What follows belongs to an exercise in optimizing a design on an open flow for small area; a production flow would make more cautious choices.
At most, simulation tests tie the RTL to the original design; equivalence was not proved.
The series may have gaps, and a smaller design here may also do less where the tests do not look.
For runs 2 and 3, only the layout was checked, not whether the RTL still works.

===== design.v =====
`timescale 1ns / 1ps
module BCD_to7_hexadecimal(
    input [3:0] in,
    output reg [6:0] out
    );
	 always@(in) begin
		case(in)
			4'd0: out <= 7'b1111110;
			4'd1: out <= 7'b0110000;
			4'd2: out <= 7'b1101101;
			4'd3: out <= 7'b1111001;
			4'd4: out <= 7'b0110011;
			4'd5: out <= 7'b1011011;
			4'd6: out <= 7'b1011111;
			4'd7: out <= 7'b1110000;
			4'd8: out <= 7'b1111111;
			4'd9: out <= 7'b1111011;
			4'd10: out <= 7'b1110111;  
			4'd11: out <= 7'b0011111;  
			4'd12: out <= 7'b1001110; 
			4'd13: out <= 7'b0111101;  
			4'd14: out <= 7'b1001111; 
			4'd15: out <= 7'b1000111; 
		endcase
	end
endmodule
`timescale 1ns / 1ps
module MUX_2bit(
    input [1:0] In1,
    input [1:0] In2,
    input signal,
    output [1:0] out1
    );
	 assign out1 = (signal == 1'b0) ? In1 :
						In2;		
endmodule
`timescale 1ns / 1ps
module MUX_8bit(
    input [7:0] In1,
    input [7:0] In2,
    input signal,
    output [7:0] out1
    );
	 reg[7:0] out_reg;
	 assign out1 = out_reg;
	 always@(In1 or In2 or signal)
		begin
			if(signal == 0) begin
				out_reg = In1;
			end else begin
				out_reg = In2;
			end
		end
endmodule
`timescale 1ns / 1ps
module ALU(
    input [7:0] A,
    input [7:0] B,
    output [7:0] F,
    input ALUop
    );
	 assign F = A+B;
endmodule
`timescale 1ns / 1ps
module Control(
    input [7:6] Instruction,
    output reg RegDst,
    output reg RegWrite,
    output reg ALUsrc,
    output reg Branch,
    output reg MemRead,
    output reg MemWrite,
    output reg MemtoReg,
    output reg ALUOp  
    );
	 reg [7:0] out;
	 always @(Instruction)
	 begin
		case(Instruction)
			2'b00 : out = 8'b11000001; 
			2'b01 : out = 8'b01101011; 
			2'b10 : out = 8'b00100101; 
			2'b11 : out = 8'b00010000; 
			default : out = 8'b00000000;
		endcase
		RegDst = out[7];
		RegWrite = out[6];
		ALUsrc = out[5];
		Branch = out[4];
		MemRead = out[3];
		MemWrite = out[2];
		MemtoReg = out[1];
		ALUOp = out[0];
	end		
endmodule
`timescale 1ns / 1ps
module counter(
    input clk,
    input reset,
	 input [7:0] value,
	 output [7:0] read_address
    );
	 reg [7:0] address;
	 assign read_address = address;
	 always@(posedge clk or posedge reset)
		begin
			if (reset == 1'b1)
				begin
					address <= 0;
				end
			else
				begin
					address <= value;
				end
		end
endmodule
`timescale 1ns / 1ps
module Registers(
    input clk,
    input [1:0] Read_Register1,
    input [1:0] Read_Register2,
    input [1:0] Write_Register,
	 input RegWrite,
	 input reset,
    output [7:0] Read_Data1,
    output [7:0] Read_Data2,
    input [7:0] Write_Data_in,
	 output [7:0] Write_Data_out,  
	 output [7:0] reg1,  
	 output [7:0] reg2,
	 output [7:0] reg3,
	 output [7:0] reg4
    );
	 reg [7:0] r1,
					r2,
					r3,
					r4;  
	 reg [7:0] rd1,  
					rd2,  
					wdo;  
	 assign reg1 = r1;
	 assign reg2 = r2;
	 assign reg3 = r3;
	 assign reg4 = r4;
	 always @(posedge clk or posedge reset)
		begin
			if (reset) begin
				r1 = 8'b00000000;
				r2 = 8'b00000000;
				r3 = 8'b00000000;
				r4 = 8'b00000000;
				rd1 = 8'b00000000;
				rd2 = 8'b00000000;
				wdo = 8'b00000000;
			end
			else begin
				if(RegWrite) begin
						case(Write_Register)
							2'b00 : r1 = Write_Data_in;
							2'b01 : r2 = Write_Data_in;
							2'b10 : r3 = Write_Data_in;
							2'b11 : r4 = Write_Data_in;
						endcase
				end
			end
		end
		assign Read_Data1 = (Read_Register1 == 2'b00) ? r1 : 
								  (Read_Register1 == 2'b01) ? r2 :
								  (Read_Register1 == 2'b10) ? r3 :
								  r4;
		assign Read_Data2 = (Read_Register2 == 2'b00) ? r1 : 
								  (Read_Register2 == 2'b01) ? r2 :
								  (Read_Register2 == 2'b10) ? r3 :
								  r4;
		assign Write_Data_out = Write_Data_in;  
endmodule
`timescale 1ns / 1ps
module DataMemory(
	 input clk,
    input [7:0] Address,
    input [7:0] WriteData,
    input MemRead,
    input MemWrite,
	 input reset,
    output [7:0] ReadData,
	 output [7:0] DataMemory0,  
	 output [7:0] DataMemory1,
	 output [7:0] DataMemory2,
	 output [7:0] DataMemory3
    );
	 reg[7:0] Data[31:0];
	 integer i;
	 assign ReadData = (MemRead == 1'b1 && Address < 8'd32) ? Data[Address[4:0]] : 8'd0;
	 assign DataMemory0 = Data[0];  
	 assign DataMemory1 = Data[1]; 
	 assign DataMemory2 = Data[2]; 
	 assign DataMemory3 = Data[3]; 
	 always@ (posedge clk or posedge reset)  
		begin
			if(reset) begin
				for(i = 0; i < 16; i = i + 1) begin
					Data[i] = i;  
				end
				for(i = 0; i < 16; i = i + 1) begin
					Data[i+16] = -1 * i;
				end
			end
			else if (MemWrite && Address < 8'd32) begin
				Data[Address[4:0]] = WriteData;
			end
		end
endmodule
`timescale 1ns / 1ps
module main(
	 input clock,
	 input [7:0] Instruction,  
	 input reset,
	 output [7:0] read_address,  
	 output [6:0] BCD_output1,
	 output [6:0] BCD_output2,
	 output [6:0] BCD_output3,
	 output [6:0] BCD_output4
    );
	 wire [7:0] PC_out;
	 assign read_address = PC_out;
	 wire clkout;  
	 wire [7:0] PC_in;  
	 wire RegDst;  
	 wire RegWrite;
	 wire ALUsrc;
	 wire Branch;
	 wire MemRead;
	 wire MemWrite;
	 wire MemtoReg;
	 wire ALUOp;  
	 wire [1:0] write_register;  
	 wire [7:0] read_reg_data1;  
	 wire [7:0] read_reg_data2;  
	 wire [7:0] read_reg_data2_toALU;  
	 wire [7:0] write_reg_data;  
	 wire [7:0] reg_out;  
	 wire [7:0] ALU_out;
	 wire [7:0] data_memory_out;  
	 wire [7:0] Add1_out;  
	 wire [7:0] Add2_out;  
	 wire [7:0] sign_extended;
	 wire [1:0] instruction_control;
	 wire [1:0] instruction_reg_address1;
	 wire [1:0] instruction_reg_address2;
	 wire [1:0] instruction_1_0;
	 assign sign_extended = $signed(Instruction[1:0]);	 
	 assign instruction_control = Instruction[7:6];	 
	 assign instruction_reg_address1 = Instruction[5:4];
	 assign instruction_reg_address2 = Instruction[3:2];
	 assign instruction_1_0 = Instruction[1:0];
	 assign clkout = clock;  
	 counter Counter(.clk(clkout), .reset(reset), .value(PC_in), .read_address(PC_out));
	 Control Control(.Instruction(instruction_control), .RegDst(RegDst), .RegWrite(RegWrite), .ALUsrc(ALUsrc), .Branch(Branch), .MemRead(MemRead), .MemWrite(MemWrite), .MemtoReg(MemtoReg), .ALUOp(ALUOp));
	 Registers Registers(.clk(clkout), .Read_Register1(instruction_reg_address1), .Read_Register2(instruction_reg_address2), .Write_Register(write_register), .RegWrite(RegWrite), .reset(reset), .Read_Data1(read_reg_data1), .Read_Data2(read_reg_data2), .Write_Data_in(write_reg_data), .Write_Data_out(reg_out), .reg1(), .reg2(), .reg3(), .reg4());
	 MUX_2bit Mux1(.In1(instruction_reg_address2), .In2(instruction_1_0), .signal(RegDst), .out1(write_register));
	 MUX_8bit Mux2(.In1(read_reg_data2), .In2(sign_extended), .signal(ALUsrc), .out1(read_reg_data2_toALU));
	 ALU ALU(.A(read_reg_data1), .B(read_reg_data2_toALU), .F(ALU_out), .ALUop(ALUOp));
	 DataMemory DataMemory(.clk(clkout), .Address(ALU_out), .WriteData(read_reg_data2), .MemRead(MemRead), .MemWrite(MemWrite), .reset(reset), .ReadData(data_memory_out), .DataMemory0(), .DataMemory1(), .DataMemory2(), .DataMemory3());
	 MUX_8bit Mux3(.In1(ALU_out), .In2(data_memory_out), .signal(MemtoReg), .out1(write_reg_data));
	 ALU Add1(.A(PC_out), .B(8'd1), .F(Add1_out), .ALUop(1'b1));
	 ALU Add2(.A(Add1_out), .B(sign_extended), .F(Add2_out), .ALUop(1'b1));
	 MUX_8bit Mux4(.In1(Add1_out), .In2(Add2_out), .signal(Branch), .out1(PC_in));
	 BCD_to7_hexadecimal BCD_1(.in(reg_out[3:0]), .out(BCD_output1));
	 BCD_to7_hexadecimal BCD_2(.in(reg_out[7:4]), .out(BCD_output2));
	 BCD_to7_hexadecimal BCD_3(.in(PC_out[3:0]), .out(BCD_output3));
	 BCD_to7_hexadecimal BCD_4(.in(PC_out[7:4]), .out(BCD_output4));
endmodule

===== run.sh =====
#!/bin/bash
# synth_recipe.tcl (not shown) runs the flow's synth.tcl, then flattens the netlist and writes it again
# the make line also repeats each setting of config.mk as NAME=value (left out here)
make -C /OpenROAD-flow-scripts/flow DESIGN_CONFIG=/design/flow/config.mk WORK_HOME=/design/flow/orfs CLKGATE_MAP_FILE= SYNTH_SCRIPT=/design/flow/synth_recipe.tcl finish

===== config.mk =====
export PLATFORM = sky130hd
export DESIGN_NAME = main
export DESIGN_NICKNAME = main
export VERILOG_FILES = /design/flow/design.v
export SDC_FILE = /design/flow/constraint.sdc
export NUM_CORES = 4
export LEC_CHECK = 0
export CAP_MARGIN = 20
export CORE_MARGIN = 2
export CORE_UTILIZATION = 40
export SLEW_MARGIN = 20

===== constraint.sdc =====
create_clock -name core_clock -period 10.0 [get_ports {clock}]
set_input_delay 2.0000 -clock core_clock [delete_from_list [all_inputs] [get_ports {clock}]]
set_output_delay 2.0000 -clock core_clock [all_outputs]
set_load 0.01 [all_outputs]

==> impl_results.md, run 1 <==
- Result of the run: no timing/DRC/antenna violations
- Slew Limit Fails: 0
- Std cell rows: 74
- Area of all placed cells without fillers: 19,500 um2
- Commonest non-fill, non-tap cells in the layout: mux2_2, dfrtp_1, dfstp_2
- Worst reg2reg path depth: 13
- Critical-path top delay cell: fa_2
- Min Tclk post-route: 9860 ps
- Antenna diode instance count: 0
- Worst hold start: DataMemory.Data[5][3]$_DFFE_PP0P_
- Pin count of the biggest net entering global routing: 196
- Fill cell instance count of the final layout: 3,711
- Non-filler cells in the finished layout: 2,115
- Die Span Y: 208 um
- Final Net Count: 1,614
- Number of unique standard cell types used by synthesis: 87
- Clock insertion delay at the later pin of the skew report: 550 ps
- Min-Delay Path Class: reg -> reg
- Synth warnings: 7
- Initial antenna violation count: 1
- Worst hold path cell count: 2
- Final estimated routing congestion in global placement: 0.985
- TritonCTS clock tree: yes
- Gate count after technology mapping: 1,479
- Post-CTS setup buffer count: 0
- Clock slew seen by the registers of the worst setup and hold paths: 60 ps
- Synthesized area: 16,600 um2
- # resized after CTS: 5
- Final cell utilization of the core: 0.478
- Launch point of the worst reg-to-reg path: Registers.r4[0]$_DFFE_PP0P_
- Detailed-route via count: 12,900
- Commonest non-fill, non-tap cell in the layout: mux2_2
- Routed vias/inst: 6.12
- Count of flip-flops with a built-in enable after synthesis: 0
- Remaining routing DRC violations: 0
- Number of buffers inserted by port buffering: 45
- Endpoints failing hold: 0
- Synthesized area per cell: 11.2 um2
- Top-level I/O count: 46
- Fmax: 101 MHz
- First-pass GRT wire length: 86.5 mm
- Crit-path max FO: 10
-- run 1: worst max path at each step --
stage          slack [ps]  depth (start not counted)                           end      startpoint
2_1_floorplan          30                          1  Counter.address[0]$_DFF_PP0_           reset
6_report              140                         16                BCD_output2[1]  Instruction[2]
3_5_place_dp         -250                         18                BCD_output2[1]  Instruction[2]
4_1_cts                80                         19                BCD_output2[1]  Instruction[2]
3_3_place_gp         -230                         18                BCD_output2[1]  Instruction[2]
5_1_grt                10                         21                BCD_output2[1]  Instruction[2]
-- run 1: routing by layer --
metal  global-route usage  wire [um]  up-vias  share of wire
met5                    0         13        -        0.00023
met4                0.104       2050        2          0.036
met3               0.0507       4130      122          0.072
met2                0.414      26100      512           0.46
met1                0.370      24900     6671           0.44
li1                     -          -     5640              -
-- run 1: cell families (layout without fill, tap and decap cells) --
| logic type | count (synthesis) | count (layout) | synth area share |
|---|---|---|---|
| simple gates | 328 | 328 | 0.100 |
| flops | 296 | 296 | 0.456 |
| buf+inv | 148 | 252 | 0.0364 |
| compound gates | 329 | 329 | 0.139 |
| fa+ha+maj | 47 | 47 | 0.0364 |
| xor+xnor | 22 | 22 | 0.0133 |
| mux | 309 | 309 | 0.219 |
-- run 1: cells in the mapped netlist, types with 4 or more instances --
| cell type | n | area (um2) |
|---|---|---|
| ha_1 | 45 | 563 |
| a2bb2oi_1 | 4 | 35.0 |
| mux2_2 | 258 | 2910 |
| nor2_1 | 65 | 244 |
| nand4_1 | 10 | 62.6 |
| buf_1 | 9 | 33.8 |
| nor3_1 | 11 | 55.1 |
| nor4_1 | 6 | 37.5 |
| nand2_1 | 108 | 405 |
| nand3_1 | 37 | 185 |
| o221ai_1 | 4 | 35.0 |
| o31ai_1 | 6 | 45.0 |
| a311oi_1 | 8 | 70.1 |
| a211o_1 | 9 | 78.8 |
| or3_1 | 5 | 31.3 |
| a22o_1 | 9 | 78.8 |
| and3_1 | 17 | 106 |
| dfrtp_1 | 172 | 4300 |
| a2111oi_0 | 5 | 43.8 |
| o21ai_0 | 65 | 325 |
| mux4_2 | 17 | 383 |
| buf_2 | 23 | 115 |
| o22ai_1 | 5 | 31.3 |
| a21o_1 | 8 | 60.1 |
| o21bai_1 | 5 | 37.5 |
| and4_1 | 4 | 35.0 |
| clkbuf_1 | 78 | 293 |
| a211oi_1 | 22 | 165 |
| nor3_2 | 4 | 40.0 |
| nand2_2 | 8 | 50.1 |
| inv_1 | 34 | 128 |
| mux2i_1 | 32 | 320 |
| xor2_1 | 4 | 35.0 |
| a21oi_1 | 66 | 330 |
| o211ai_1 | 13 | 97.6 |
| a22oi_1 | 32 | 240 |
| nand3b_1 | 5 | 37.5 |
| a31oi_1 | 13 | 81.3 |
| a221oi_1 | 7 | 61.3 |
| a32oi_1 | 9 | 78.8 |
| o32ai_1 | 4 | 35.0 |
| nand2b_1 | 14 | 87.6 |
| nor2_2 | 6 | 37.5 |
| dfstp_2 | 124 | 3260 |
| xnor2_1 | 16 | 140 |
-- run 1: through the flow --
step / TNS [ps] / hold WS (ps)
after floorplan: 0 / 442
after global placement: -622 / 459
after detailed placement: -693 / 462
after CTS: 0 / 474
after global routing: 0 / 504
final: 0 / 475
-- run 1: worst min-delay path, stage by stage, from the launching register on --
cell and delay [ps]:
dfrtp_1 330, nand2_1 50, o21ai_0 60
-- run 1: sequential cells by signal, summed over array words and instances (netlist names) --
name,count
DataMemory.Data,256
Registers.r4,8
Registers.r2,8
Registers.r3,8
Registers.r1,8
Counter.address,8
-- run 1: cell type report --
class | count | area, um2 | area share
multi-input combinational | 1035 | 8550 | 0.438
clock buffer | 50 | 1000 | 0.0515
tap | 532 | 666 | 0.0341
sequential | 296 | 7560 | 0.387
timing repair buffer | 153 | 1370 | 0.0703
inverter | 35 | 139 | 0.00711
clock inverter | 14 | 229 | 0.0117
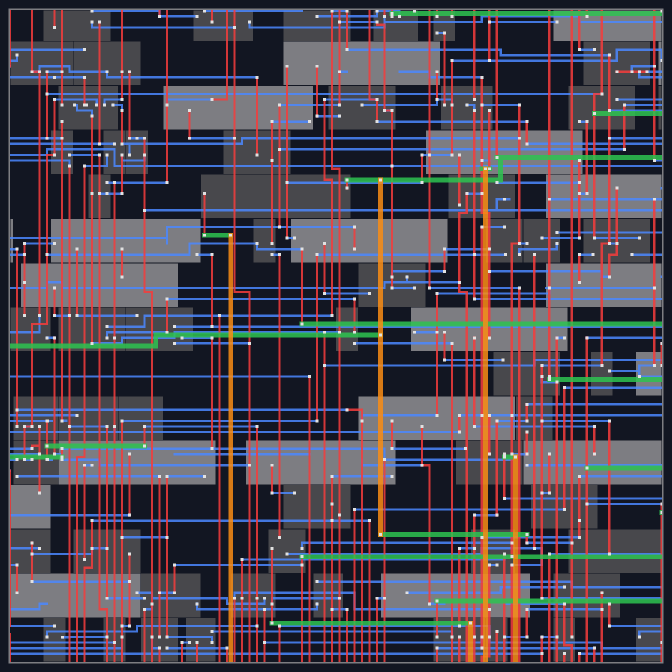
*Close-up of the layout, run 1*
Region (32, 136) to (72, 176) um. Cells in gray, sequential cells in the stronger gray; small squares are vias.
Key: green = met3; blue = met1; red = met2; orange = met4
70 logic cells have their middle in the window. Most frequent: mux2_2 (20), dfstp_2 (11), nand2_1 (10). Sequential cells in the window: 16. Netlist names of flops here include DataMemory.Data (16).

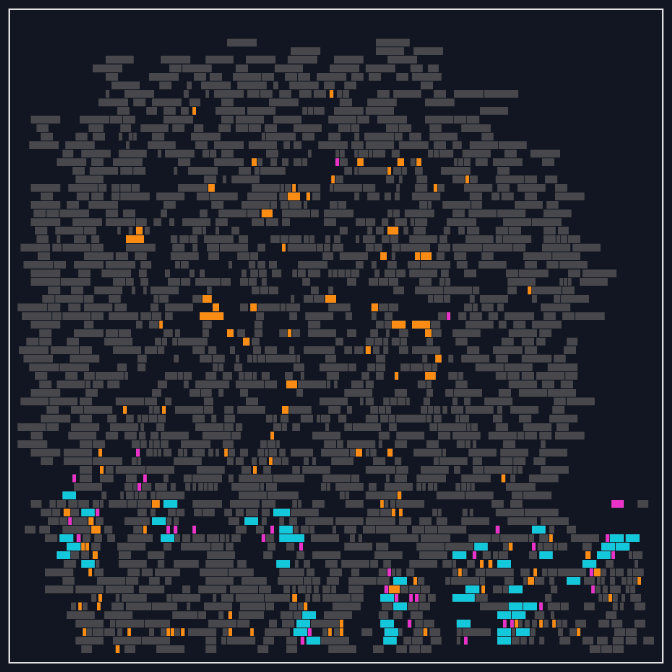
*Selected gate families, run 1*
Key: cyan = adder and majority cells [cells 47, most used ha_1, where a band across the bottom]; magenta = inverters [cells 35, most used inv_1, where a band across the bottom]; orange = NOR gates [cells 102, most used nor2_1, where widely spread]

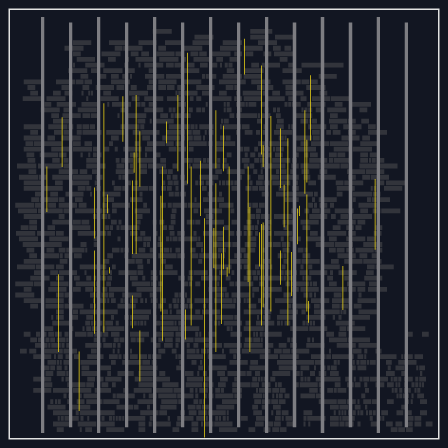
*Signal wires on met4, run 1*
Supply wires on this layer in gray. Cells faint in the background.
45 nets have wire on it. The layer holds 3.6% of the routed length. The layer carries 2,050 um of wire.

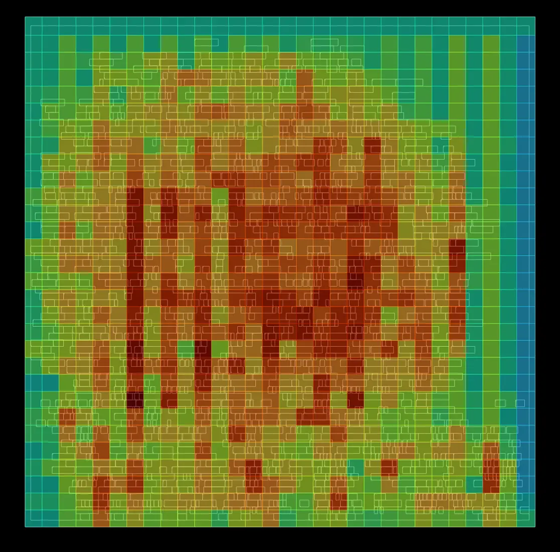
*Routing congestion, run 1*
most heavily used metal layer in global routing: met2
M1 GR Usage: 0.370

==> run 2: changes to the inputs <==
==> design.v (replaced) <==
module main(
    input clock,
    input [7:0] Instruction,
    input reset,
    output [7:0] read_address,
    output [6:0] BCD_output1,
    output [6:0] BCD_output2,
    output [6:0] BCD_output3,
    output [6:0] BCD_output4
    );
    function [6:0] seg;
        input [3:0] v;
        case (v)
            4'h0: seg = 7'b1111110;
            4'h1: seg = 7'b0110000;
            4'h2: seg = 7'b1101101;
            4'h3: seg = 7'b1111001;
            4'h4: seg = 7'b0110011;
            4'h5: seg = 7'b1011011;
            4'h6: seg = 7'b1011111;
            4'h7: seg = 7'b1110000;
            4'h8: seg = 7'b1111111;
            4'h9: seg = 7'b1111011;
            4'hA: seg = 7'b1110111;
            4'hB: seg = 7'b0011111;
            4'hC: seg = 7'b1001110;
            4'hD: seg = 7'b0111101;
            4'hE: seg = 7'b1001111;
            default: seg = 7'b1000111;
        endcase
    endfunction
    function [7:0] mem_init;
        input [4:0] a;
        mem_init = a[4] ? (8'd0 - {4'd0, a[3:0]}) : {4'd0, a[3:0]};
    endfunction
    reg  [7:0] pc;
    reg  [7:0] r0, r1, r2, r3;
    reg        ready;
    reg  [7:0] mem [0:31];
    reg        m1b0;             
    wire [1:0] op = Instruction[7:6];
    wire [1:0] rs = Instruction[5:4];
    wire [1:0] rt = Instruction[3:2];
    wire [1:0] lo = Instruction[1:0];
    wire [7:0] sx = {{6{lo[1]}}, lo};
    wire is_add = (op == 2'b00);
    wire is_lw  = (op == 2'b01);
    wire is_sw  = (op == 2'b10);
    wire is_j   = (op == 2'b11);
    reg [7:0] a_val, b_val;
    always @* begin
        case (rs)
            2'd0: a_val = r0;
            2'd1: a_val = r1;
            2'd2: a_val = r2;
            default: a_val = r3;
        endcase
        case (rt)
            2'd0: b_val = r0;
            2'd1: b_val = r1;
            2'd2: b_val = r2;
            default: b_val = r3;
        endcase
    end
    wire [7:0] alu = a_val + ((is_lw | is_sw) ? sx : b_val);
    wire       inrange = (alu[7:5] == 3'd0);
    reg  [7:0] mem_rd;
    integer i;
    always @* begin
        mem_rd = 8'd0;
        for (i = 0; i < 32; i = i + 1)
            if (ready && inrange && alu[4:0] == i)
                mem_rd = mem_rd | (i == 1 ? {mem[i][7:1], m1b0} : mem[i]);
    end
    wire [7:0] rd = {mem_rd[7:1], mem_rd[0] | (!ready && alu == 8'd1 && m1b0)};
    wire [7:0] wd = is_lw ? rd : alu;
    wire        mem_we = is_sw && inrange;
    wire [7:0]  wdata0 = ready ? b_val : 8'h00;    
    wire [7:0]  wdata1 = ready ? b_val : 8'hFF;    
    integer w, b;
    always @(posedge clock) begin
        for (w = 0; w < 32; w = w + 1)
            if (!ready || (mem_we && alu[4:0] == w))
                for (b = 0; b < 8; b = b + 1)
                    mem[w][b] <= mem_init(w) >> b & 1 ? wdata1[b] : wdata0[b];
    end
    always @(posedge clock or posedge reset) begin
        if (reset) begin
            ready <= 1'b0;
            m1b0 <= 1'b1;
            pc <= 8'd0;
            r0 <= 8'd0; r1 <= 8'd0; r2 <= 8'd0; r3 <= 8'd0;
        end else begin
            ready <= 1'b1;
            if (mem_we && alu[4:0] == 5'd1)
                m1b0 <= b_val[0];
            pc <= pc + 8'd1 + (is_j ? sx : 8'd0);
            if (is_add)
                case (lo)
                    2'd0: r0 <= alu;
                    2'd1: r1 <= alu;
                    2'd2: r2 <= alu;
                    default: r3 <= alu;
                endcase
            else if (is_lw)
                case (rt)
                    2'd0: r0 <= rd;
                    2'd1: r1 <= rd;
                    2'd2: r2 <= rd;
                    default: r3 <= rd;
                endcase
        end
    end
    assign read_address = pc;
    assign BCD_output1 = seg(wd[3:0]);
    assign BCD_output2 = seg(wd[7:4]);
    assign BCD_output3 = seg(pc[3:0]);
    assign BCD_output4 = seg(pc[7:4]);
endmodule
==> impl_results.md, run 2 <==
- Gate count after technology mapping: 1,106 (was 1,479)
- Final estimated routing congestion in global placement: 0.984 (was 0.985)
- Ranking of synthesized cells by instance count: edfxtp_1, o21ai_0, nand2_1, mux2_2 (was mux2_2, dfrtp_1, dfstp_2, nand2_1, clkbuf_1)
- First-pass GRT wire length: 66.9 mm (was 86.5 mm)
- Initial antenna violation count: 0 (was 1)
- Clock insertion delay at the later pin of the skew report: 570 ps (was 550 ps)
- Synthesized area per cell: 13.1 um2 (was 11.2 um2)
- Share of the synthesized area in the top cell type: 0.529 (was 0.260)
- Amount of wire on met2 after detailed routing: 20.7 mm (was 26.1 mm)
- Commonest non-fill, non-tap cells in the layout: edfxtp_1, buf_4, nand2_1 (was mux2_2, dfrtp_1, dfstp_2)
- Synthesized area: 14,500 um2 (was 16,600 um2)
- Number of buffers inserted by port buffering: 45 (unchanged)
- TritonCTS clock tree: yes (unchanged)
- Detailed-route via count: 10,400 (was 12,900)
- Final Net Count: 1,290 (was 1,614)
- Clock slew seen by the registers of the worst setup and hold paths: 60 ps (about the same)
- Std cell rows: 69 (was 74)
- Top-level I/O count: 46 (unchanged)
- Worst reg2reg path depth: 12 (was 13)
- Endpoints failing hold: 0 (unchanged)
- Highest routed layer: met4 (was met5)
- Fmax: 102 MHz (was 101 MHz)
- Number of unique standard cell types used by synthesis: 82 (was 87)
- Remaining routing DRC violations: 0 (unchanged)
- Flip-flop count of the largest register after layout: 255 (was 256)
- Min-Delay Path Class: reg -> reg (unchanged)
- Wire length on met3: 4.16 mm (was 4.13 mm)
- Routed vias/inst: 6.03 (was 6.12)
- Min Tclk post-route: 9800 ps (was 9860 ps)
- Slew Limit Fails: 0 (unchanged)
- Pin count of the biggest net entering global routing: 44 (was 196)
- Synth warnings: 2 (was 7)
- Library cell occupying the most area in the post-synthesis netlist: edfxtp_1 (was dfrtp_1)
- Commonest non-fill, non-tap cell in the layout: edfxtp_1 (was mux2_2)
- Result of the run: no timing/DRC/antenna violations (unchanged)
## run 2: cell types whose count changed after synthesis, sizes merged, moves of 24 or more
| cell | previous run | this run |
|---|---|---|
| edfxtp | 0 | 255 |
| clkbuf | 78 | 40 |
| nand2 | 116 | 84 |
| nor2 | 71 | 47 |
| dfstp | 124 | 1 |
| dfrtp | 172 | 41 |
| mux2 | 260 | 48 |
## run 2: worst paths after layout
path	end	slack [ps]	start
max in group asynchronous	r1[6]$_DFFE_PP0P_	7730	reset
hold / removal	r0[5]$_DFFE_PP0P_	530	r0[5]$_DFFE_PP0P_
setup reg to reg	mem[8][5]$_DFFE_PP_	4870	r3[3]$_DFFE_PP0P_
hold reg to reg	r0[5]$_DFFE_PP0P_	530	r0[5]$_DFFE_PP0P_
setup / recovery	BCD_output1[3]	200	Instruction[6]
min in group asynchronous	pc[5]$_DFF_PP0_	1860	reset
## run 2: metal layers
| metal | up-vias | global-route usage |
|---|---|---|
| met1 | 5191 | 0.312 |
| met3 | 112 | 0.0678 |
| li1 | 4522 | - |
| met4 | 0 | 0.0808 |
| met5 | - | 0 |
| met2 | 533 | 0.375 |
## run 2: final cells by class
cell class              instances  area (um2)
fillers                      3121       18400
flip-flops and latches        297        8710
multi-input cells             703        5430
repair buffers                157        1380
clock buffers                  40         810
well taps                     461         577
inverters                      42         158
clock inverters                18         149
diodes                          1        2.50
## run 2: cell families after synthesis
kind of cell | count (synthesis) | synth area share
buffers and inverters | 106 | 0.0299
other | 1 | 0.000259
adders and majority gates | 48 | 0.0425
AOI/OAI and AO/OA | 271 | 0.126
muxes | 111 | 0.103
DFF | 297 | 0.602
xor gates and xnor gates | 18 | 0.0119
and+or+nand+nor | 254 | 0.0850
## run 2: repair_timing
| action | 4_1_cts | 5_1_grt |
|---|---|---|
| setup endpoints to repair | 4 | 12 |
| gates resized for setup | 2 | 13 |
| gates cloned | 0 | 0 |
| setup buffers | 0 | 3 |
| pin swaps | 0 | 3 |
| endpoints found under the hold margin | 0 | 0 |
## run 2: through the flow
stage / util / setup TNS [ps] / hold slack, ps
2_1_floorplan: - / 0 / 492
3_3_place_gp: 0.454 / -161 / 502
3_5_place_dp: 0.454 / -269 / 517
4_1_cts: 0.481 / 0 / 529
5_1_grt: 0.484 / -6.17 / 552
6_report: 0.484 / 0 / 529
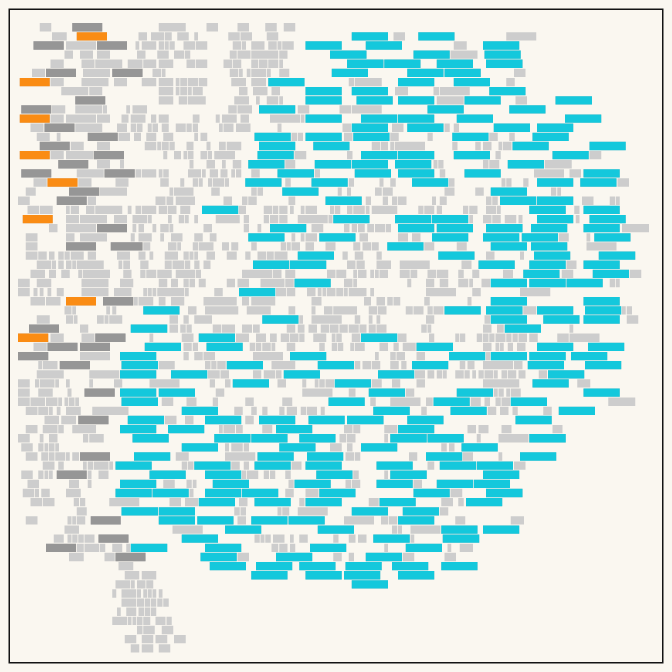
*Where the registers sit, run 2*
Other sequential cells in the stronger gray, the rest of the logic in the fainter gray.
Key: orange = r3 [sequential cells 8]; cyan = mem [sequential cells 255]
total area of sequential cells: 8710 um2
final cell utilization of the core: 0.484
proportion of cell area occupied by registers: 0.506

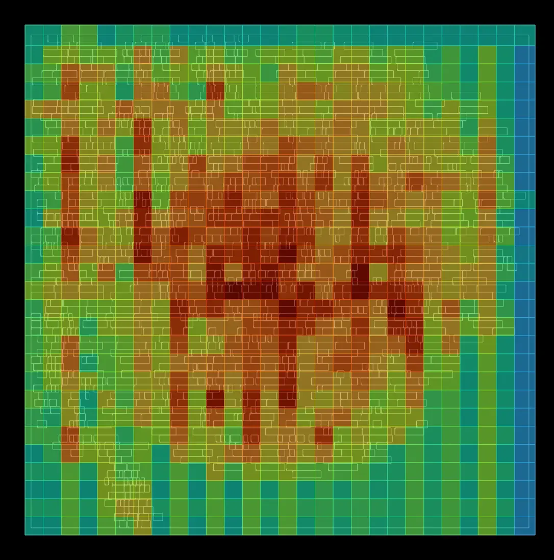
*Routing congestion, run 2*
Avg WL per Cell: 26.2 um
global-route met2 utilization: 0.375
M1 GR Usage: 0.312
met3 track utilization from global routing: 0.0678

==> run 3: changes to the inputs <==
--- a/config.mk
+++ b/config.mk
@@ -10,2 +10,3 @@
 export CORE_UTILIZATION = 40
+export GPL_TIMING_DRIVEN = 0
 export SLEW_MARGIN = 20
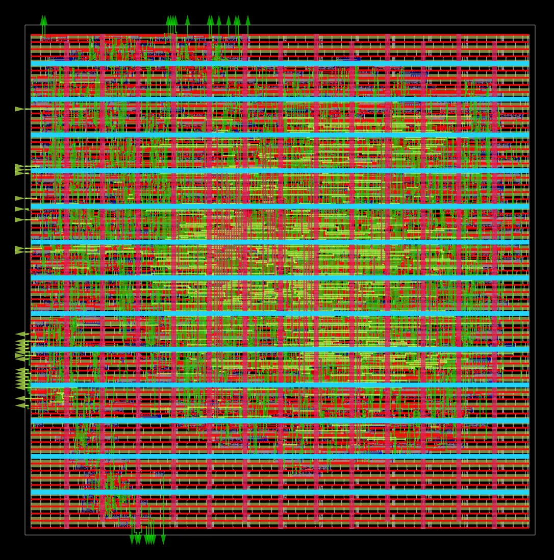
*Full-chip view from the flow's report step, run 3*
std cell rows: 69
area of all placed cells without fillers: 17,400 um2
width of the die: 194 um
Die Span Y: 194 um

==> impl_results.md, run 3 <==
- Commonest non-fill, non-tap cell in the layout: edfxtp_1 (unchanged)
- Initial antenna violation count: 0 (unchanged)
- TritonCTS clock tree: yes (unchanged)
- Pin count of the biggest net entering global routing: 35 (was 44)
- Slew Limit Fails: 0 (unchanged)
- Critical-path top delay cell: clkdlybuf4s50_1 (was or4_1)
- Top-level I/O count: 46 (unchanged)
- Synth top area cells: edfxtp_1, dfrtp_1, ha_1, mux4_2, mux2_2 (unchanged)
- Setup tns final: 0 ps (unchanged)
- Launch point of the critical path: Instruction[3] (was Instruction[6])
- Non-filler cells in the finished layout: 1,711 (was 1,719)
- Gate count after technology mapping: 1,106 (unchanged)
- Result of the run: no timing/DRC/antenna violations (unchanged)
- Most common cell in the netlist: edfxtp_1 (unchanged)
- Launch point of the worst reg-to-reg path: r3[0]$_DFFE_PP0P_ (was r3[3]$_DFFE_PP0P_)
- Clock insertion delay at the later pin of the skew report: 610 ps (was 570 ps)
- Endpoint of the most critical setup path: BCD_output1[3] (unchanged)
- Count of flip-flops with a built-in enable after synthesis: 255 (unchanged)
- Final cell utilization of the core: 0.489 (was 0.484)
- Logic depth of the worst setup path including buffers: 20 (was 22)
- Number of unique standard cell types used by synthesis: 82 (unchanged)
- Worst R2R Setup Slack: 4920 ps (was 4870 ps)
- Synthesized area: 14,500 um2 (unchanged)
- Endpoints failing hold: 0 (unchanged)
- Worst flop-to-flop path endpoint: mem[23][4]$_DFFE_PP_ (was mem[8][5]$_DFFE_PP_)
- Synth warnings: 2 (unchanged)
- Share of the synthesized area in the top cell type: 0.529 (unchanged)
- Worst reg2reg path depth: 14 (was 12)
- Ranking of synthesized cells by instance count: edfxtp_1, o21ai_0, nand2_1, mux2_2 (unchanged)
- Fmax: 101 MHz (was 102 MHz)
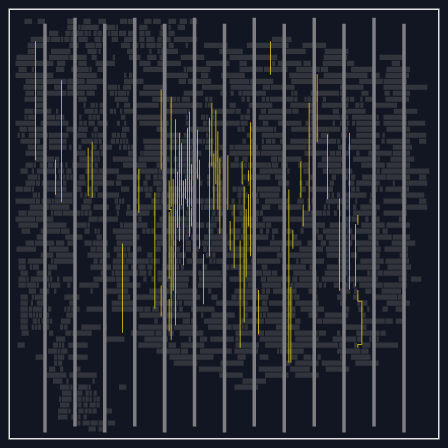
*Signal wires on met4, run 3*
Supply wires on this layer in gray. Cells faint in the background.
The longest straight run is 93.2 um. 42 nets have wire on it. The wires run mostly vertical. The layer carries 1,970 um of wire. The layer holds 4.0% of the routed length.
detailed-route via count: 10,700
routed wire length: 49.1 mm

==> run 3: cell counts after synthesis <==
No cell type changed its count.
==> run 3: cell families after synthesis <==
group	share of synthesized area
AND/OR/NAND/NOR	0.0850
flip-flops	0.602
AO/OA/AOI/OAI	0.126
XOR/XNOR	0.0119
multiplexers	0.103
other	0.000259
adder cells (fa/ha/maj)	0.0425
buffers and inverters	0.0299
==> run 3: area by class of cell <==
type | instances | area [um2] | area share
Timing Repair Buffer | 88 | 822 | 0.0473
Buffer | 61 | 429 | 0.0247
Clock inverter | 15 | 168 | 0.00965
Sequential cell | 297 | 8710 | 0.501
Multi-Input combinational cell | 703 | 5670 | 0.326
Inverter | 42 | 158 | 0.00907
Clock buffer | 43 | 841 | 0.0484
Tap cell | 461 | 577 | 0.0332
Antenna cell | 1 | 2.50 | 0.000144
==> run 3: timing repair <==
action / in CTS / in global routing
pin swaps: 6 / 5
buffers inserted: 8 / 8
gates resized for setup: 107 / 32
endpoints found under the setup margin: 14 / 13
==> run 3: worst min-delay path by stage <==
stage                        end  slack, ps  depth (start not counted)         startpoint
2_1_floorplan  r1[7]$_DFFE_PP0P_        490                          1  r1[7]$_DFFE_PP0P_
3_3_place_gp   r1[7]$_DFFE_PP0P_        500                          1  r1[7]$_DFFE_PP0P_
3_5_place_dp   r2[5]$_DFFE_PP0P_        510                          1  r2[5]$_DFFE_PP0P_
4_1_cts        r3[2]$_DFFE_PP0P_        530                          1  r3[2]$_DFFE_PP0P_
5_1_grt        r2[2]$_DFFE_PP0P_        550                          1  r2[2]$_DFFE_PP0P_
6_report       r3[2]$_DFFE_PP0P_        520                          1  r3[2]$_DFFE_PP0P_
==> run 3: metrics by stage <==
| stage | setup WS, ps |
|---|---|
| global route | -10.6 |
| detailed placement | -2180 |
| floorplan | 1110 |
| CTS | 4.93 |
| global placement | -2190 |
| finish | 147 |
==> run 3: layer usage <==
metal  track usage  share of wire  routed length [um]
met5             0              0                   0
met4        0.0878          0.040                1970
met3        0.0536           0.11                5420
met2         0.398           0.46               22400
met1         0.352           0.39               19300
--- run 4 (changed files replaced; the others as in run 3) ---
==> design.v <==
module main(
    input clock,
    input [7:0] Instruction,
    input reset,
    output [7:0] read_address,
    output [6:0] BCD_output1,
    output [6:0] BCD_output2,
    output [6:0] BCD_output3,
    output [6:0] BCD_output4
    );
    function [6:0] seg;
        input [3:0] v;
        case (v)
            4'h0: seg = 7'b1111110;
            4'h1: seg = 7'b0110000;
            4'h2: seg = 7'b1101101;
            4'h3: seg = 7'b1111001;
            4'h4: seg = 7'b0110011;
            4'h5: seg = 7'b1011011;
            4'h6: seg = 7'b1011111;
            4'h7: seg = 7'b1110000;
            4'h8: seg = 7'b1111111;
            4'h9: seg = 7'b1111011;
            4'hA: seg = 7'b1110111;
            4'hB: seg = 7'b0011111;
            4'hC: seg = 7'b1001110;
            4'hD: seg = 7'b0111101;
            4'hE: seg = 7'b1001111;
            default: seg = 7'b1000111;
        endcase
    endfunction
    reg  [7:0] pc;
    reg  [7:0] r0, r1, r2, r3;
    reg        ready;
    reg        m1b0;             
    wire [1:0] op = Instruction[7:6];
    wire [1:0] rs = Instruction[5:4];
    wire [1:0] rt = Instruction[3:2];
    wire [1:0] lo = Instruction[1:0];
    wire [7:0] sx = {{6{lo[1]}}, lo};
    wire is_add = (op == 2'b00);
    wire is_lw  = (op == 2'b01);
    wire is_sw  = (op == 2'b10);
    wire is_j   = (op == 2'b11);
    reg [7:0] a_val, b_val;
    always @* begin
        case (rs)
            2'd0: a_val = r0;
            2'd1: a_val = r1;
            2'd2: a_val = r2;
            default: a_val = r3;
        endcase
        case (rt)
            2'd0: b_val = r0;
            2'd1: b_val = r1;
            2'd2: b_val = r2;
            default: b_val = r3;
        endcase
    end
    wire [7:0] alu = a_val + ((is_lw | is_sw) ? sx : b_val);
    wire       inrange = (alu[7:5] == 3'd0);
    wire [3:0] dlo;              
    wire [7:0] dhi;              
    genvar j, k, w, b;
    generate
        for (j = 0; j < 4; j = j + 1) begin : g_dlo
            assign dlo[j] = (alu[1:0] == j);
        end
        for (k = 0; k < 8; k = k + 1) begin : g_dhi
            assign dhi[k] = (alu[4:2] == k) && inrange;
        end
    endgenerate
    wire [3:0] n_rlo = ~dlo;
    wire [7:0] n_rhi = ~(dhi & {8{is_lw & ready}});
    wire       n_rhi0x = ~(dhi[0] & is_lw);              
    wire [3:0] n_wlo = ~dlo & {4{ready}};
    wire [7:0] n_whi = ~(dhi & {8{is_sw}}) & {8{ready}};
    wire       we_m1 = dlo[1] & dhi[0] & is_sw;
    wire [31:0] rsel, wsel;
    wire        rsel1x;
    generate
        for (w = 0; w < 32; w = w + 1) begin : g_sel
            c_nor2 u_r (.a(n_rlo[w % 4]), .b(n_rhi[w / 4]), .y(rsel[w]));
            c_nor2 u_w (.a(n_wlo[w % 4]), .b(n_whi[w / 4]), .y(wsel[w]));
        end
    endgenerate
    c_nor2 u_r1x (.a(n_rlo[1]), .b(n_rhi0x), .y(rsel1x));
    wire [7:0] d0 = b_val & {8{ready}};
    wire [7:0] d1 = b_val | {8{~ready}};
    wire [7:0] mq [0:31];
    generate
        for (w = 0; w < 32; w = w + 1) begin : g_mem
            localparam [7:0] INIT = (w < 16) ? w : ((256 - (w - 16)) % 256);
            reg [7:0] m;
            for (b = 0; b < 8; b = b + 1) begin : g_bit
                if (w == 1 && b == 0) begin : g_x
                    assign mq[w][b] = m1b0;
                end else begin : g_f
                    always @(posedge clock)
                        if (wsel[w])
                            m[b] <= INIT[b] ? d1[b] : d0[b];
                    assign mq[w][b] = m[b];
                end
            end
        end
    endgenerate
    wire nlw = ~is_lw;
    wire [7:0] wd;
    generate
        for (b = 0; b < 8; b = b + 1) begin : g_rd
            wire [10:0] t;
            wire [31:0] sl = (b == 0) ? {rsel[31:2], rsel1x, rsel[0]} : rsel;
            for (k = 0; k < 10; k = k + 1) begin : g_t
                c_aoi222 u (.a1(sl[3*k]), .a2(mq[3*k][b]),
                            .b1(sl[3*k+1]), .b2(mq[3*k+1][b]),
                            .c1(sl[3*k+2]), .c2(mq[3*k+2][b]), .y(t[k]));
            end
            c_aoi222 u_last (.a1(sl[30]), .a2(mq[30][b]), .b1(sl[31]), .b2(mq[31][b]),
                             .c1(nlw), .c2(alu[b]), .y(t[10]));
            wire p0, p1, p2;
            c_nand4 u_p0 (.a(t[0]), .b(t[1]), .c(t[2]), .d(t[3]), .y(p0));
            c_nand4 u_p1 (.a(t[4]), .b(t[5]), .c(t[6]), .d(t[7]), .y(p1));
            c_nand3 u_p2 (.a(t[8]), .b(t[9]), .c(t[10]), .y(p2));
            c_or3   u_o  (.a(p0), .b(p1), .c(p2), .y(wd[b]));
        end
    endgenerate
    always @(posedge clock or posedge reset) begin
        if (reset) begin
            ready <= 1'b0;
            m1b0 <= 1'b1;
            pc <= 8'd0;
            r0 <= 8'd0; r1 <= 8'd0; r2 <= 8'd0; r3 <= 8'd0;
        end else begin
            ready <= 1'b1;
            if (we_m1)
                m1b0 <= b_val[0];
            pc <= pc + 8'd1 + (is_j ? sx : 8'd0);
            if (is_add)
                case (lo)
                    2'd0: r0 <= wd;
                    2'd1: r1 <= wd;
                    2'd2: r2 <= wd;
                    default: r3 <= wd;
                endcase
            else if (is_lw)
                case (rt)
                    2'd0: r0 <= wd;
                    2'd1: r1 <= wd;
                    2'd2: r2 <= wd;
                    default: r3 <= wd;
                endcase
        end
    end
    assign read_address = pc;
    assign BCD_output1 = seg(wd[3:0]);
    assign BCD_output2 = seg(wd[7:4]);
    assign BCD_output3 = seg(pc[3:0]);
    assign BCD_output4 = seg(pc[7:4]);
endmodule
module c_nor2(input a, input b, output y);
    assign y = ~(a | b);
endmodule
module c_nand3(input a, input b, input c, output y);
    assign y = ~(a & b & c);
endmodule
module c_nand4(input a, input b, input c, input d, output y);
    assign y = ~(a & b & c & d);
endmodule
module c_or3(input a, input b, input c, output y);
    assign y = a | b | c;
endmodule
module c_aoi222(input a1, input a2, input b1, input b2, input c1, input c2, output y);
    assign y = ~((a1 & a2) | (b1 & b2) | (c1 & c2));
endmodule
==> config.mk <==
export PLATFORM = sky130hd
export DESIGN_NAME = main
export DESIGN_NICKNAME = main
export VERILOG_FILES = /design/flow/design.v
export SDC_FILE = /design/flow/constraint.sdc
export NUM_CORES = 4
export LEC_CHECK = 0
export CAP_MARGIN = 20
export CORE_MARGIN = 2
export CORE_UTILIZATION = 60
export CTS_BUF_LIST = sky130_fd_sc_hd__clkbuf_8 sky130_fd_sc_hd__clkbuf_16
export CTS_CLUSTER_DIAMETER = 60
export CTS_CLUSTER_SIZE = 30
export SLEW_MARGIN = 20
export SYNTH_HIERARCHICAL = 1
export SYNTH_MINIMUM_KEEP_SIZE = 0
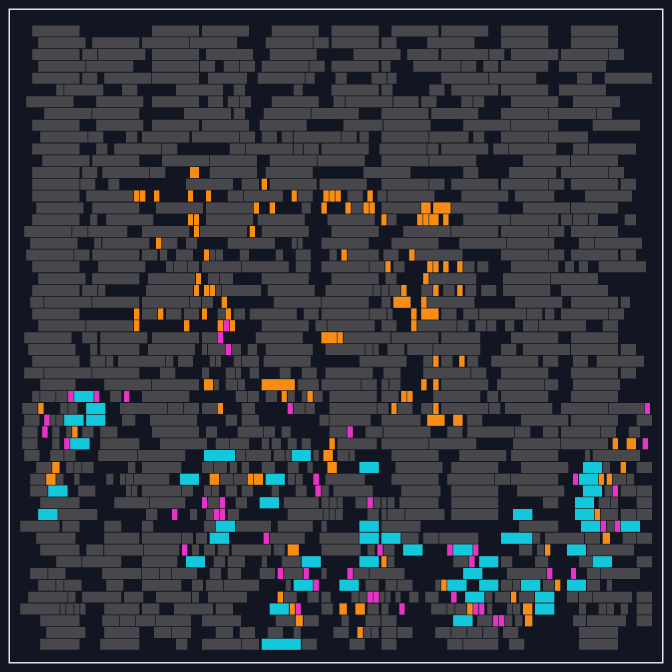
*Selected gate families, run 4*
Key: cyan = adder and majority cells [cells 48, most used ha_1, where a band across the bottom]; magenta = inverters [cells 46, most used inv_1]; orange = NOR gates [cells 109, most used nor2_1]

==> impl_results.md, run 4 <==
- Fill cell instance count of the final layout: 1,346 (was 3,172)
- Result of the run: no timing/DRC/antenna violations (unchanged)
- Non-filler cells in the finished layout: 1,282 (was 1,711)
- Synth warnings: 7 (was 2)
- Min Tclk post-route: 9760 ps (was 9850 ps)
- Remaining routing DRC violations: 0 (unchanged)
- Launch point of the worst reg-to-reg path: r3[0]$_DFFE_PP0P_ (unchanged)
- Library cell occupying the most area in the post-synthesis netlist: edfxtp_1 (unchanged)
- Top-level I/O count: 46 (unchanged)
- Initial antenna violation count: 0 (unchanged)
- Synth top area cells: edfxtp_1, dfrtp_1, a222oi_1, ha_1, mux4_2 (was edfxtp_1, dfrtp_1, ha_1, mux4_2, mux2_2)
- Synthesized area: 12,900 um2 (was 14,500 um2)
- Min-Delay Path Class: reg -> reg (unchanged)
- Flip-flop count of the largest register after layout: 255 (unchanged)
- Commonest non-fill, non-tap cell in the layout: edfxtp_1 (unchanged)
- Std cell rows: 53 (was 69)
- Pin count of the biggest net entering global routing: 43 (was 35)
- Width of the die: 150 um (was 194 um)
- Worst R2R Setup Slack: 4880 ps (was 4920 ps)
- Clock insertion delay at the later pin of the skew report: 550 ps (was 610 ps)
- Worst hold start: r1[1]$_DFFE_PP0P_ (was r3[2]$_DFFE_PP0P_)
- Fmax: 103 MHz (was 101 MHz)
- Launch point of the critical path: Instruction[7] (was Instruction[3])
- Gate count after technology mapping: 862 (was 1,106)
- Most common cell in the netlist: edfxtp_1 (unchanged)
- Synthesized area per cell: 14.9 um2 (was 13.1 um2)
- Count of flip-flops with a built-in enable after synthesis: 255 (unchanged)
- Final Net Count: 1,050 (was 1,282)
- Ranking of synthesized cells by instance count: edfxtp_1, nor2_1, a222oi_1, ha_1, inv_1 (was edfxtp_1, o21ai_0, nand2_1, mux2_2)
- Worst flop-to-flop path endpoint: r1[3]$_DFFE_PP0P_ (was mem[23][4]$_DFFE_PP_)
- Number of buffers inserted by port buffering: 45 (was 42)
- Share of the synthesized area in the top cell type: 0.596 (was 0.529)
- Routed wire length: 32.9 mm (was 49.1 mm)
- Worst hold path cell count: 2 (was 1)
- Setup tns final: 0 ps (unchanged)
- Routed vias/inst: 6.70 (was 6.24)
- Endpoints failing hold: 0 (unchanged)
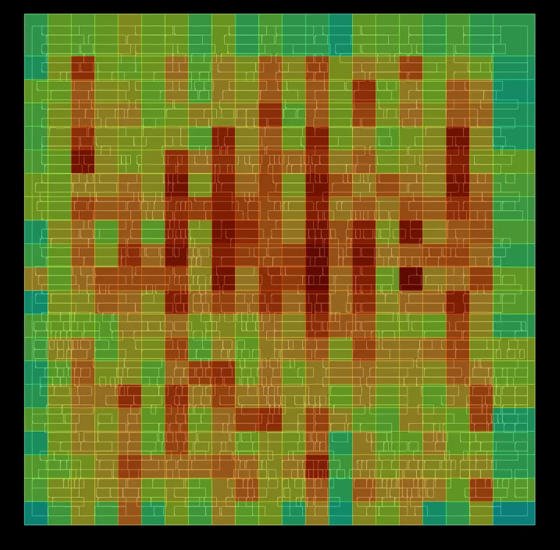
*Routing congestion, run 4*
M1 GR Usage: 0.404
final cell utilization of the core: 0.720
Avg WL per Cell: 25.7 um
global-route met2 utilization: 0.485

run 4: worst max path at each step:
stage,endpoint,slack [ps],cells past startpoint
after floorplan,BCD_output1[3],1270,22
after global placement,BCD_output1[3],-30,25
after detailed placement,BCD_output1[3],-240,24
after CTS,BCD_output1[3],1,25
after global routing,BCD_output2[3],50,26
final,BCD_output2[3],240,24
run 4: layer usage:
metal,vias up,track usage,wire length [um]
met1,4333,0.404,12700
met4,0,0.106,1040
met3,64,0.0539,2880
li1,3737,-,-
met2,449,0.485,16300
met5,-,0,0
run 4: worst max-delay path: stages:
cell and delay [ps]:
clkdlybuf4s50_1 490, inv_1 90, ha_4 310, mux2_2 340, ha_1 200, buf_4 140
a211oi_1 230, o21bai_1 140, a41oi_2 250, xnor2_2 150, or4_4 170, nor4_4 50
buf_4 180, nand2_2 150, nor2_1 70, buf_4 180, a222oi_1 480, nand4_1 240
or3_4 440, buf_4 160, ha_1 230, mux4_2 470, inv_1 60, clkdlybuf4s50_1 520
run 4: kinds of logic after synthesis:
kind of cell    count (synthesis)  share of synthesized area
compound gates                183                      0.112
buf+inv                        66                     0.0205
fa+ha+maj                      48                     0.0479
flops                         297                      0.678
other cells                     1                   0.000292
simple gates                  206                     0.0738
mux                            49                     0.0599
xor+xnor                       12                    0.00818
run 4: cell type report:
type                            count  area [um2]  share of cell area
Tap cell                          275         344              0.0227
Clock buffer                       21         526              0.0347
Sequential cell                   297        8710               0.576
Multi-Input combinational cell    499        4040               0.267
Timing Repair Buffer              127        1080              0.0712
Clock inverter                     17         267              0.0176
Inverter                           46         173              0.0114
run 4: what timing repair did:
item,in CTS,in global routing
pin swaps,1,17
setup buffers,0,10
gates resized for setup,8,29
gates cloned,0,0
setup endpoints to repair,11,14
run 4: modules after synthesis, one instance, submodules excluded:
module	cells inside	flops+latches	times used	cell area [um2]
c_nand4	1	0	16	6.26
c_nor2	1	0	65	3.75
main	677	297	1	11500
c_nand3	1	0	8	5.00
c_or3	1	0	8	6.26
c_aoi222	1	0	88	10.0
run 4: stage by stage:
stage | hold slack [ps] | setup slack [ps] | cell area [um2]
CTS | 528 | 1.49 | 14900
global placement | 491 | -27.7 | 14100
global route | 559 | 53.6 | 15100
floorplan | 461 | 1270 | 12900
finish | 525 | 244 | 15100
detailed placement | 509 | -245 | 14100
==> run 5: changes to the inputs <==
--- a/config.mk
+++ b/config.mk
@@ -9,6 +9,3 @@
 export CORE_MARGIN = 2
-export CORE_UTILIZATION = 60
-export CTS_BUF_LIST = sky130_fd_sc_hd__clkbuf_8 sky130_fd_sc_hd__clkbuf_16
-export CTS_CLUSTER_DIAMETER = 60
-export CTS_CLUSTER_SIZE = 30
+export CORE_UTILIZATION = 40
 export SLEW_MARGIN = 20
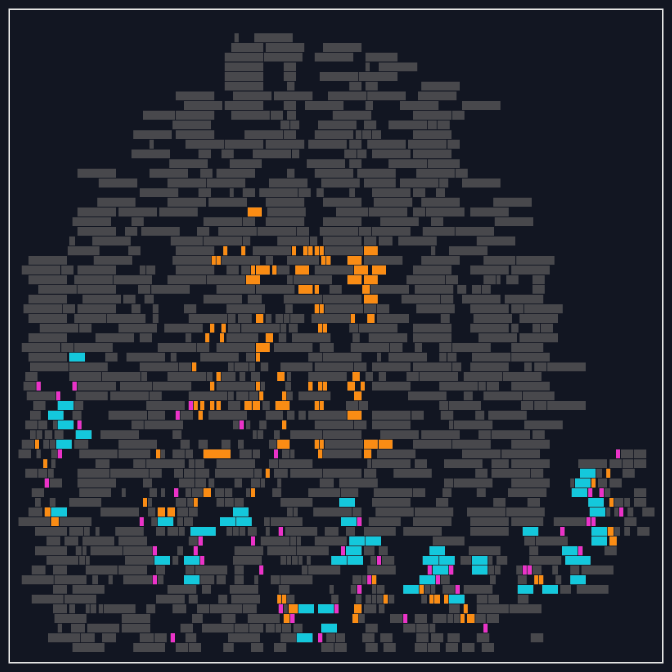
*Selected gate families, run 5*
Key: magenta = inverters [cells 46, most used inv_1]; orange = NOR gates [cells 109, most used nor2_1]; cyan = adder and majority cells [cells 48, most used ha_1, where a band across the bottom]
commonest non-fill, non-tap cell in the layout: edfxtp_1
multi-input combinational area share: 0.266
non-filler cells in the finished layout: 1,410

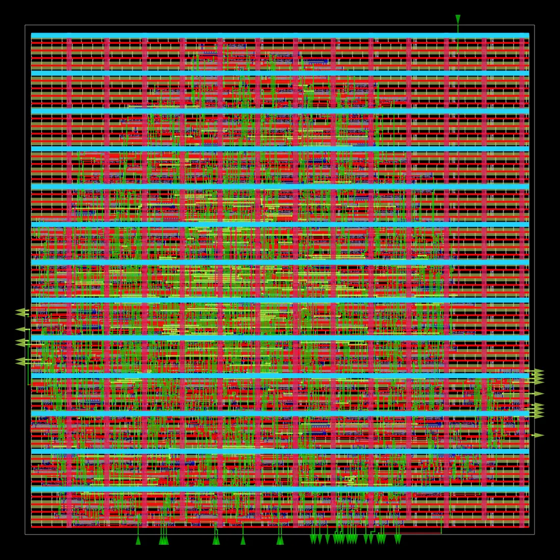
*Full-chip view from the flow's report step, run 5*
Die Footprint: 33,600 um2
routed wire length: 31.5 mm
final cell utilization of the core: 0.489
width of the die: 183 um

==> impl_results.md, run 5 <==
- Flip-flop count of the largest register after layout: 255 (unchanged)
- Synthesized area per cell: 14.9 um2 (unchanged)
- Area of all placed cells without fillers: 15,500 um2 (was 15,100 um2)
- Min-Delay Path Class: reg -> reg (unchanged)
- Worst Hold Margin: 509 ps (was 525 ps)
- Met3 track utilization from global routing: 0.0248 (was 0.0539)
- Placement-stage worst setup slack: -184 ps (was -245 ps)
- Endpoints failing hold: 0 (unchanged)
- Min Tclk post-route: 9800 ps (was 9760 ps)
- Top-level I/O count: 46 (unchanged)
- Share of the synthesized area in the top cell type: 0.596 (unchanged)
- Result of the run: no timing/DRC/antenna violations (unchanged)
- Area taken by multi-input logic gates: 4110 um2 (was 4040 um2)
- Number of buffers inserted by port buffering: 45 (unchanged)
- Post-layout worst setup margin: 199 ps (was 244 ps)
- Std cell rows: 65 (was 53)
- Cell breakdown of the critical path: clkdlybuf4s50_1 -> mux4_2 -> mux2_2 -> ha_1 -> inv_1 -> fa_1 -> nor2b_1 -> o31a_1 -> o21ai_1 -> o31ai_2 -> or4_4 -> nor4_4 -> buf_6 -> nand2_2 -> nor2_4 -> a222oi_1 -> nand4_1 -> or3_4 -> inv_1 -> ha_1 -> inv_1 -> mux4_2 -> inv_1 -> clkdlybuf4s50_1 (was clkdlybuf4s50_1 -> inv_1 -> ha_4 -> mux2_2 -> ha_1 -> buf_4 -> a211oi_1 -> o21bai_1 -> a41oi_2 -> xnor2_2 -> or4_4 -> nor4_4 -> buf_4 -> nand2_2 -> nor2_1 -> buf_4 -> a222oi_1 -> nand4_1 -> or3_4 -> buf_4 -> ha_1 -> mux4_2 -> inv_1 -> clkdlybuf4s50_1)
- Xor-xnor portion of the synthesized cell area: 0.00818 (unchanged)
- Synth Area in Compound Gates: 0.112 (unchanged)
- Final estimated routing congestion in global placement: 0.853 (was 0.895)
- Initial antenna violation count: 1 (was 0)
- Most used cell, CP: inv_1 (was buf_4)
- Worst R2R Setup Slack: 4840 ps (was 4880 ps)
- Dominant combinational cell family by area after synthesis: compound AO/OA/AOI/OAI gates (unchanged)
- Worst reg2reg path depth: 19 (unchanged)
- Fill cell instance count of the final layout: 2,627 (was 1,346)
- Worst flop-to-flop path endpoint: r3[2]$_DFFE_PP0P_ (was r1[3]$_DFFE_PP0P_)
- Most heavily used metal layer in global routing: met2 (unchanged)
[run 5: cell counts after synthesis]
No cell type changed its count.
[run 5: worst max-delay path, delay by kind of cell]
kind	cells	cell delay, ps
AO/OA/AOI/OAI	4	680
adder cells (fa/ha/maj)	3	700
buffers and inverters	7	1510
multiplexers	3	1260
AND/OR/NAND/NOR	7	1660
[run 5: final cells by class]
cell class / count / share of cell area
clock buffer: 42 / 0.0576
inverter: 46 / 0.0112
timing repair buffer: 110 / 0.0614
sequential: 297 / 0.564
tap: 402 / 0.0325
clock inverter: 14 / 0.00810
multi-input combinational: 499 / 0.266
[run 5: timing repair]
action / CTS / global route
buffers inserted: 0 / 3
pin swaps: 0 / 11
endpoints found under the setup margin: 5 / 14
resized for setup: 24 / 42
[run 5: per-module statistics from Yosys, one instance, submodules excluded]
module    times used  cells inside  flops+latches  area (um2)
main               1           677            297       11500
c_aoi222          88             1              0        10.0
c_nand3            8             1              0        5.00
c_or3              8             1              0        6.26
c_nand4           16             1              0        6.26
c_nor2            65             1              0        3.75
[run 5: worst min path at each step]
stage	from	to	slack (ps)	depth (start not counted)
final	r2[1]$_DFFE_PP0P_	r2[1]$_DFFE_PP0P_	510	2
after global routing	r2[4]$_DFFE_PP0P_	r2[4]$_DFFE_PP0P_	530	2
after CTS	r1[1]$_DFFE_PP0P_	r1[1]$_DFFE_PP0P_	510	2
after detailed placement	r1[1]$_DFFE_PP0P_	r1[1]$_DFFE_PP0P_	490	2
after global placement	r1[1]$_DFFE_PP0P_	r1[1]$_DFFE_PP0P_	490	2
after floorplan	r1[1]$_DFFE_PP0P_	r1[1]$_DFFE_PP0P_	460	2
[run 5: metal layers]
layer	wire length, um	vias up	share of wire
met5	0	-	0
met4	581	0	0.018
met3	2180	38	0.069
met2	15200	325	0.48
met1	13500	4225	0.43
li1	-	3733	-
[run 5: logic make-up (layout without fill, tap and decap cells)]
kind of cell | after synthesis | after routing
DFF | 297 | 297
AOI/OAI and AO/OA | 183 | 183
buffers and inverters | 66 | 212
and+or+nand+nor | 206 | 206
xor gates and xnor gates | 12 | 12
other | 1 | 1
muxes | 49 | 49
adders and majority gates | 48 | 48
[run 5: through the flow]
step	utilization
2_1_floorplan	-
3_3_place_gp	0.448
3_5_place_dp	0.448
4_1_cts	0.483
5_1_grt	0.489
6_report	0.489
==> run 6: changes to the inputs <==
--- a/config.mk
+++ b/config.mk
@@ -10,2 +10,5 @@
 export CORE_UTILIZATION = 40
+export CTS_BUF_LIST = sky130_fd_sc_hd__clkbuf_8
+export CTS_CLUSTER_DIAMETER = 80
+export CTS_CLUSTER_SIZE = 20
 export SLEW_MARGIN = 20
==> impl_results.md, run 6 <==
- Top-level I/O count: 46 (unchanged)
- Launch point of the worst reg-to-reg path: r3[0]$_DFFE_PP0P_ (unchanged)
- Worst reg2reg path depth: 19 (unchanged)
- Launch point of the critical path: Instruction[2] (unchanged)
- Library cell occupying the most area in the post-synthesis netlist: edfxtp_1 (unchanged)
- Synth warnings: 7 (unchanged)
- Fmax: 102 MHz (about the same)
- Synth top area cells: edfxtp_1, dfrtp_1, a222oi_1, ha_1, mux4_2 (unchanged)
- Share of the synthesized area in the top cell type: 0.596 (unchanged)
- Pin count of the biggest net entering global routing: 43 (unchanged)
- Ranking of synthesized cells by instance count: edfxtp_1, nor2_1, a222oi_1, ha_1, inv_1 (unchanged)
- Number of buffers inserted by port buffering: 45 (unchanged)
- Detailed-route via count: 8,215 (was 8,321)
- Antenna diode instance count: 0 (unchanged)
- Gate count after technology mapping: 862 (unchanged)
- Worst flop-to-flop path endpoint: r2[2]$_DFFE_PP0P_ (was r3[2]$_DFFE_PP0P_)
- Crit-path max FO: 5 (unchanged)
- Initial antenna violation count: 1 (unchanged)
- Min-Delay Path Class: reg -> reg (unchanged)
- Routed vias/inst: 5.95 (was 5.90)
- Commonest non-fill, non-tap cells in the layout: edfxtp_1, a222oi_1, nor2_1 (unchanged)
- Endpoints failing hold: 0 (unchanged)
- Share of the cycle needed by the critical path after routing: 0.981 (was 0.980)
- Width of the die: 183 um (unchanged)
- Clock slew seen by the registers of the worst setup and hold paths: 110 ps (was 60 ps)
- Synthesized area per cell: 14.9 um2 (unchanged)
- Min Tclk post-route: 9810 ps (was 9800 ps)
- Slew Limit Fails: 0 (unchanged)
- Endpoint of the most critical setup path: BCD_output2[3] (unchanged)
- Result of the run: no timing/DRC/antenna violations (unchanged)
- Most common cell in the netlist: edfxtp_1 (unchanged)
- Commonest non-fill, non-tap cell in the layout: edfxtp_1 (unchanged)
- Final Net Count: 1,030 (was 1,042)
- Count of flip-flops with a built-in enable after synthesis: 255 (unchanged)
- Routed wire length: 30.9 mm (was 31.5 mm)
- Number of unique standard cell types used by synthesis: 48 (unchanged)
- First-pass GRT wire length: 47.2 mm (was 47.9 mm)
- Clock insertion delay at the later pin of the skew report: 560 ps (was 550 ps)
- Worst R2R Setup Slack: 4930 ps (was 4840 ps)
[run 6: cell counts after synthesis]
No cell type changed its count.
[run 6: per-module statistics from Yosys (local to each module, per instance)]
module / cells / flip-flops and latches
c_or3: 1 / 0
c_aoi222: 1 / 0
c_nor2: 1 / 0
main: 677 / 297
c_nand4: 1 / 0
c_nand3: 1 / 0
[run 6: repair_timing]
item                                    4_1_cts  5_1_grt
pin swaps                                     0       10
resized for setup                            25       38
buffers inserted                              0        2
gates cloned                                  0        0
endpoints found under the setup margin        4       14
[run 6: worst min path at each step]
stage                                   end  cells after the start         startpoint
after floorplan           r1[1]$_DFFE_PP0P_                      2  r1[1]$_DFFE_PP0P_
after global placement    r1[1]$_DFFE_PP0P_                      2  r1[1]$_DFFE_PP0P_
after detailed placement  r1[1]$_DFFE_PP0P_                      2  r1[1]$_DFFE_PP0P_
after CTS                 r1[1]$_DFFE_PP0P_                      2  r1[1]$_DFFE_PP0P_
after global routing      r2[4]$_DFFE_PP0P_                      2  r2[4]$_DFFE_PP0P_
final                     r1[1]$_DFFE_PP0P_                      2  r1[1]$_DFFE_PP0P_
[run 6: cell families (layout without fill, tap and decap cells)]
kind of cell,count (synthesis),after routing,share of synthesized area
AOI/OAI and AO/OA,183,183,0.112
xor gates and xnor gates,12,12,0.00818
adders and majority gates,48,48,0.0479
buffers and inverters,66,183,0.0205
DFF,297,297,0.678
muxes,49,49,0.0599
other,1,1,0.000292
and+or+nand+nor,206,206,0.0738
[run 6: final cells by class]
| cell class | count | area (um2) |
|---|---|---|
| fillers | 2707 | 16900 |
| well taps | 402 | 503 |
| repair buffers | 109 | 933 |
| clock buffers | 19 | 262 |
| multi-input cells | 499 | 4110 |
| flip-flops and latches | 297 | 8710 |
| inverters | 46 | 173 |
| clock inverters | 9 | 52.6 |
[run 6: worst max-delay path, stage by stage]
cell	delay (ps)
clkdlybuf4s50_1	510
mux4_2	530
mux2_2	280
ha_1	210
inv_1	70
fa_1	200
nor2b_1	70
o31a_1	270
o21ai_0	150
o31ai_1	110
or4_4	540
nor4_4	310
buf_6	190
nand2_2	150
nor2_4	230
a222oi_1	150
nand4_1	180
or3_4	200
inv_1	90
ha_1	280
inv_1	40
mux4_2	450
inv_1	70
clkdlybuf4s50_1	530
[run 6: stage by stage]
stage          setup TNS [ps]  worst slack, ps  instance area [um2]  utilization
6_report                    0              189                14700        0.466
5_1_grt                  -128            -64.2                14700        0.466
4_1_cts                 -2.45            -2.45                14600        0.461
3_5_place_dp             -412             -184                14200        0.448
3_3_place_gp             -104            -70.1                14200        0.448
2_1_floorplan               0             1270                12900            -
[run 6: layer usage]
metal  routed length (um)  GRT usage  vias to the layer above
li1                     -          -                     3673
met1                13300      0.259                     4179
met2                14900      0.304                      324
met3                 2200     0.0272                       39
met4                  612     0.0435                        0
met5                    0          0                        -
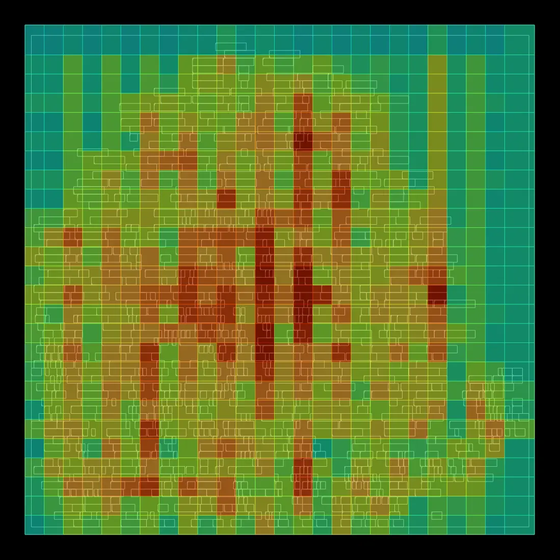
*Routing congestion, run 6*
Avg WL per Cell: 22.4 um
global-route met2 utilization: 0.304

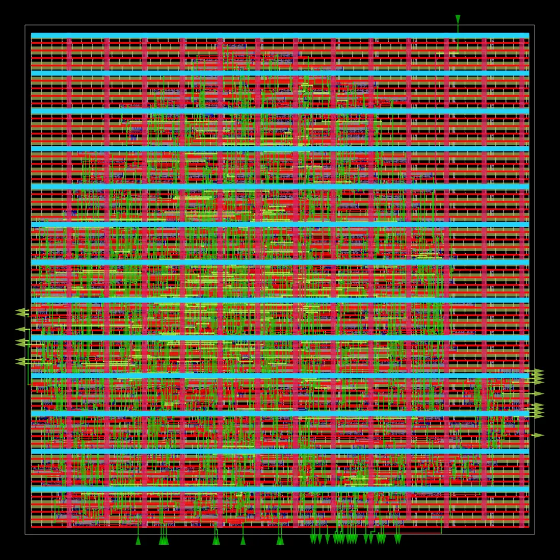
*Full-chip view from the flow's report step, run 6*
Die Span Y: 183 um
final cell utilization of the core: 0.466
non-filler cells in the finished layout: 1,381

## Run 7: files that changed since run 6, shown whole
==> design.v <==
module main(
    input clock,
    input [7:0] Instruction,
    input reset,
    output [7:0] read_address,
    output [6:0] BCD_output1,
    output [6:0] BCD_output2,
    output [6:0] BCD_output3,
    output [6:0] BCD_output4
    );
    reg  [7:0] pc;
    reg  [7:0] r0, r1, r2, r3;
    reg        ready;
    reg        m1b0;             
    wire is_lw, is_sw, is_addj;
    wire [3:0] sa, sb, we;
    blk_dec u_dec (.I(Instruction), .is_lw(is_lw), .is_sw(is_sw), .is_addj(is_addj),
                   .sa(sa), .sb(sb), .we(we));
    wire [7:0] a, b;
    genvar w, k, i;
    generate
        for (i = 0; i < 8; i = i + 1) begin : g_rp
            wire a012, a3, b012, b3;
            c_a222oi_1 u_a012 (.A1(sa[0]), .A2(r0[i]), .B1(sa[1]), .B2(r1[i]), .C1(sa[2]), .C2(r2[i]), .Y(a012));
            c_nand2_1  u_a3   (.A(sa[3]), .B(r3[i]), .Y(a3));
            c_nand2_1  u_a    (.A(a012), .B(a3), .Y(a[i]));
            c_a222oi_1 u_b012 (.A1(sb[0]), .A2(r0[i]), .B1(sb[1]), .B2(r1[i]), .C1(sb[2]), .C2(r2[i]), .Y(b012));
            c_nand2_1  u_b3   (.A(sb[3]), .B(r3[i]), .Y(b3));
            c_nand2_1  u_b    (.A(b012), .B(b3), .Y(b[i]));
        end
    endgenerate
    wire [7:0] addr, sum;
    wire [3:0] n_rlo, n_wlo;
    wire [7:0] n_rhi, n_whi;
    wire n_rhi0x, we_m1;
    blk_addr u_addr (.a(a), .I(Instruction), .ready(ready), .addr(addr),
                     .n_rlo(n_rlo), .n_rhi(n_rhi), .n_rhi0x(n_rhi0x),
                     .n_wlo(n_wlo), .n_whi(n_whi), .we_m1(we_m1));
    wire [7:0] cs;
    wire x7;
    c_ha_1 u_s0 (.A(a[0]), .B(b[0]), .SUM(sum[0]), .COUT(cs[1]));
    generate
        for (i = 1; i < 7; i = i + 1) begin : g_sum
            c_fa_1 u (.A(a[i]), .B(b[i]), .CIN(cs[i]), .SUM(sum[i]), .COUT(cs[i+1]));
        end
    endgenerate
    c_xnor2_1 u_s7a (.A(a[7]), .B(b[7]), .Y(x7));
    c_xnor2_1 u_s7  (.A(x7), .B(cs[7]), .Y(sum[7]));
    wire [31:0] rsel, wsel;
    wire        rsel1x;          
    generate
        for (w = 0; w < 32; w = w + 1) begin : g_sel
            c_nor2_1 u_r (.A(n_rlo[w % 4]), .B(n_rhi[w / 4]), .Y(rsel[w]));
            c_nor2_1 u_w (.A(n_wlo[w % 4]), .B(n_whi[w / 4]), .Y(wsel[w]));
        end
    endgenerate
    c_nor2_1 u_r1x (.A(n_rlo[1]), .B(n_rhi0x), .Y(rsel1x));
    wire [7:0] d0, d1;
    generate
        for (i = 0; i < 8; i = i + 1) begin : g_d
            c_and2_1   u_d0 (.A(b[i]), .B(ready), .X(d0[i]));
            c_nand2b_1 u_d1 (.A_N(b[i]), .B(ready), .Y(d1[i]));
        end
    endgenerate
    wire [7:0] mq [0:31];
    generate
        for (w = 0; w < 32; w = w + 1) begin : g_mem
            localparam [7:0] INIT = (w < 16) ? w : ((256 - (w - 16)) % 256);
            reg [7:0] m;
            for (i = 0; i < 8; i = i + 1) begin : g_bit
                if (w == 1 && i == 0) begin : g_x
                    assign mq[w][i] = m1b0;
                end else begin : g_f
                    always @(posedge clock)
                        if (wsel[w])
                            m[i] <= INIT[i] ? d1[i] : d0[i];
                    assign mq[w][i] = m[i];
                end
            end
        end
    endgenerate
    wire [7:0] wd;
    generate
        for (i = 0; i < 8; i = i + 1) begin : g_wd
            wire [31:0] sl = (i == 0) ? {rsel[31:2], rsel1x, rsel[0]} : rsel;
            wire [10:0] t;
            for (k = 0; k < 10; k = k + 1) begin : g_t
                c_a222oi_1 u (.A1(sl[3*k]), .A2(mq[3*k][i]), .B1(sl[3*k+1]), .B2(mq[3*k+1][i]),
                              .C1(sl[3*k+2]), .C2(mq[3*k+2][i]), .Y(t[k]));
            end
            c_a222oi_1 u_t10 (.A1(sl[30]), .A2(mq[30][i]), .B1(sl[31]), .B2(mq[31][i]),
                              .C1(is_sw), .C2(addr[i]), .Y(t[10]));
            wire p0, p1, p2;
            c_nand4_1  u_p0 (.A(t[0]), .B(t[1]), .C(t[2]), .D(t[3]), .Y(p0));
            c_nand4_1  u_p1 (.A(t[4]), .B(t[5]), .C(t[6]), .D(t[7]), .Y(p1));
            c_nand3_1  u_p2 (.A(t[8]), .B(t[9]), .C(t[10]), .Y(p2));
            c_a2111o_1 u_o  (.A1(is_addj), .A2(sum[i]), .B1(p0), .C1(p1), .D1(p2), .X(wd[i]));
        end
    endgenerate
    wire [3:0] nwe;
    wire [7:0] r0n, r1n, r2n, r3n;
    generate
        for (k = 0; k < 4; k = k + 1) begin : g_nwe
            c_inv_1 u (.A(we[k]), .Y(nwe[k]));
        end
        for (i = 0; i < 8; i = i + 1) begin : g_rw
            c_a22o_1 u_0 (.A1(we[0]), .A2(wd[i]), .B1(nwe[0]), .B2(r0[i]), .X(r0n[i]));
            c_a22o_1 u_1 (.A1(we[1]), .A2(wd[i]), .B1(nwe[1]), .B2(r1[i]), .X(r1n[i]));
            c_a22o_1 u_2 (.A1(we[2]), .A2(wd[i]), .B1(nwe[2]), .B2(r2[i]), .X(r2n[i]));
            c_a22o_1 u_3 (.A1(we[3]), .A2(wd[i]), .B1(nwe[3]), .B2(r3[i]), .X(r3n[i]));
        end
    endgenerate
    wire [7:0] pcn;
    wire [7:0] cp;
    wire isj, lox, i0, i1, sgn, y7;
    c_and2_1   u_j   (.A(Instruction[7]), .B(Instruction[6]), .X(isj));
    c_nand2_1  u_i0  (.A(isj), .B(Instruction[0]), .Y(i0));
    c_xor2_1   u_lox (.A(Instruction[1]), .B(Instruction[0]), .X(lox));
    c_and2_1   u_i1  (.A(isj), .B(lox), .X(i1));
    c_and3b_1  u_sg  (.A_N(Instruction[0]), .B(Instruction[1]), .C(isj), .X(sgn));
    c_ha_1     u_p0  (.A(pc[0]), .B(i0), .SUM(pcn[0]), .COUT(cp[1]));
    c_fa_1     u_p1  (.A(pc[1]), .B(i1), .CIN(cp[1]), .SUM(pcn[1]), .COUT(cp[2]));
    generate
        for (i = 2; i < 7; i = i + 1) begin : g_pc
            c_fa_1 u (.A(pc[i]), .B(sgn), .CIN(cp[i]), .SUM(pcn[i]), .COUT(cp[i+1]));
        end
    endgenerate
    c_xnor2_1 u_p7a (.A(pc[7]), .B(sgn), .Y(y7));
    c_xnor2_1 u_p7  (.A(y7), .B(cp[7]), .Y(pcn[7]));
    always @(posedge clock or posedge reset) begin
        if (reset) begin
            ready <= 1'b0;
            m1b0 <= 1'b1;
            pc <= 8'd0;
            r0 <= 8'd0; r1 <= 8'd0; r2 <= 8'd0; r3 <= 8'd0;
        end else begin
            ready <= 1'b1;
            if (we_m1) m1b0 <= b[0];
            pc <= pcn;
            r0 <= r0n; r1 <= r1n; r2 <= r2n; r3 <= r3n;
        end
    end
    assign read_address = pc;
    blk_seg_fast  u_s1 (.v(wd[3:0]), .seg(BCD_output1));
    blk_seg_fast  u_s2 (.v(wd[7:4]), .seg(BCD_output2));
    blk_seg_small u_s3 (.v(pc[3:0]), .seg(BCD_output3));
    blk_seg_small u_s4 (.v(pc[7:4]), .seg(BCD_output4));
endmodule
module blk_seg_small(input [3:0] v, output [6:0] seg);
    wire n13;
    wire n14;
    wire n15;
    wire n16;
    wire n17;
    wire n18;
    wire n19;
    wire n20;
    wire n21;
    wire n22;
    wire n23;
    wire n24;
    wire n25;
    wire n26;
    wire n27;
    wire n28;
    wire n29;
    wire n30;
    wire n31;
    c_inv_1 u0 (.A(v[0]), .Y(n13));
    c_inv_1 u1 (.A(v[2]), .Y(n14));
    c_nor2_1 u2 (.A(n13), .B(n14), .Y(n15));
    c_nor2_1 u3 (.A(v[0]), .B(v[2]), .Y(n16));
    c_nor2_1 u4 (.A(n16), .B(n15), .Y(n17));
    c_inv_1 u5 (.A(v[3]), .Y(n18));
    c_nand3_1 u6 (.A(n14), .B(n18), .C(v[1]), .Y(n19));
    c_nand3_1 u7 (.A(n17), .B(v[1]), .C(n19), .Y(n20));
    c_nor2_1 u8 (.A(n14), .B(n18), .Y(n21));
    c_inv_1 u9 (.A(v[1]), .Y(n22));
    c_nand2_1 u10 (.A(n21), .B(n22), .Y(n23));
    c_nand2_1 u11 (.A(n20), .B(n23), .Y(n24));
    c_o21ai_1 u12 (.A1(v[1]), .A2(n14), .B1(n18), .Y(n25));
    c_nand2_1 u13 (.A(n23), .B(n25), .Y(n26));
    c_o21ai_1 u14 (.A1(v[2]), .A2(n22), .B1(n13), .Y(n27));
    c_nand2_1 u15 (.A(n26), .B(n27), .Y(seg[1]));
    c_o21ai_1 u16 (.A1(n15), .A2(n24), .B1(seg[1]), .Y(seg[5]));
    c_nand2_1 u17 (.A(seg[5]), .B(n19), .Y(n28));
    c_o21ai_1 u18 (.A1(n21), .A2(n16), .B1(n28), .Y(seg[4]));
    c_nand2_1 u19 (.A(n19), .B(v[1]), .Y(n29));
    c_nor2_1 u20 (.A(n29), .B(n17), .Y(n30));
    c_a31oi_1 u21 (.A1(n22), .A2(n18), .A3(n17), .B1(n30), .Y(seg[3]));
    c_nor2_1 u22 (.A(n16), .B(n21), .Y(n31));
    c_nand2_1 u23 (.A(n20), .B(n31), .Y(seg[2]));
    c_o22a_1 u24 (.A1(v[0]), .A2(n23), .B1(n25), .B2(n28), .X(seg[0]));
    c_a32oi_1 u25 (.A1(n22), .A2(n18), .A3(n17), .B1(n24), .B2(v[0]), .Y(seg[6]));
endmodule
module blk_seg_fast(input [3:0] v, output [6:0] seg);
    wire n13;
    wire n14;
    wire n15;
    wire n16;
    wire n17;
    wire n18;
    wire n19;
    wire n20;
    wire n21;
    wire n22;
    wire n23;
    wire n24;
    wire n25;
    wire n26;
    wire n27;
    wire n28;
    wire n29;
    wire n30;
    wire n31;
    wire n32;
    wire n33;
    c_inv_1 u0 (.A(v[0]), .Y(n13));
    c_inv_1 u1 (.A(v[2]), .Y(n14));
    c_inv_1 u2 (.A(v[3]), .Y(n15));
    c_and2_1 u3 (.A(v[1]), .B(v[0]), .X(n16));
    c_nor2_1 u4 (.A(v[2]), .B(n16), .Y(n17));
    c_nor2_1 u5 (.A(v[1]), .B(n14), .Y(n18));
    c_nand3b_1 u6 (.A_N(v[1]), .B(v[0]), .C(v[2]), .Y(n19));
    c_nand2_1 u7 (.A(v[3]), .B(n19), .Y(n20));
    c_nor2_1 u8 (.A(v[1]), .B(v[0]), .Y(n21));
    c_a21bo_1 u9 (.A1(v[1]), .A2(v[0]), .B1_N(v[2]), .X(n22));
    c_nor2_1 u10 (.A(n14), .B(n21), .Y(n23));
    c_nor2_1 u11 (.A(n21), .B(n22), .Y(n24));
    c_o32a_1 u12 (.A1(v[3]), .A2(n21), .A3(n22), .B1(n17), .B2(n20), .X(seg[5]));
    c_nand2b_1 u13 (.A_N(v[1]), .B(v[0]), .Y(n25));
    c_a21o_1 u14 (.A1(v[2]), .A2(n25), .B1(n15), .X(n26));
    c_nand2b_1 u15 (.A_N(v[2]), .B(v[1]), .Y(n27));
    c_nor2_1 u16 (.A(v[0]), .B(n27), .Y(n28));
    c_o21ai_1 u17 (.A1(v[3]), .A2(n28), .B1(n26), .Y(seg[4]));
    c_a21o_1 u18 (.A1(n14), .A2(n25), .B1(v[3]), .X(n29));
    c_nor2_1 u19 (.A(n14), .B(n15), .Y(n30));
    c_o21ai_1 u20 (.A1(v[1]), .A2(v[2]), .B1(v[3]), .Y(n31));
    c_o21ai_1 u21 (.A1(n13), .A2(v[2]), .B1(n22), .Y(n32));
    c_o22a_1 u22 (.A1(n24), .A2(n29), .B1(n31), .B2(n32), .X(seg[3]));
    c_o21ai_1 u23 (.A1(v[0]), .A2(n18), .B1(n31), .Y(seg[2]));
    c_o21a_1 u24 (.A1(v[1]), .A2(v[0]), .B1(n22), .X(n33));
    c_o21ai_1 u25 (.A1(v[3]), .A2(n33), .B1(n20), .Y(seg[1]));
    c_a32oi_1 u26 (.A1(n15), .A2(n22), .A3(n27), .B1(n30), .B2(n21), .Y(seg[0]));
    c_o22a_1 u27 (.A1(n17), .A2(n26), .B1(n29), .B2(n23), .X(seg[6]));
endmodule
module blk_dec(input [7:0] I, output is_lw, output is_sw, output is_addj, output [3:0] sa, output [3:0] sb, output [3:0] we);
    wire n25;
    wire n26;
    wire n27;
    wire n28;
    wire n29;
    wire n30;
    wire n31;
    wire n32;
    wire n33;
    wire n34;
    wire n35;
    wire n36;
    wire n37;
    c_inv_1 u0 (.A(I[7]), .Y(n25));
    c_inv_1 u1 (.A(I[4]), .Y(n26));
    c_inv_1 u2 (.A(I[5]), .Y(n27));
    c_nand2b_1 u3 (.A_N(I[2]), .B(I[3]), .Y(n28));
    c_inv_1 u4 (.A(n28), .Y(sb[2]));
    c_nand2b_1 u5 (.A_N(I[7]), .B(I[6]), .Y(n29));
    c_inv_1 u6 (.A(n29), .Y(is_lw));
    c_nand2_1 u7 (.A(I[2]), .B(I[3]), .Y(n30));
    c_inv_1 u8 (.A(n30), .Y(sb[3]));
    c_nor2_1 u9 (.A(I[4]), .B(n27), .Y(sa[2]));
    c_nand2b_1 u10 (.A_N(I[3]), .B(I[2]), .Y(n31));
    c_inv_1 u11 (.A(n31), .Y(sb[1]));
    c_or2_1 u12 (.A(I[6]), .B(I[7]), .X(n32));
    c_nand2b_1 u13 (.A_N(I[1]), .B(I[0]), .Y(n33));
    c_o22ai_1 u14 (.A1(n29), .A2(n31), .B1(n32), .B2(n33), .Y(we[1]));
    c_nor2_1 u15 (.A(n26), .B(I[5]), .Y(sa[1]));
    c_or2_1 u16 (.A(I[2]), .B(I[3]), .X(n34));
    c_inv_1 u17 (.A(n34), .Y(sb[0]));
    c_or4_1 u18 (.A(I[0]), .B(I[1]), .C(I[6]), .D(I[7]), .X(n35));
    c_o21ai_1 u19 (.A1(n29), .A2(n34), .B1(n35), .Y(we[0]));
    c_nand2_1 u20 (.A(I[0]), .B(I[1]), .Y(n36));
    c_o22ai_1 u21 (.A1(n29), .A2(n30), .B1(n32), .B2(n36), .Y(we[3]));
    c_nor2_1 u22 (.A(n26), .B(n27), .Y(sa[3]));
    c_nand2b_1 u23 (.A_N(I[0]), .B(I[1]), .Y(n37));
    c_o22ai_1 u24 (.A1(n28), .A2(n29), .B1(n32), .B2(n37), .Y(we[2]));
    c_nor2_1 u25 (.A(I[4]), .B(I[5]), .Y(sa[0]));
    c_nor2_1 u26 (.A(I[6]), .B(n25), .Y(is_sw));
    c_xnor2_1 u27 (.A(I[6]), .B(I[7]), .Y(is_addj));
endmodule
module blk_addr(input [7:0] a, input [7:0] I, input ready, output [7:0] addr, output [3:0] n_rlo, output [7:0] n_rhi, output n_rhi0x, output [3:0] n_wlo, output [7:0] n_whi, output we_m1);
    wire n53;
    wire n54;
    wire n55;
    wire n56;
    wire n57;
    wire n58;
    wire n59;
    wire n60;
    wire n61;
    wire n62;
    wire n63;
    wire n64;
    wire n65;
    wire n66;
    wire n67;
    wire n68;
    wire n69;
    wire n70;
    wire n71;
    wire n72;
    wire n73;
    wire n74;
    wire n75;
    wire n76;
    wire n77;
    wire n78;
    wire n79;
    wire n80;
    wire n81;
    wire n82;
    wire n83;
    wire n84;
    wire n85;
    wire n86;
    wire n87;
    wire n88;
    wire n89;
    wire n90;
    wire n91;
    c_inv_1 u0 (.A(ready), .Y(n53));
    c_inv_1 u1 (.A(I[7]), .Y(n54));
    c_nand2_1 u2 (.A(I[1]), .B(a[2]), .Y(n55));
    c_nand2_1 u3 (.A(I[1]), .B(a[1]), .Y(n56));
    c_nand2_1 u4 (.A(I[0]), .B(a[0]), .Y(n57));
    c_nor2_1 u5 (.A(I[1]), .B(a[1]), .Y(n58));
    c_xor2_1 u6 (.A(I[1]), .B(a[1]), .X(n59));
    c_o21ai_1 u7 (.A1(n57), .A2(n58), .B1(n56), .Y(n60));
    c_xor2_1 u8 (.A(I[1]), .B(a[2]), .X(n61));
    c_nand2_1 u9 (.A(n60), .B(n61), .Y(n62));
    c_nand2_1 u10 (.A(n55), .B(n62), .Y(n63));
    c_nand2_1 u11 (.A(I[1]), .B(a[3]), .Y(n64));
    c_xor2_1 u12 (.A(I[1]), .B(a[3]), .X(n65));
    c_xnor2_1 u13 (.A(n63), .B(n65), .Y(n66));
    c_inv_1 u14 (.A(n66), .Y(addr[3]));
    c_xnor2_1 u15 (.A(n60), .B(n61), .Y(n67));
    c_inv_1 u16 (.A(n67), .Y(addr[2]));
    c_nand2_1 u17 (.A(n55), .B(n64), .Y(n68));
    c_a31oi_1 u18 (.A1(n60), .A2(n61), .A3(n65), .B1(n68), .Y(n69));
    c_nand2_1 u19 (.A(I[1]), .B(a[4]), .Y(n70));
    c_nor2_1 u20 (.A(I[1]), .B(a[4]), .Y(n71));
    c_xor2_1 u21 (.A(I[1]), .B(a[4]), .X(n72));
    c_xnor2_1 u22 (.A(n69), .B(n72), .Y(addr[4]));
    c_nand2b_1 u23 (.A_N(I[1]), .B(a[6]), .Y(n73));
    c_nand2b_1 u24 (.A_N(a[6]), .B(I[1]), .Y(n74));
    c_nand2_1 u25 (.A(n73), .B(n74), .Y(n75));
    c_nand2_1 u26 (.A(I[1]), .B(a[5]), .Y(n76));
    c_xnor2_1 u27 (.A(I[1]), .B(a[5]), .Y(n77));
    c_o311a_1 u28 (.A1(n69), .A2(n71), .A3(n77), .B1(n76), .C1(n70), .X(n78));
    c_xnor2_1 u29 (.A(n75), .B(n78), .Y(addr[6]));
    c_o21ai_1 u30 (.A1(n69), .A2(n71), .B1(n70), .Y(n79));
    c_xnor2_1 u31 (.A(n77), .B(n79), .Y(addr[5]));
    c_xnor2_1 u32 (.A(n57), .B(n59), .Y(addr[1]));
    c_xnor2_1 u33 (.A(I[0]), .B(a[0]), .Y(n80));
    c_inv_1 u34 (.A(n80), .Y(addr[0]));
    c_nand2_1 u35 (.A(n59), .B(addr[0]), .Y(n_rlo[3]));
    c_nand2_1 u36 (.A(addr[1]), .B(n80), .Y(n_rlo[2]));
    c_nand2b_1 u37 (.A_N(n59), .B(addr[0]), .Y(n_rlo[1]));
    c_nand2b_1 u38 (.A_N(addr[1]), .B(n80), .Y(n_rlo[0]));
    c_nor2_1 u39 (.A(n66), .B(addr[2]), .Y(n81));
    c_mux2i_1 u40 (.A0(n73), .A1(n74), .S(n78), .Y(n82));
    c_xnor2_1 u41 (.A(a[7]), .B(n82), .Y(n83));
    c_inv_1 u42 (.A(n83), .Y(addr[7]));
    c_nor2_1 u43 (.A(addr[6]), .B(addr[5]), .Y(n84));
    c_and3_1 u44 (.A(addr[4]), .B(n83), .C(n84), .X(n85));
    c_nor2_1 u45 (.A(I[6]), .B(n54), .Y(n86));
    c_a31oi_1 u46 (.A1(n81), .A2(n85), .A3(n86), .B1(n53), .Y(n_whi[6]));
    c_nor2_1 u47 (.A(addr[3]), .B(n67), .Y(n87));
    c_a31oi_1 u48 (.A1(n85), .A2(n86), .A3(n87), .B1(n53), .Y(n_whi[5]));
    c_nor2_1 u49 (.A(addr[3]), .B(addr[2]), .Y(n88));
    c_a31oi_1 u50 (.A1(n85), .A2(n86), .A3(n88), .B1(n53), .Y(n_whi[4]));
    c_nor2_1 u51 (.A(n66), .B(n67), .Y(n89));
    c_and3b_1 u52 (.A_N(addr[4]), .B(n83), .C(n84), .X(n90));
    c_a31oi_1 u53 (.A1(n86), .A2(n89), .A3(n90), .B1(n53), .Y(n_whi[3]));
    c_a31oi_1 u54 (.A1(n81), .A2(n86), .A3(n90), .B1(n53), .Y(n_whi[2]));
    c_a31oi_1 u55 (.A1(n86), .A2(n87), .A3(n90), .B1(n53), .Y(n_whi[1]));
    c_a31oi_1 u56 (.A1(n86), .A2(n88), .A3(n90), .B1(n53), .Y(n_whi[0]));
    c_and2_1 u57 (.A(ready), .B(n_rlo[2]), .X(n_wlo[2]));
    c_and2_1 u58 (.A(ready), .B(n_rlo[1]), .X(n_wlo[1]));
    c_and2_1 u59 (.A(ready), .B(n_rlo[0]), .X(n_wlo[0]));
    c_and3_1 u60 (.A(ready), .B(I[6]), .C(n54), .X(n91));
    c_nand3_1 u61 (.A(n81), .B(n85), .C(n91), .Y(n_rhi[6]));
    c_nand3_1 u62 (.A(n85), .B(n87), .C(n91), .Y(n_rhi[5]));
    c_nand3_1 u63 (.A(n85), .B(n88), .C(n91), .Y(n_rhi[4]));
    c_nand3_1 u64 (.A(n89), .B(n90), .C(n91), .Y(n_rhi[3]));
    c_nand3_1 u65 (.A(n81), .B(n90), .C(n91), .Y(n_rhi[2]));
    c_nand3_1 u66 (.A(n87), .B(n90), .C(n91), .Y(n_rhi[1]));
    c_nand3_1 u67 (.A(n88), .B(n90), .C(n91), .Y(n_rhi[0]));
    c_and4b_1 u68 (.A_N(n_rlo[1]), .B(n86), .C(n88), .D(n90), .X(we_m1));
    c_a31oi_1 u69 (.A1(n85), .A2(n86), .A3(n89), .B1(n53), .Y(n_whi[7]));
    c_and2_1 u70 (.A(ready), .B(n_rlo[3]), .X(n_wlo[3]));
    c_nand4_1 u71 (.A(I[6]), .B(n54), .C(n88), .D(n90), .Y(n_rhi0x));
    c_nand3_1 u72 (.A(n85), .B(n89), .C(n91), .Y(n_rhi[7]));
endmodule
module c_a2111o_1(input A1, input A2, input B1, input C1, input D1, output X);
    assign X = (A1&A2) | (B1) | (C1) | (D1);
endmodule
module c_a21bo_1(input A1, input A2, input B1_N, output X);
    assign X = (A1&A2) | (~B1_N);
endmodule
module c_a21o_1(input A1, input A2, input B1, output X);
    assign X = (A1&A2) | (B1);
endmodule
module c_a222oi_1(input A1, input A2, input B1, input B2, input C1, input C2, output Y);
    assign Y = (~A1&~B1&~C1) | (~A1&~B1&~C2) | (~A1&~B2&~C1) | (~A2&~B1&~C1) | (~A1&~B2&~C2) | (~A2&~B1&~C2) | (~A2&~B2&~C1) | (~A2&~B2&~C2);
endmodule
module c_a22o_1(input A1, input A2, input B1, input B2, output X);
    assign X = (B1&B2) | (A1&A2);
endmodule
module c_a31oi_1(input A1, input A2, input A3, input B1, output Y);
    assign Y = (~A1&~B1) | (~A2&~B1) | (~A3&~B1);
endmodule
module c_a32oi_1(input A1, input A2, input A3, input B1, input B2, output Y);
    assign Y = (~A1&~B1) | (~A1&~B2) | (~A2&~B1) | (~A3&~B1) | (~A2&~B2) | (~A3&~B2);
endmodule
module c_and2_1(input A, input B, output X);
    assign X = (A&B);
endmodule
module c_and3_1(input A, input B, input C, output X);
    assign X = (A&B&C);
endmodule
module c_and3b_1(input A_N, input B, input C, output X);
    assign X = (~A_N&B&C);
endmodule
module c_and4b_1(input A_N, input B, input C, input D, output X);
    assign X = (~A_N&B&C&D);
endmodule
module c_fa_1(input A, input B, input CIN, output COUT, output SUM);
    assign COUT = (A&B) | (A&CIN) | (B&CIN);
    assign SUM = (A&~B&~CIN) | (~A&B&~CIN) | (~A&~B&CIN) | (A&B&CIN);
endmodule
module c_ha_1(input A, input B, output COUT, output SUM);
    assign COUT = (A&B);
    assign SUM = (A&~B) | (~A&B);
endmodule
module c_inv_1(input A, output Y);
    assign Y = (~A);
endmodule
module c_mux2i_1(input A0, input A1, input S, output Y);
    assign Y = (~A0&~S) | (~A1&S);
endmodule
module c_nand2_1(input A, input B, output Y);
    assign Y = (~A) | (~B);
endmodule
module c_nand2b_1(input A_N, input B, output Y);
    assign Y = (A_N) | (~B);
endmodule
module c_nand3_1(input A, input B, input C, output Y);
    assign Y = (~A) | (~B) | (~C);
endmodule
module c_nand3b_1(input A_N, input B, input C, output Y);
    assign Y = (A_N) | (~B) | (~C);
endmodule
module c_nand4_1(input A, input B, input C, input D, output Y);
    assign Y = (~A) | (~B) | (~C) | (~D);
endmodule
module c_nor2_1(input A, input B, output Y);
    assign Y = (~A&~B);
endmodule
module c_o21a_1(input A1, input A2, input B1, output X);
    assign X = (A1&B1) | (A2&B1);
endmodule
module c_o21ai_1(input A1, input A2, input B1, output Y);
    assign Y = (~A1&~A2) | (~B1);
endmodule
module c_o22a_1(input A1, input A2, input B1, input B2, output X);
    assign X = (A1&B1) | (A2&B1) | (A1&B2) | (A2&B2);
endmodule
module c_o22ai_1(input A1, input A2, input B1, input B2, output Y);
    assign Y = (~B1&~B2) | (~A1&~A2);
endmodule
module c_o311a_1(input A1, input A2, input A3, input B1, input C1, output X);
    assign X = (A1&B1&C1) | (A2&B1&C1) | (A3&B1&C1);
endmodule
module c_o32a_1(input A1, input A2, input A3, input B1, input B2, output X);
    assign X = (A1&B1) | (A1&B2) | (A2&B1) | (A3&B1) | (A2&B2) | (A3&B2);
endmodule
module c_or2_1(input A, input B, output X);
    assign X = (A) | (B);
endmodule
module c_or4_1(input A, input B, input C, input D, output X);
    assign X = (A) | (B) | (C) | (D);
endmodule
module c_xnor2_1(input A, input B, output Y);
    assign Y = (~A&~B) | (A&B);
endmodule
module c_xor2_1(input A, input B, output X);
    assign X = (A&~B) | (~A&B);
endmodule
==> config.mk <==
export PLATFORM = sky130hd
export DESIGN_NAME = main
export DESIGN_NICKNAME = main
export VERILOG_FILES = /design/flow/design.v
export SDC_FILE = /design/flow/constraint.sdc
export NUM_CORES = 4
export LEC_CHECK = 0
export CAP_MARGIN = 20
export CORE_MARGIN = 2
export CORE_UTILIZATION = 40
export CTS_BUF_LIST = sky130_fd_sc_hd__clkbuf_8
export CTS_CLUSTER_DIAMETER = 60
export CTS_CLUSTER_SIZE = 16
export SLEW_MARGIN = 20
export SYNTH_HIERARCHICAL = 1
export SYNTH_MINIMUM_KEEP_SIZE = 0
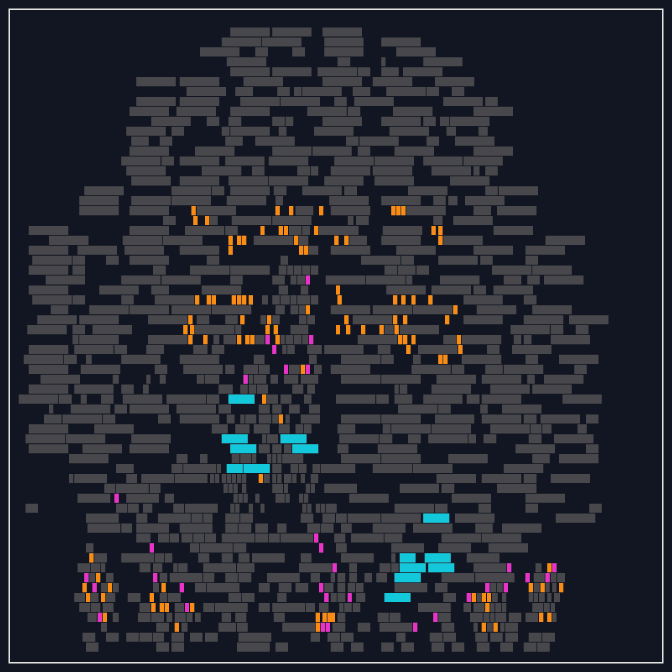
*Selected gate families, run 7*
Key: orange = NOR gates [cells 104, most used nor2_1]; magenta = inverters [cells 32, most used inv_1]; cyan = adder and majority cells [cells 14, most used fa_1, where bottom middle]
non-filler cells in the finished layout: 1,324
multi-input combinational area share: 0.246

==> impl_results.md, run 7 <==
- Result of the run: no timing/DRC/antenna violations (unchanged)
- Avg WL per Cell: 24.8 um (was 22.4 um)
- Synthesized area per cell: 15.0 um2 (was 14.9 um2)
- Commonest non-fill, non-tap cell in the layout: edfxtp_1 (unchanged)
- Slew Limit Fails: 0 (unchanged)
- Number of global-route vias before repair: 7,940 (was 8,005)
- Number of buffers inserted by port buffering: 45 (unchanged)
- Clock insertion delay at the later pin of the skew report: 580 ps (was 560 ps)
- First-pass GRT wire length: 48.3 mm (was 47.2 mm)
- Routed vias/inst: 6.23 (was 5.95)
- Syn nets: 840 (was 920)
- Flip-flop count of the largest register after layout: 255 (unchanged)
- Detailed-route via count: 8,251 (was 8,215)
- Relative slew margins: 0.281 (was 0.351)
- Placement-stage worst setup slack: 320 ps (was -184 ps)
- Commonest non-fill, non-tap cells in the layout: edfxtp_1, a222oi_1, nor2_1 (unchanged)
- Fill cell instance count of the final layout: 2,599 (was 2,707)
- Synthesized area: 12,200 um2 (was 12,900 um2)
- Gate count after technology mapping: 816 (was 862)
- Remaining routing DRC violations: 0 (unchanged)
- Post-layout worst setup margin: 228 ps (was 189 ps)
- Synth warnings: 7 (unchanged)
- Setup tns final: 0 ps (unchanged)
- Top-level I/O count: 46 (unchanged)
- Die Span Y: 179 um (was 183 um)
- Share of the cycle needed by the critical path after routing: 0.977 (was 0.981)
- Routed wire length: 32.9 mm (was 30.9 mm)
- Crit-path max FO: 8 (was 5)
- Min-Delay Path Class: reg -> reg (unchanged)
- Min Tclk post-route: 9770 ps (was 9810 ps)
- Std cell rows: 63 (was 65)
- Synthesis-to-finish area growth: 13.9% (was 14.7%)
- Final Net Count: 946 (was 1,030)
- Final estimated routing congestion in global placement: 0.917 (was 0.853)
- Endpoints failing hold: 0 (unchanged)
- Antenna diode instance count: 0 (unchanged)
- Pin count of the biggest net entering global routing: 43 (unchanged)
- Initial antenna violation count: 0 (was 1)
- Die Footprint: 32,000 um2 (was 33,600 um2)
- Root cell of the clock tree: clkbuf_8 (unchanged)
- TritonCTS clock tree: yes (unchanged)
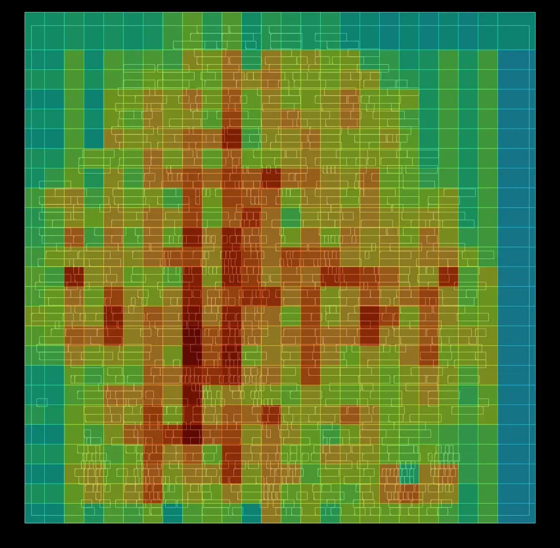
*Routing congestion, run 7*
final cell utilization of the core: 0.466
M1 GR Usage: 0.286
met3 track utilization from global routing: 0.0422
Overall Global Routing Usage: 0.203

## run 7: cell types whose count changed in the layout (fill, tap and decap cells not counted), sizes merged, moves of 14 or more
cell    change
nand2b     +14
ha         -44
mux4       -20
buf        -31
a21oi      -36
inv        -14
a222oi     +16
mux2       -22
a22o       +31
nand2      +20
## run 7: final timing paths
kind / start / to / slack, ps / cells past startpoint
max in group asynchronous: reset / r3[3]$_DFF_PP0_ / 7750 / 3
hold / removal: r0[6]$_DFF_PP0_ / r0[6]$_DFF_PP0_ / 540 / 1
setup reg to reg: r2[2]$_DFF_PP0_ / r0[7]$_DFF_PP0_ / 5070 / 16
min in group asynchronous: reset / pc[7]$_DFF_PP0_ / 1850 / 3
setup / recovery: Instruction[5] / BCD_output1[1] / 230 / 23
hold reg to reg: r0[6]$_DFF_PP0_ / r0[6]$_DFF_PP0_ / 540 / 1
## run 7: metrics by stage
step / utilization / hold WS (ps) / cell area [um2] / std cells
finish: 0.466 / 544 / 13900 / 1324
global route: 0.466 / 571 / 13900 / 1324
CTS: 0.464 / 543 / 13900 / 1320
detailed placement: 0.448 / 519 / 13400 / 1281
global placement: 0.448 / 515 / 13400 / 1281
floorplan: - / 495 / 12200 / 816
## run 7: final cells by class
type | instances | area (um2) | area share
clock buffer | 25 | 344 | 0.0247
clock inverter | 14 | 136 | 0.00980
inverter | 32 | 120 | 0.00863
multi-input combinational | 488 | 3420 | 0.246
sequential | 297 | 8710 | 0.626
tap | 390 | 488 | 0.0351
timing repair buffer | 78 | 698 | 0.0502
## run 7: worst max-delay path, stage by stage
cell and delay (ps):
clkdlybuf4s50_1 520, inv_1 70, nor2_1 100, buf_4 170, a222oi_1 100, nand2_1 180
nand2_1 130, o21ai_1 300, a31oi_2 150, o311a_1 410, xnor2_1 240, nor2_1 90
and3b_1 230, buf_4 160, nand3_1 170, nor2_1 200, a222oi_1 430, nand4_1 400
a2111o_1 610, a21bo_1 280, o21a_1 120, o21ai_1 130, clkdlybuf4s50_1 570
## run 7: metal layers
layer | GRT usage | vias to the layer above | share of wire | routed length [um]
li1 | - | 3585 | - | -
met5 | 0 | - | 0 | 0
met1 | 0.286 | 4209 | 0.43 | 14000
met2 | 0.321 | 406 | 0.46 | 15200
met3 | 0.0422 | 51 | 0.087 | 2860
met4 | 0.0539 | 0 | 0.024 | 780
## run 7: timing repair
action / in CTS / in global routing
resized for setup: 0 / 5
setup buffers: 0 / 3
endpoints found under the hold margin: 0 / 0
setup endpoints to repair: 0 / 10
==> run 8: changes to the inputs <==
==> flow/run.sh (new file) <==
#!/bin/bash
set -uo pipefail
bash standard.sh 'BUFFER_PORTS_ARGS=-buffer_cell sky130_fd_sc_hd__buf_1' finish > standard_sh.log 2>&1
==> standard.sh (new file) <==
#!/bin/bash
# synth_recipe.tcl (not shown) runs the flow's synth.tcl, then flattens the netlist and writes it again
# the make line also repeats each setting of config.mk as NAME=value (left out here)
make -C /OpenROAD-flow-scripts/flow DESIGN_CONFIG=/design/flow/config.mk WORK_HOME=/design/flow/orfs CLKGATE_MAP_FILE= SYNTH_SCRIPT=/design/flow/synth_recipe.tcl "${@:-finish}"
removed: run.sh
==> impl_results.md, run 8 <==
- Result of the run: no timing/DRC/antenna violations (unchanged)
- Number of global-route vias before repair: 7,660 (was 7,940)
- # resized after CTS: 0 (unchanged)
- Root cell of the clock tree: clkbuf_8 (unchanged)
- Number of buffers inserted by port buffering: 45 (unchanged)
- Syn nets: 840 (unchanged)
- Top-level I/O count: 46 (unchanged)
- Relative slew margins: 0.312 (was 0.281)
- Slew Limit Fails: 0 (unchanged)
- Placed instance count: 1,253 (was 1,281)
- Final estimated routing congestion in global placement: 0.889 (was 0.917)
- Routed wire length: 32.0 mm (was 32.9 mm)
- Final Net Count: 914 (was 946)
- Worst Hold Margin: 547 ps (was 544 ps)
- Initial antenna violation count: 0 (unchanged)
- Min Tclk post-route: 9510 ps (was 9770 ps)
- Commonest non-fill, non-tap cell in the layout: edfxtp_1 (unchanged)
- Crit-path max FO: 12 (was 8)
- Min-Delay Path Class: reg -> reg (unchanged)
- Clock insertion delay at the later pin of the skew report: 580 ps (about the same)
- Endpoints failing hold: 0 (unchanged)
- Clock slew seen by the registers of the worst setup and hold paths: 90 ps (about the same)
- Worst reg2reg path depth: 14 (was 16)
- Fmax: 105 MHz (was 102 MHz)
- Routed vias/inst: 6.24 (was 6.23)
- Overall Global Routing Usage: 0.201 (was 0.203)
- Die Footprint: 32,000 um2 (unchanged)
- Share of the cycle needed by the critical path after routing: 0.951 (was 0.977)
- Synthesis-to-finish area growth: 9.44% (was 13.9%)
- First-pass GRT wire length: 47.9 mm (was 48.3 mm)
- Synthesized area per cell: 15.0 um2 (unchanged)
- Launch point of the worst reg-to-reg path: r2[3]$_DFF_PP0_ (was r2[2]$_DFF_PP0_)
- Setup tns final: 0 ps (unchanged)
- Detailed-route via count: 8,099 (was 8,251)
- Antenna diode instance count: 0 (unchanged)
- Gate count after technology mapping: 816 (unchanged)
- Post-CTS setup buffer count: 0 (unchanged)
- Synth warnings: 7 (unchanged)
- Worst flop-to-flop path endpoint: r3[7]$_DFF_PP0_ (was r0[7]$_DFF_PP0_)
- Worst hold path cell count: 1 (unchanged)
- Flip-flop count of the largest register after layout: 255 (unchanged)
- Commonest non-fill, non-tap cells in the layout: edfxtp_1, a222oi_1, nor2_1 (unchanged)
- Avg WL per Cell: 24.6 um (was 24.8 um)
## run 8: worst max path at each step
stage / startpoint / endpoint / slack [ps]
final: Instruction[5] / BCD_output1[1] / 490
after global routing: Instruction[5] / BCD_output1[1] / 30
after CTS: Instruction[5] / BCD_output1[1] / 660
after detailed placement: Instruction[5] / BCD_output1[1] / 680
after global placement: Instruction[5] / BCD_output1[1] / 730
after floorplan: Instruction[2] / BCD_output2[3] / 1810
## run 8: worst max-delay path, stage by stage
cell,delay (ps)
buf_1,120
inv_1,70
nor2_1,430
a222oi_1,220
nand2_1,210
nor2_1,70
o21ai_1,290
a31oi_1,210
o311a_1,430
mux2i_1,140
xnor2_1,240
and3_1,370
nand3_1,230
nor2_1,660
a222oi_1,310
nand4_1,260
a2111o_1,470
a21bo_1,320
o21a_1,120
o21ai_1,150
buf_1,180
## run 8: area by class of cell
type                            instances  area, um2
Inverter                               32        120
Sequential cell                       297       8710
Timing Repair Buffer                   47        184
Multi-Input combinational cell        487       3390
Clock inverter                         19        138
Fill cell                            2614      16500
Clock buffer                           25        344
Tap cell                              390        488
## run 8: metrics by stage
stage | setup slack, ps | instance area (um2) | utilization
3_5_place_dp | 682 | 12900 | 0.431
6_report | 488 | 13400 | 0.448
4_1_cts | 661 | 13400 | 0.448
2_1_floorplan | 1810 | 12200 | -
3_3_place_gp | 730 | 12900 | 0.431
5_1_grt | 30.4 | 13400 | 0.448
## run 8: metal layers
metal,part of all wire,track usage,up-vias
met5,0,0,-
met2,0.46,0.306,446
met1,0.42,0.297,4080
met3,0.096,0.0428,54
met4,0.023,0.0484,0
li1,-,-,3519
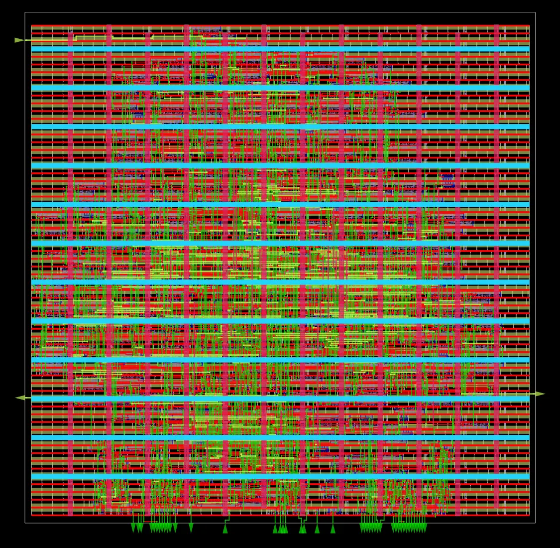
*Full-chip view from the flow's report step, run 8*
final cell utilization of the core: 0.448
Die Span Y: 179 um
non-filler cells in the finished layout: 1,297
std cell rows: 63
area of all placed cells without fillers: 13,400 um2

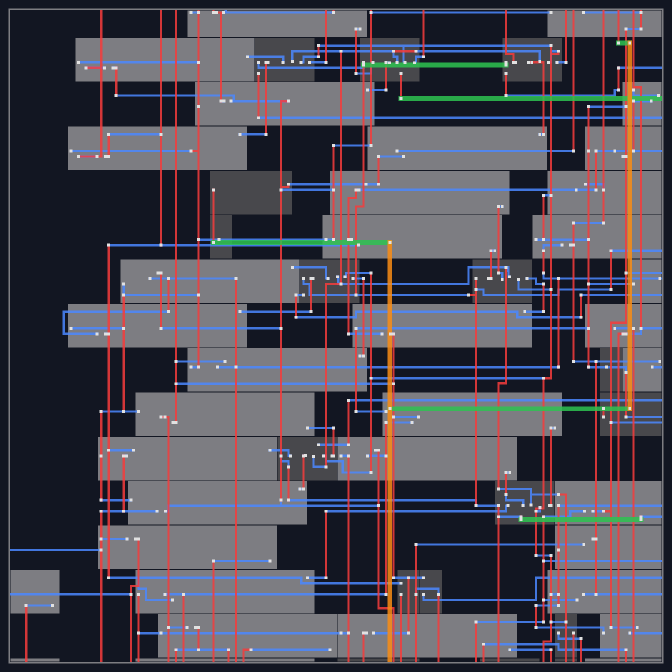
*Close-up of the layout, run 8*
Region (25, 114) to (65, 154) um. Cells in gray, sequential cells in the stronger gray; small squares are vias.
Key: green = met3; orange = met4; blue = met1; red = met2
Netlist names of flops here include g_mem.m (26). Most frequent: edfxtp_1 (26), a222oi_1 (7), nor2_1 (3). Sequential cells in the window: 26. 40 logic cells have their middle in the window.

### Routing congestion, run 8

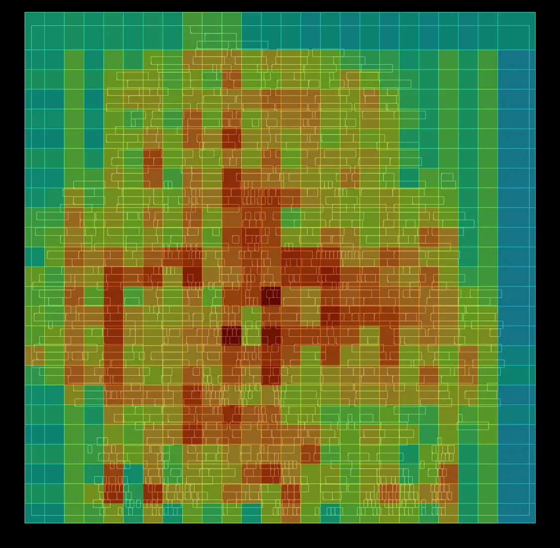

==> run 9: changes to the inputs <==
==> run.sh (new file) <==
#!/bin/bash
# synth_recipe.tcl (not shown) runs the flow's synth.tcl, then flattens the netlist and writes it again
# the make line also repeats each setting of config.mk as NAME=value (left out here)
make -C /OpenROAD-flow-scripts/flow DESIGN_CONFIG=/design/flow/config.mk WORK_HOME=/design/flow/orfs CLKGATE_MAP_FILE= SYNTH_SCRIPT=/design/flow/synth_recipe.tcl finish
--- a/config.mk
+++ b/config.mk
@@ -10,5 +10,5 @@
 export CORE_UTILIZATION = 40
-export CTS_BUF_LIST = sky130_fd_sc_hd__clkbuf_8
-export CTS_CLUSTER_DIAMETER = 60
-export CTS_CLUSTER_SIZE = 16
+export CTS_BUF_LIST = sky130_fd_sc_hd__clkbuf_8 sky130_fd_sc_hd__clkbuf_16
+export CTS_CLUSTER_DIAMETER = 80
+export CTS_CLUSTER_SIZE = 20
 export SLEW_MARGIN = 20
removed: flow/run.sh
removed: standard.sh
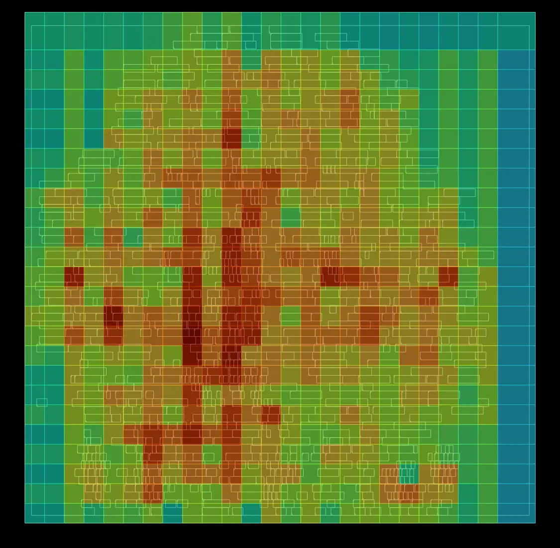
*Routing congestion, run 9*
global-route met2 utilization: 0.323
Avg WL per Cell: 24.8 um
met3 track utilization from global routing: 0.0373

==> impl_results.md, run 9 <==
- Std cell rows: 63 (unchanged)
- Detailed-route via count: 8,179 (was 8,099)
- Gate count after technology mapping: 816 (unchanged)
- Root cell of the clock tree: clkbuf_16 (was clkbuf_8)
- Relative slew margins: 0.301 (was 0.312)
- Placement-stage worst setup slack: 320 ps (was 682 ps)
- Setup tns final: 0 ps (unchanged)
- Synthesized area per cell: 15.0 um2 (unchanged)
- Min Tclk post-route: 9820 ps (was 9510 ps)
- Post-layout worst setup margin: 184 ps (was 488 ps)
- Logic depth of the worst setup path including buffers: 23 (was 21)
- Routed wire length: 32.6 mm (was 32.0 mm)
- Slew Limit Fails: 0 (unchanged)
- Commonest non-fill, non-tap cell in the layout: edfxtp_1 (unchanged)
- Top-level I/O count: 46 (unchanged)
- Width of the die: 179 um (unchanged)
- Critical-path top delay cell: a2111o_1 (was nor2_1)
- Most used cell, CP: nor2_1 (unchanged)
- First-pass GRT wire length: 48.1 mm (was 47.9 mm)
- Antenna diode instance count: 0 (unchanged)
- Min-Delay Path Class: reg -> reg (unchanged)
- Instance area at placement: 13,400 um2 (was 12,900 um2)
- Result of the run: no timing/DRC/antenna violations (unchanged)
- Share of the cycle needed by the critical path after routing: 0.982 (was 0.951)
- Worst hold path cell count: 1 (unchanged)
- Die Span Y: 179 um (unchanged)
- Number of buffers inserted by port buffering: 45 (unchanged)
- Synthesis-to-finish area growth: 14.3% (was 9.44%)
- Final estimated routing congestion in global placement: 0.917 (was 0.889)
- Cell type group with the largest total delay on the critical path: compound AO/OA/AOI/OAI gates (unchanged)
- Clock insertion delay at the later pin of the skew report: 510 ps (was 580 ps)
- Commonest non-fill, non-tap cells in the layout: edfxtp_1, a222oi_1, nor2_1 (unchanged)
- Overall Global Routing Usage: 0.203 (was 0.201)
- Pin count of the biggest net entering global routing: 43 (unchanged)
- Fmax: 102 MHz (was 105 MHz)
- Remaining routing DRC violations: 0 (unchanged)
- TritonCTS clock tree: yes (unchanged)
- Flip-flop count of the largest register after layout: 255 (unchanged)
- Syn nets: 840 (unchanged)
- Slowest cell delay on critical path: 610 ps (was 660 ps)
- Worst reg2reg path depth: 16 (was 14)
- Final Net Count: 940 (was 914)
- Buffers and inverters on the worst path: 5 (was 3)
- Synth warnings: 7 (unchanged)
- Endpoints failing hold: 0 (unchanged)
- Number of global-route vias before repair: 7,849 (was 7,660)
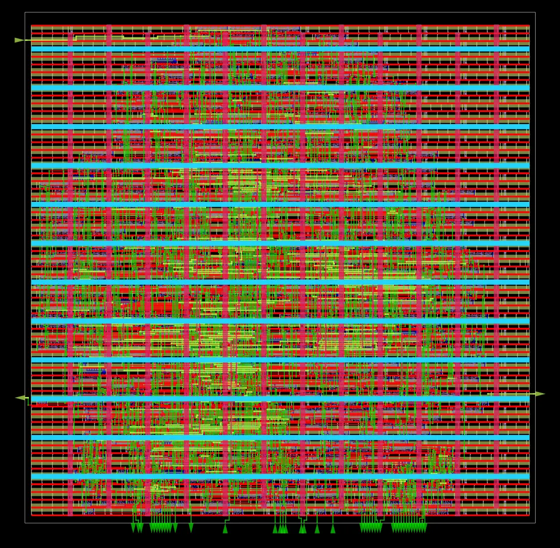
*Full-chip view from the flow's report step, run 9*
Die Footprint: 32,000 um2
final cell utilization of the core: 0.467

## run 9: per-layer routing
layer / global-route usage / wire length, um / up-vias
met4: 0.0525 / 782 / 0
li1: - / - / 3568
met3: 0.0373 / 2990 / 54
met5: 0 / 0 / -
met2: 0.323 / 15400 / 409
met1: 0.289 / 13400 / 4148
## run 9: what timing repair did
item | 4_1_cts | 5_1_grt
gates resized for setup | 0 | 5
buffers inserted | 0 | 3
setup endpoints to repair | 0 | 10
## run 9: area by class of cell
type                    instances  area (um2)
fillers                      2577       15900
flip-flops and latches        297        8710
multi-input cells             488        3420
repair buffers                 78         698
well taps                     390         488
clock buffers                  19         475
inverters                      32         120
clock inverters                 8        46.3
## run 9: path summary, 6_finish.rpt
check,from,endpoint,slack [ps]
hold reg to reg,r1[5]$_DFF_PP0_,r1[5]$_DFF_PP0_,540
max in group asynchronous,reset,ready$_DFF_PP0_,7680
min in group asynchronous,reset,pc[7]$_DFF_PP0_,1920
setup / recovery,Instruction[5],BCD_output1[1],180
setup reg to reg,r2[2]$_DFF_PP0_,r1[7]$_DFF_PP0_,5090
hold / removal,r1[5]$_DFF_PP0_,r1[5]$_DFF_PP0_,540
## run 9: metrics by stage
stage / instances / hold WS (ps)
after CTS: 1308 / 541
after detailed placement: 1281 / 519
after floorplan: 816 / 495
after global routing: 1312 / 571
final: 1312 / 545
after global placement: 1281 / 515
## run 9: worst register-to-register path, stage by stage, from the launching register on
cell      delay (ps)
dfrtp_1          410
a222oi_1         360
nand2_1          180
xor2_1           290
a31oi_2          140
o311a_1          410
xnor2_1          240
nor2_1            90
and3b_1          240
buf_4            160
nand3_1          180
nor2_1           200
a222oi_1         560
nand4_1          310
a2111o_1         630
buf_4            230
a22o_1           180

## Gallery

Full-chip view from the flow's report step.
shot_01.png
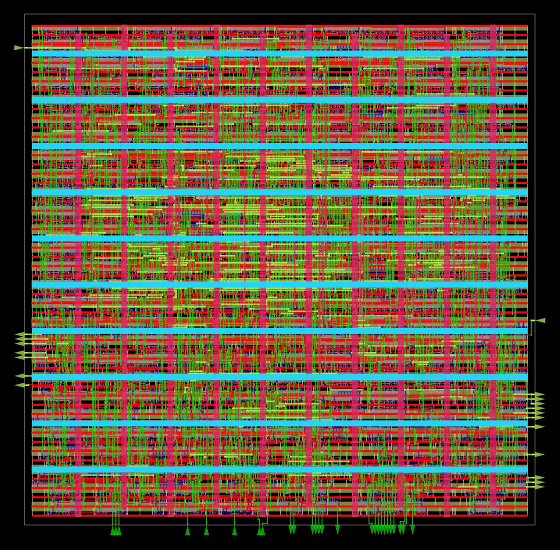
shot_02.png
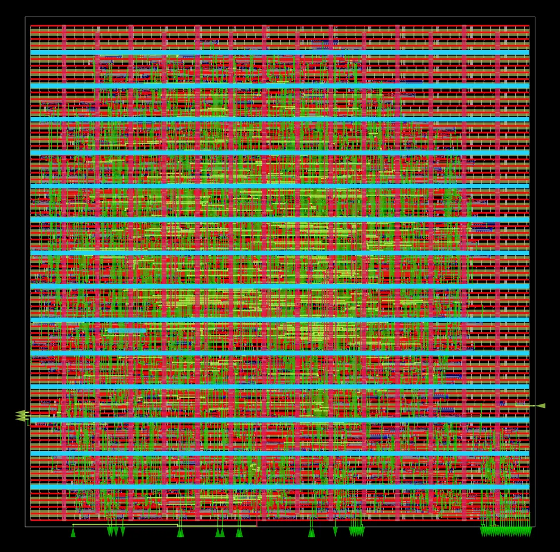
shot_03.png
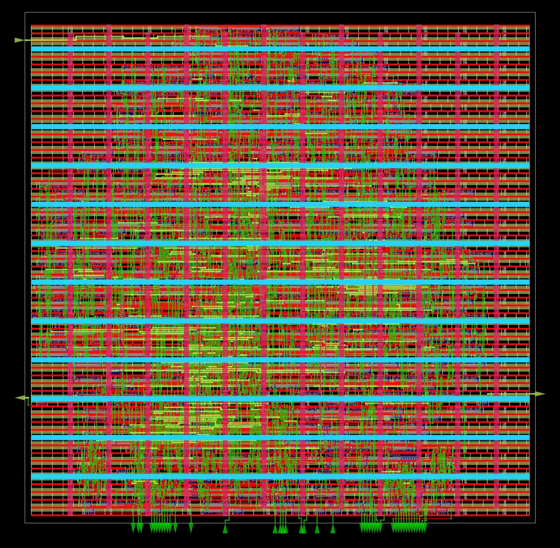
shot_04.png
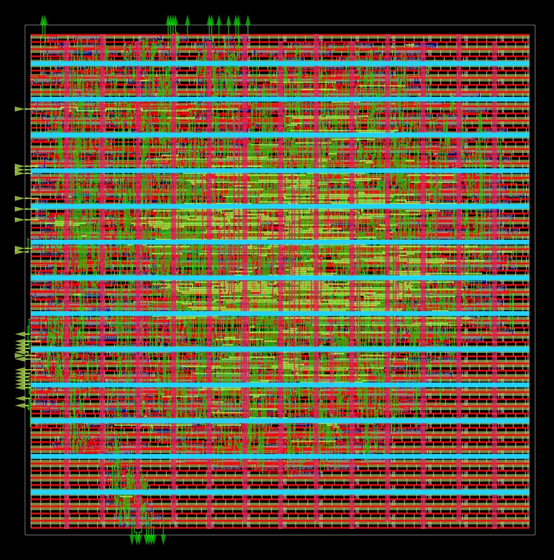
The one with the highest utilization is shot_01.png.
shot_03.png is run 7.
shot_04.png is run 2.
shot_01.png is run 4.
shot_02.png is run 1.


==> layout pictures side by side <==
Selected gate families.
Plate I
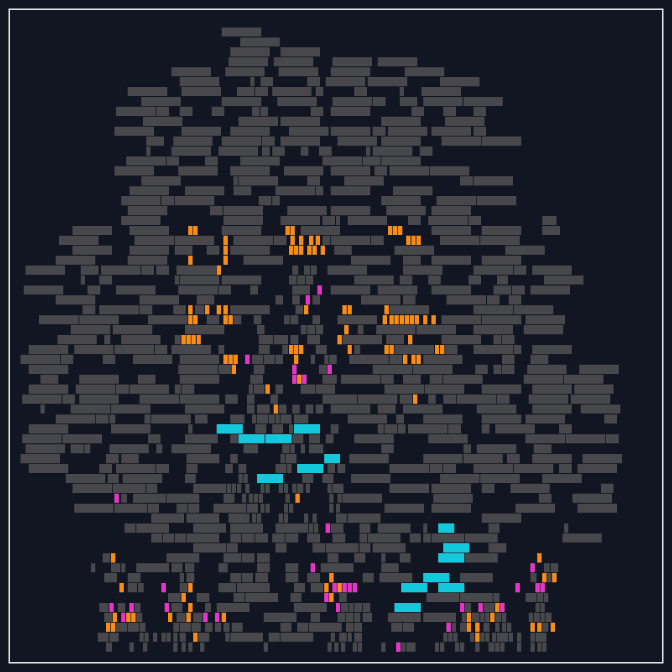
Plate II
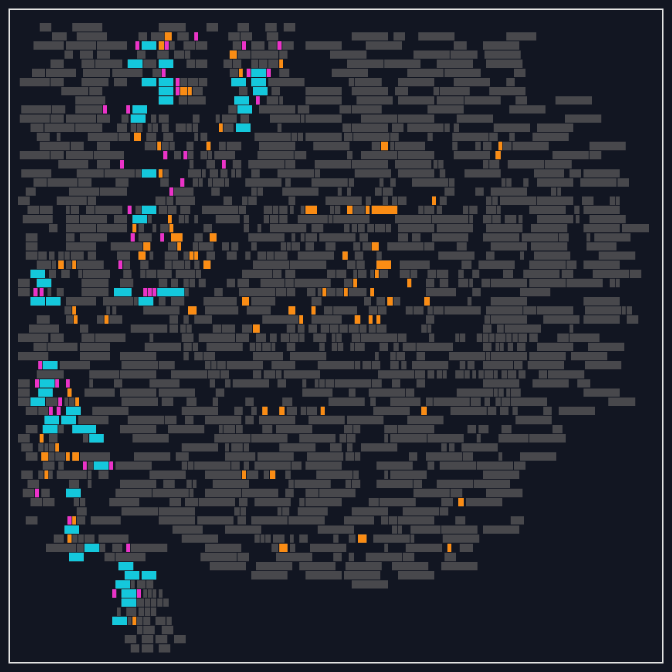
Plate III
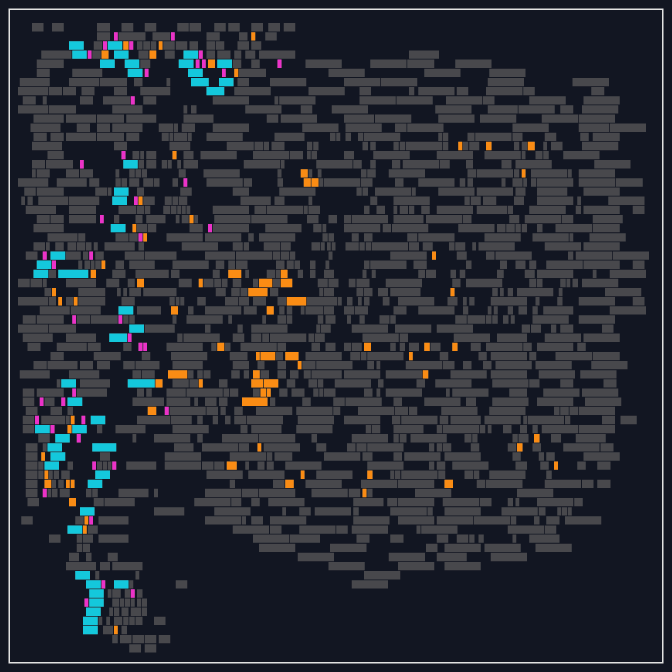
Plate IV
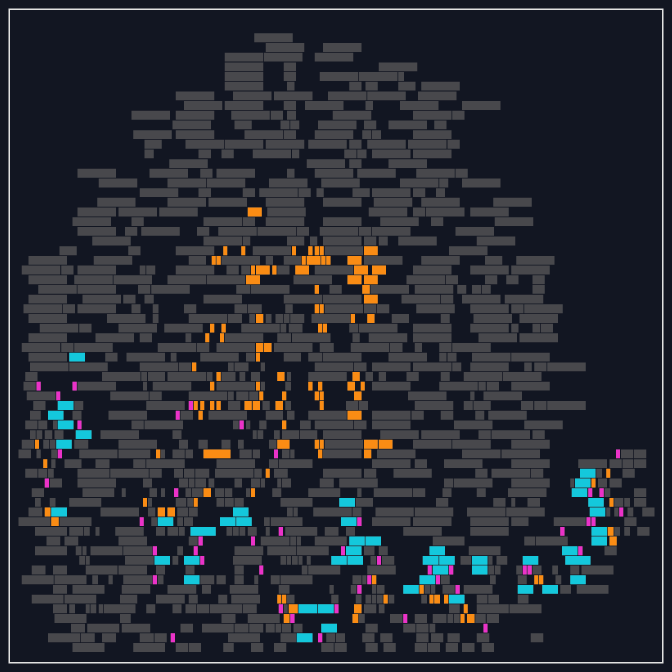
run 2: Plate II
run 6: Plate IV
run 8: Plate I
run 3: Plate III

## afterwards: timing with drivers on the ports
Ports are ideal in the flow. The routed layouts listed here were re-timed in OpenROAD.
Step 1, drivers: a clkbuf_16 drives clock and a buf_2 each remaining input, both assumed.
Step 2 moves the port delays by t, midway between the first and last clock arrival at a register: inputs arrive t later, outputs are due t later. That takes back most of the time a late clock gives input paths.
a / b / c = ideal ports / drivers / drivers and shift; a / b = the first two.
| run | t (ns) | setup WS [ns] | clock arrival spread, ns | worst register clock-pin slew, ns | worst slew at a driven data input, ns |
|---|---|---|---|---|---|
| run 1 | 0.588 | 0.140 / 0.116 / 0.116 | 0.026 / 0.026 | 0.06 / 0.06 | 0.03 |
| run 2 | 0.619 | 0.198 / 0.176 / 0.176 | 0.015 / 0.015 | 0.07 / 0.07 | 0.03 |
| run 3 | 0.649 | 0.147 / 0.119 / 0.119 | 0.027 / 0.027 | 0.07 / 0.07 | 0.03 |
| run 4 | 0.579 | 0.244 / 0.221 / 0.221 | 0.037 / 0.037 | 0.11 / 0.11 | 0.03 |
| run 5 | 0.600 | 0.199 / 0.175 / 0.175 | 0.011 / 0.010 | 0.06 / 0.06 | 0.03 |
| run 6 | 0.595 | 0.189 / 0.165 / 0.165 | 0.032 / 0.033 | 0.12 / 0.12 | 0.03 |
| run 7 | 0.608 | 0.228 / 0.205 / 0.205 | 0.026 / 0.026 | 0.10 / 0.10 | 0.03 |
| run 8 | 0.603 | 0.488 / 0.462 / 0.462 | 0.033 / 0.032 | 0.11 / 0.11 | 0.03 |
| run 9 | 0.548 | 0.184 / 0.160 / 0.160 | 0.019 / 0.019 | 0.08 / 0.08 | 0.03 |
After both steps setup and hold are still met in every run listed. For run 3, which loses most, drivers alone change the setup slack by -0.028 ns; drivers and shift together by -0.028 ns.
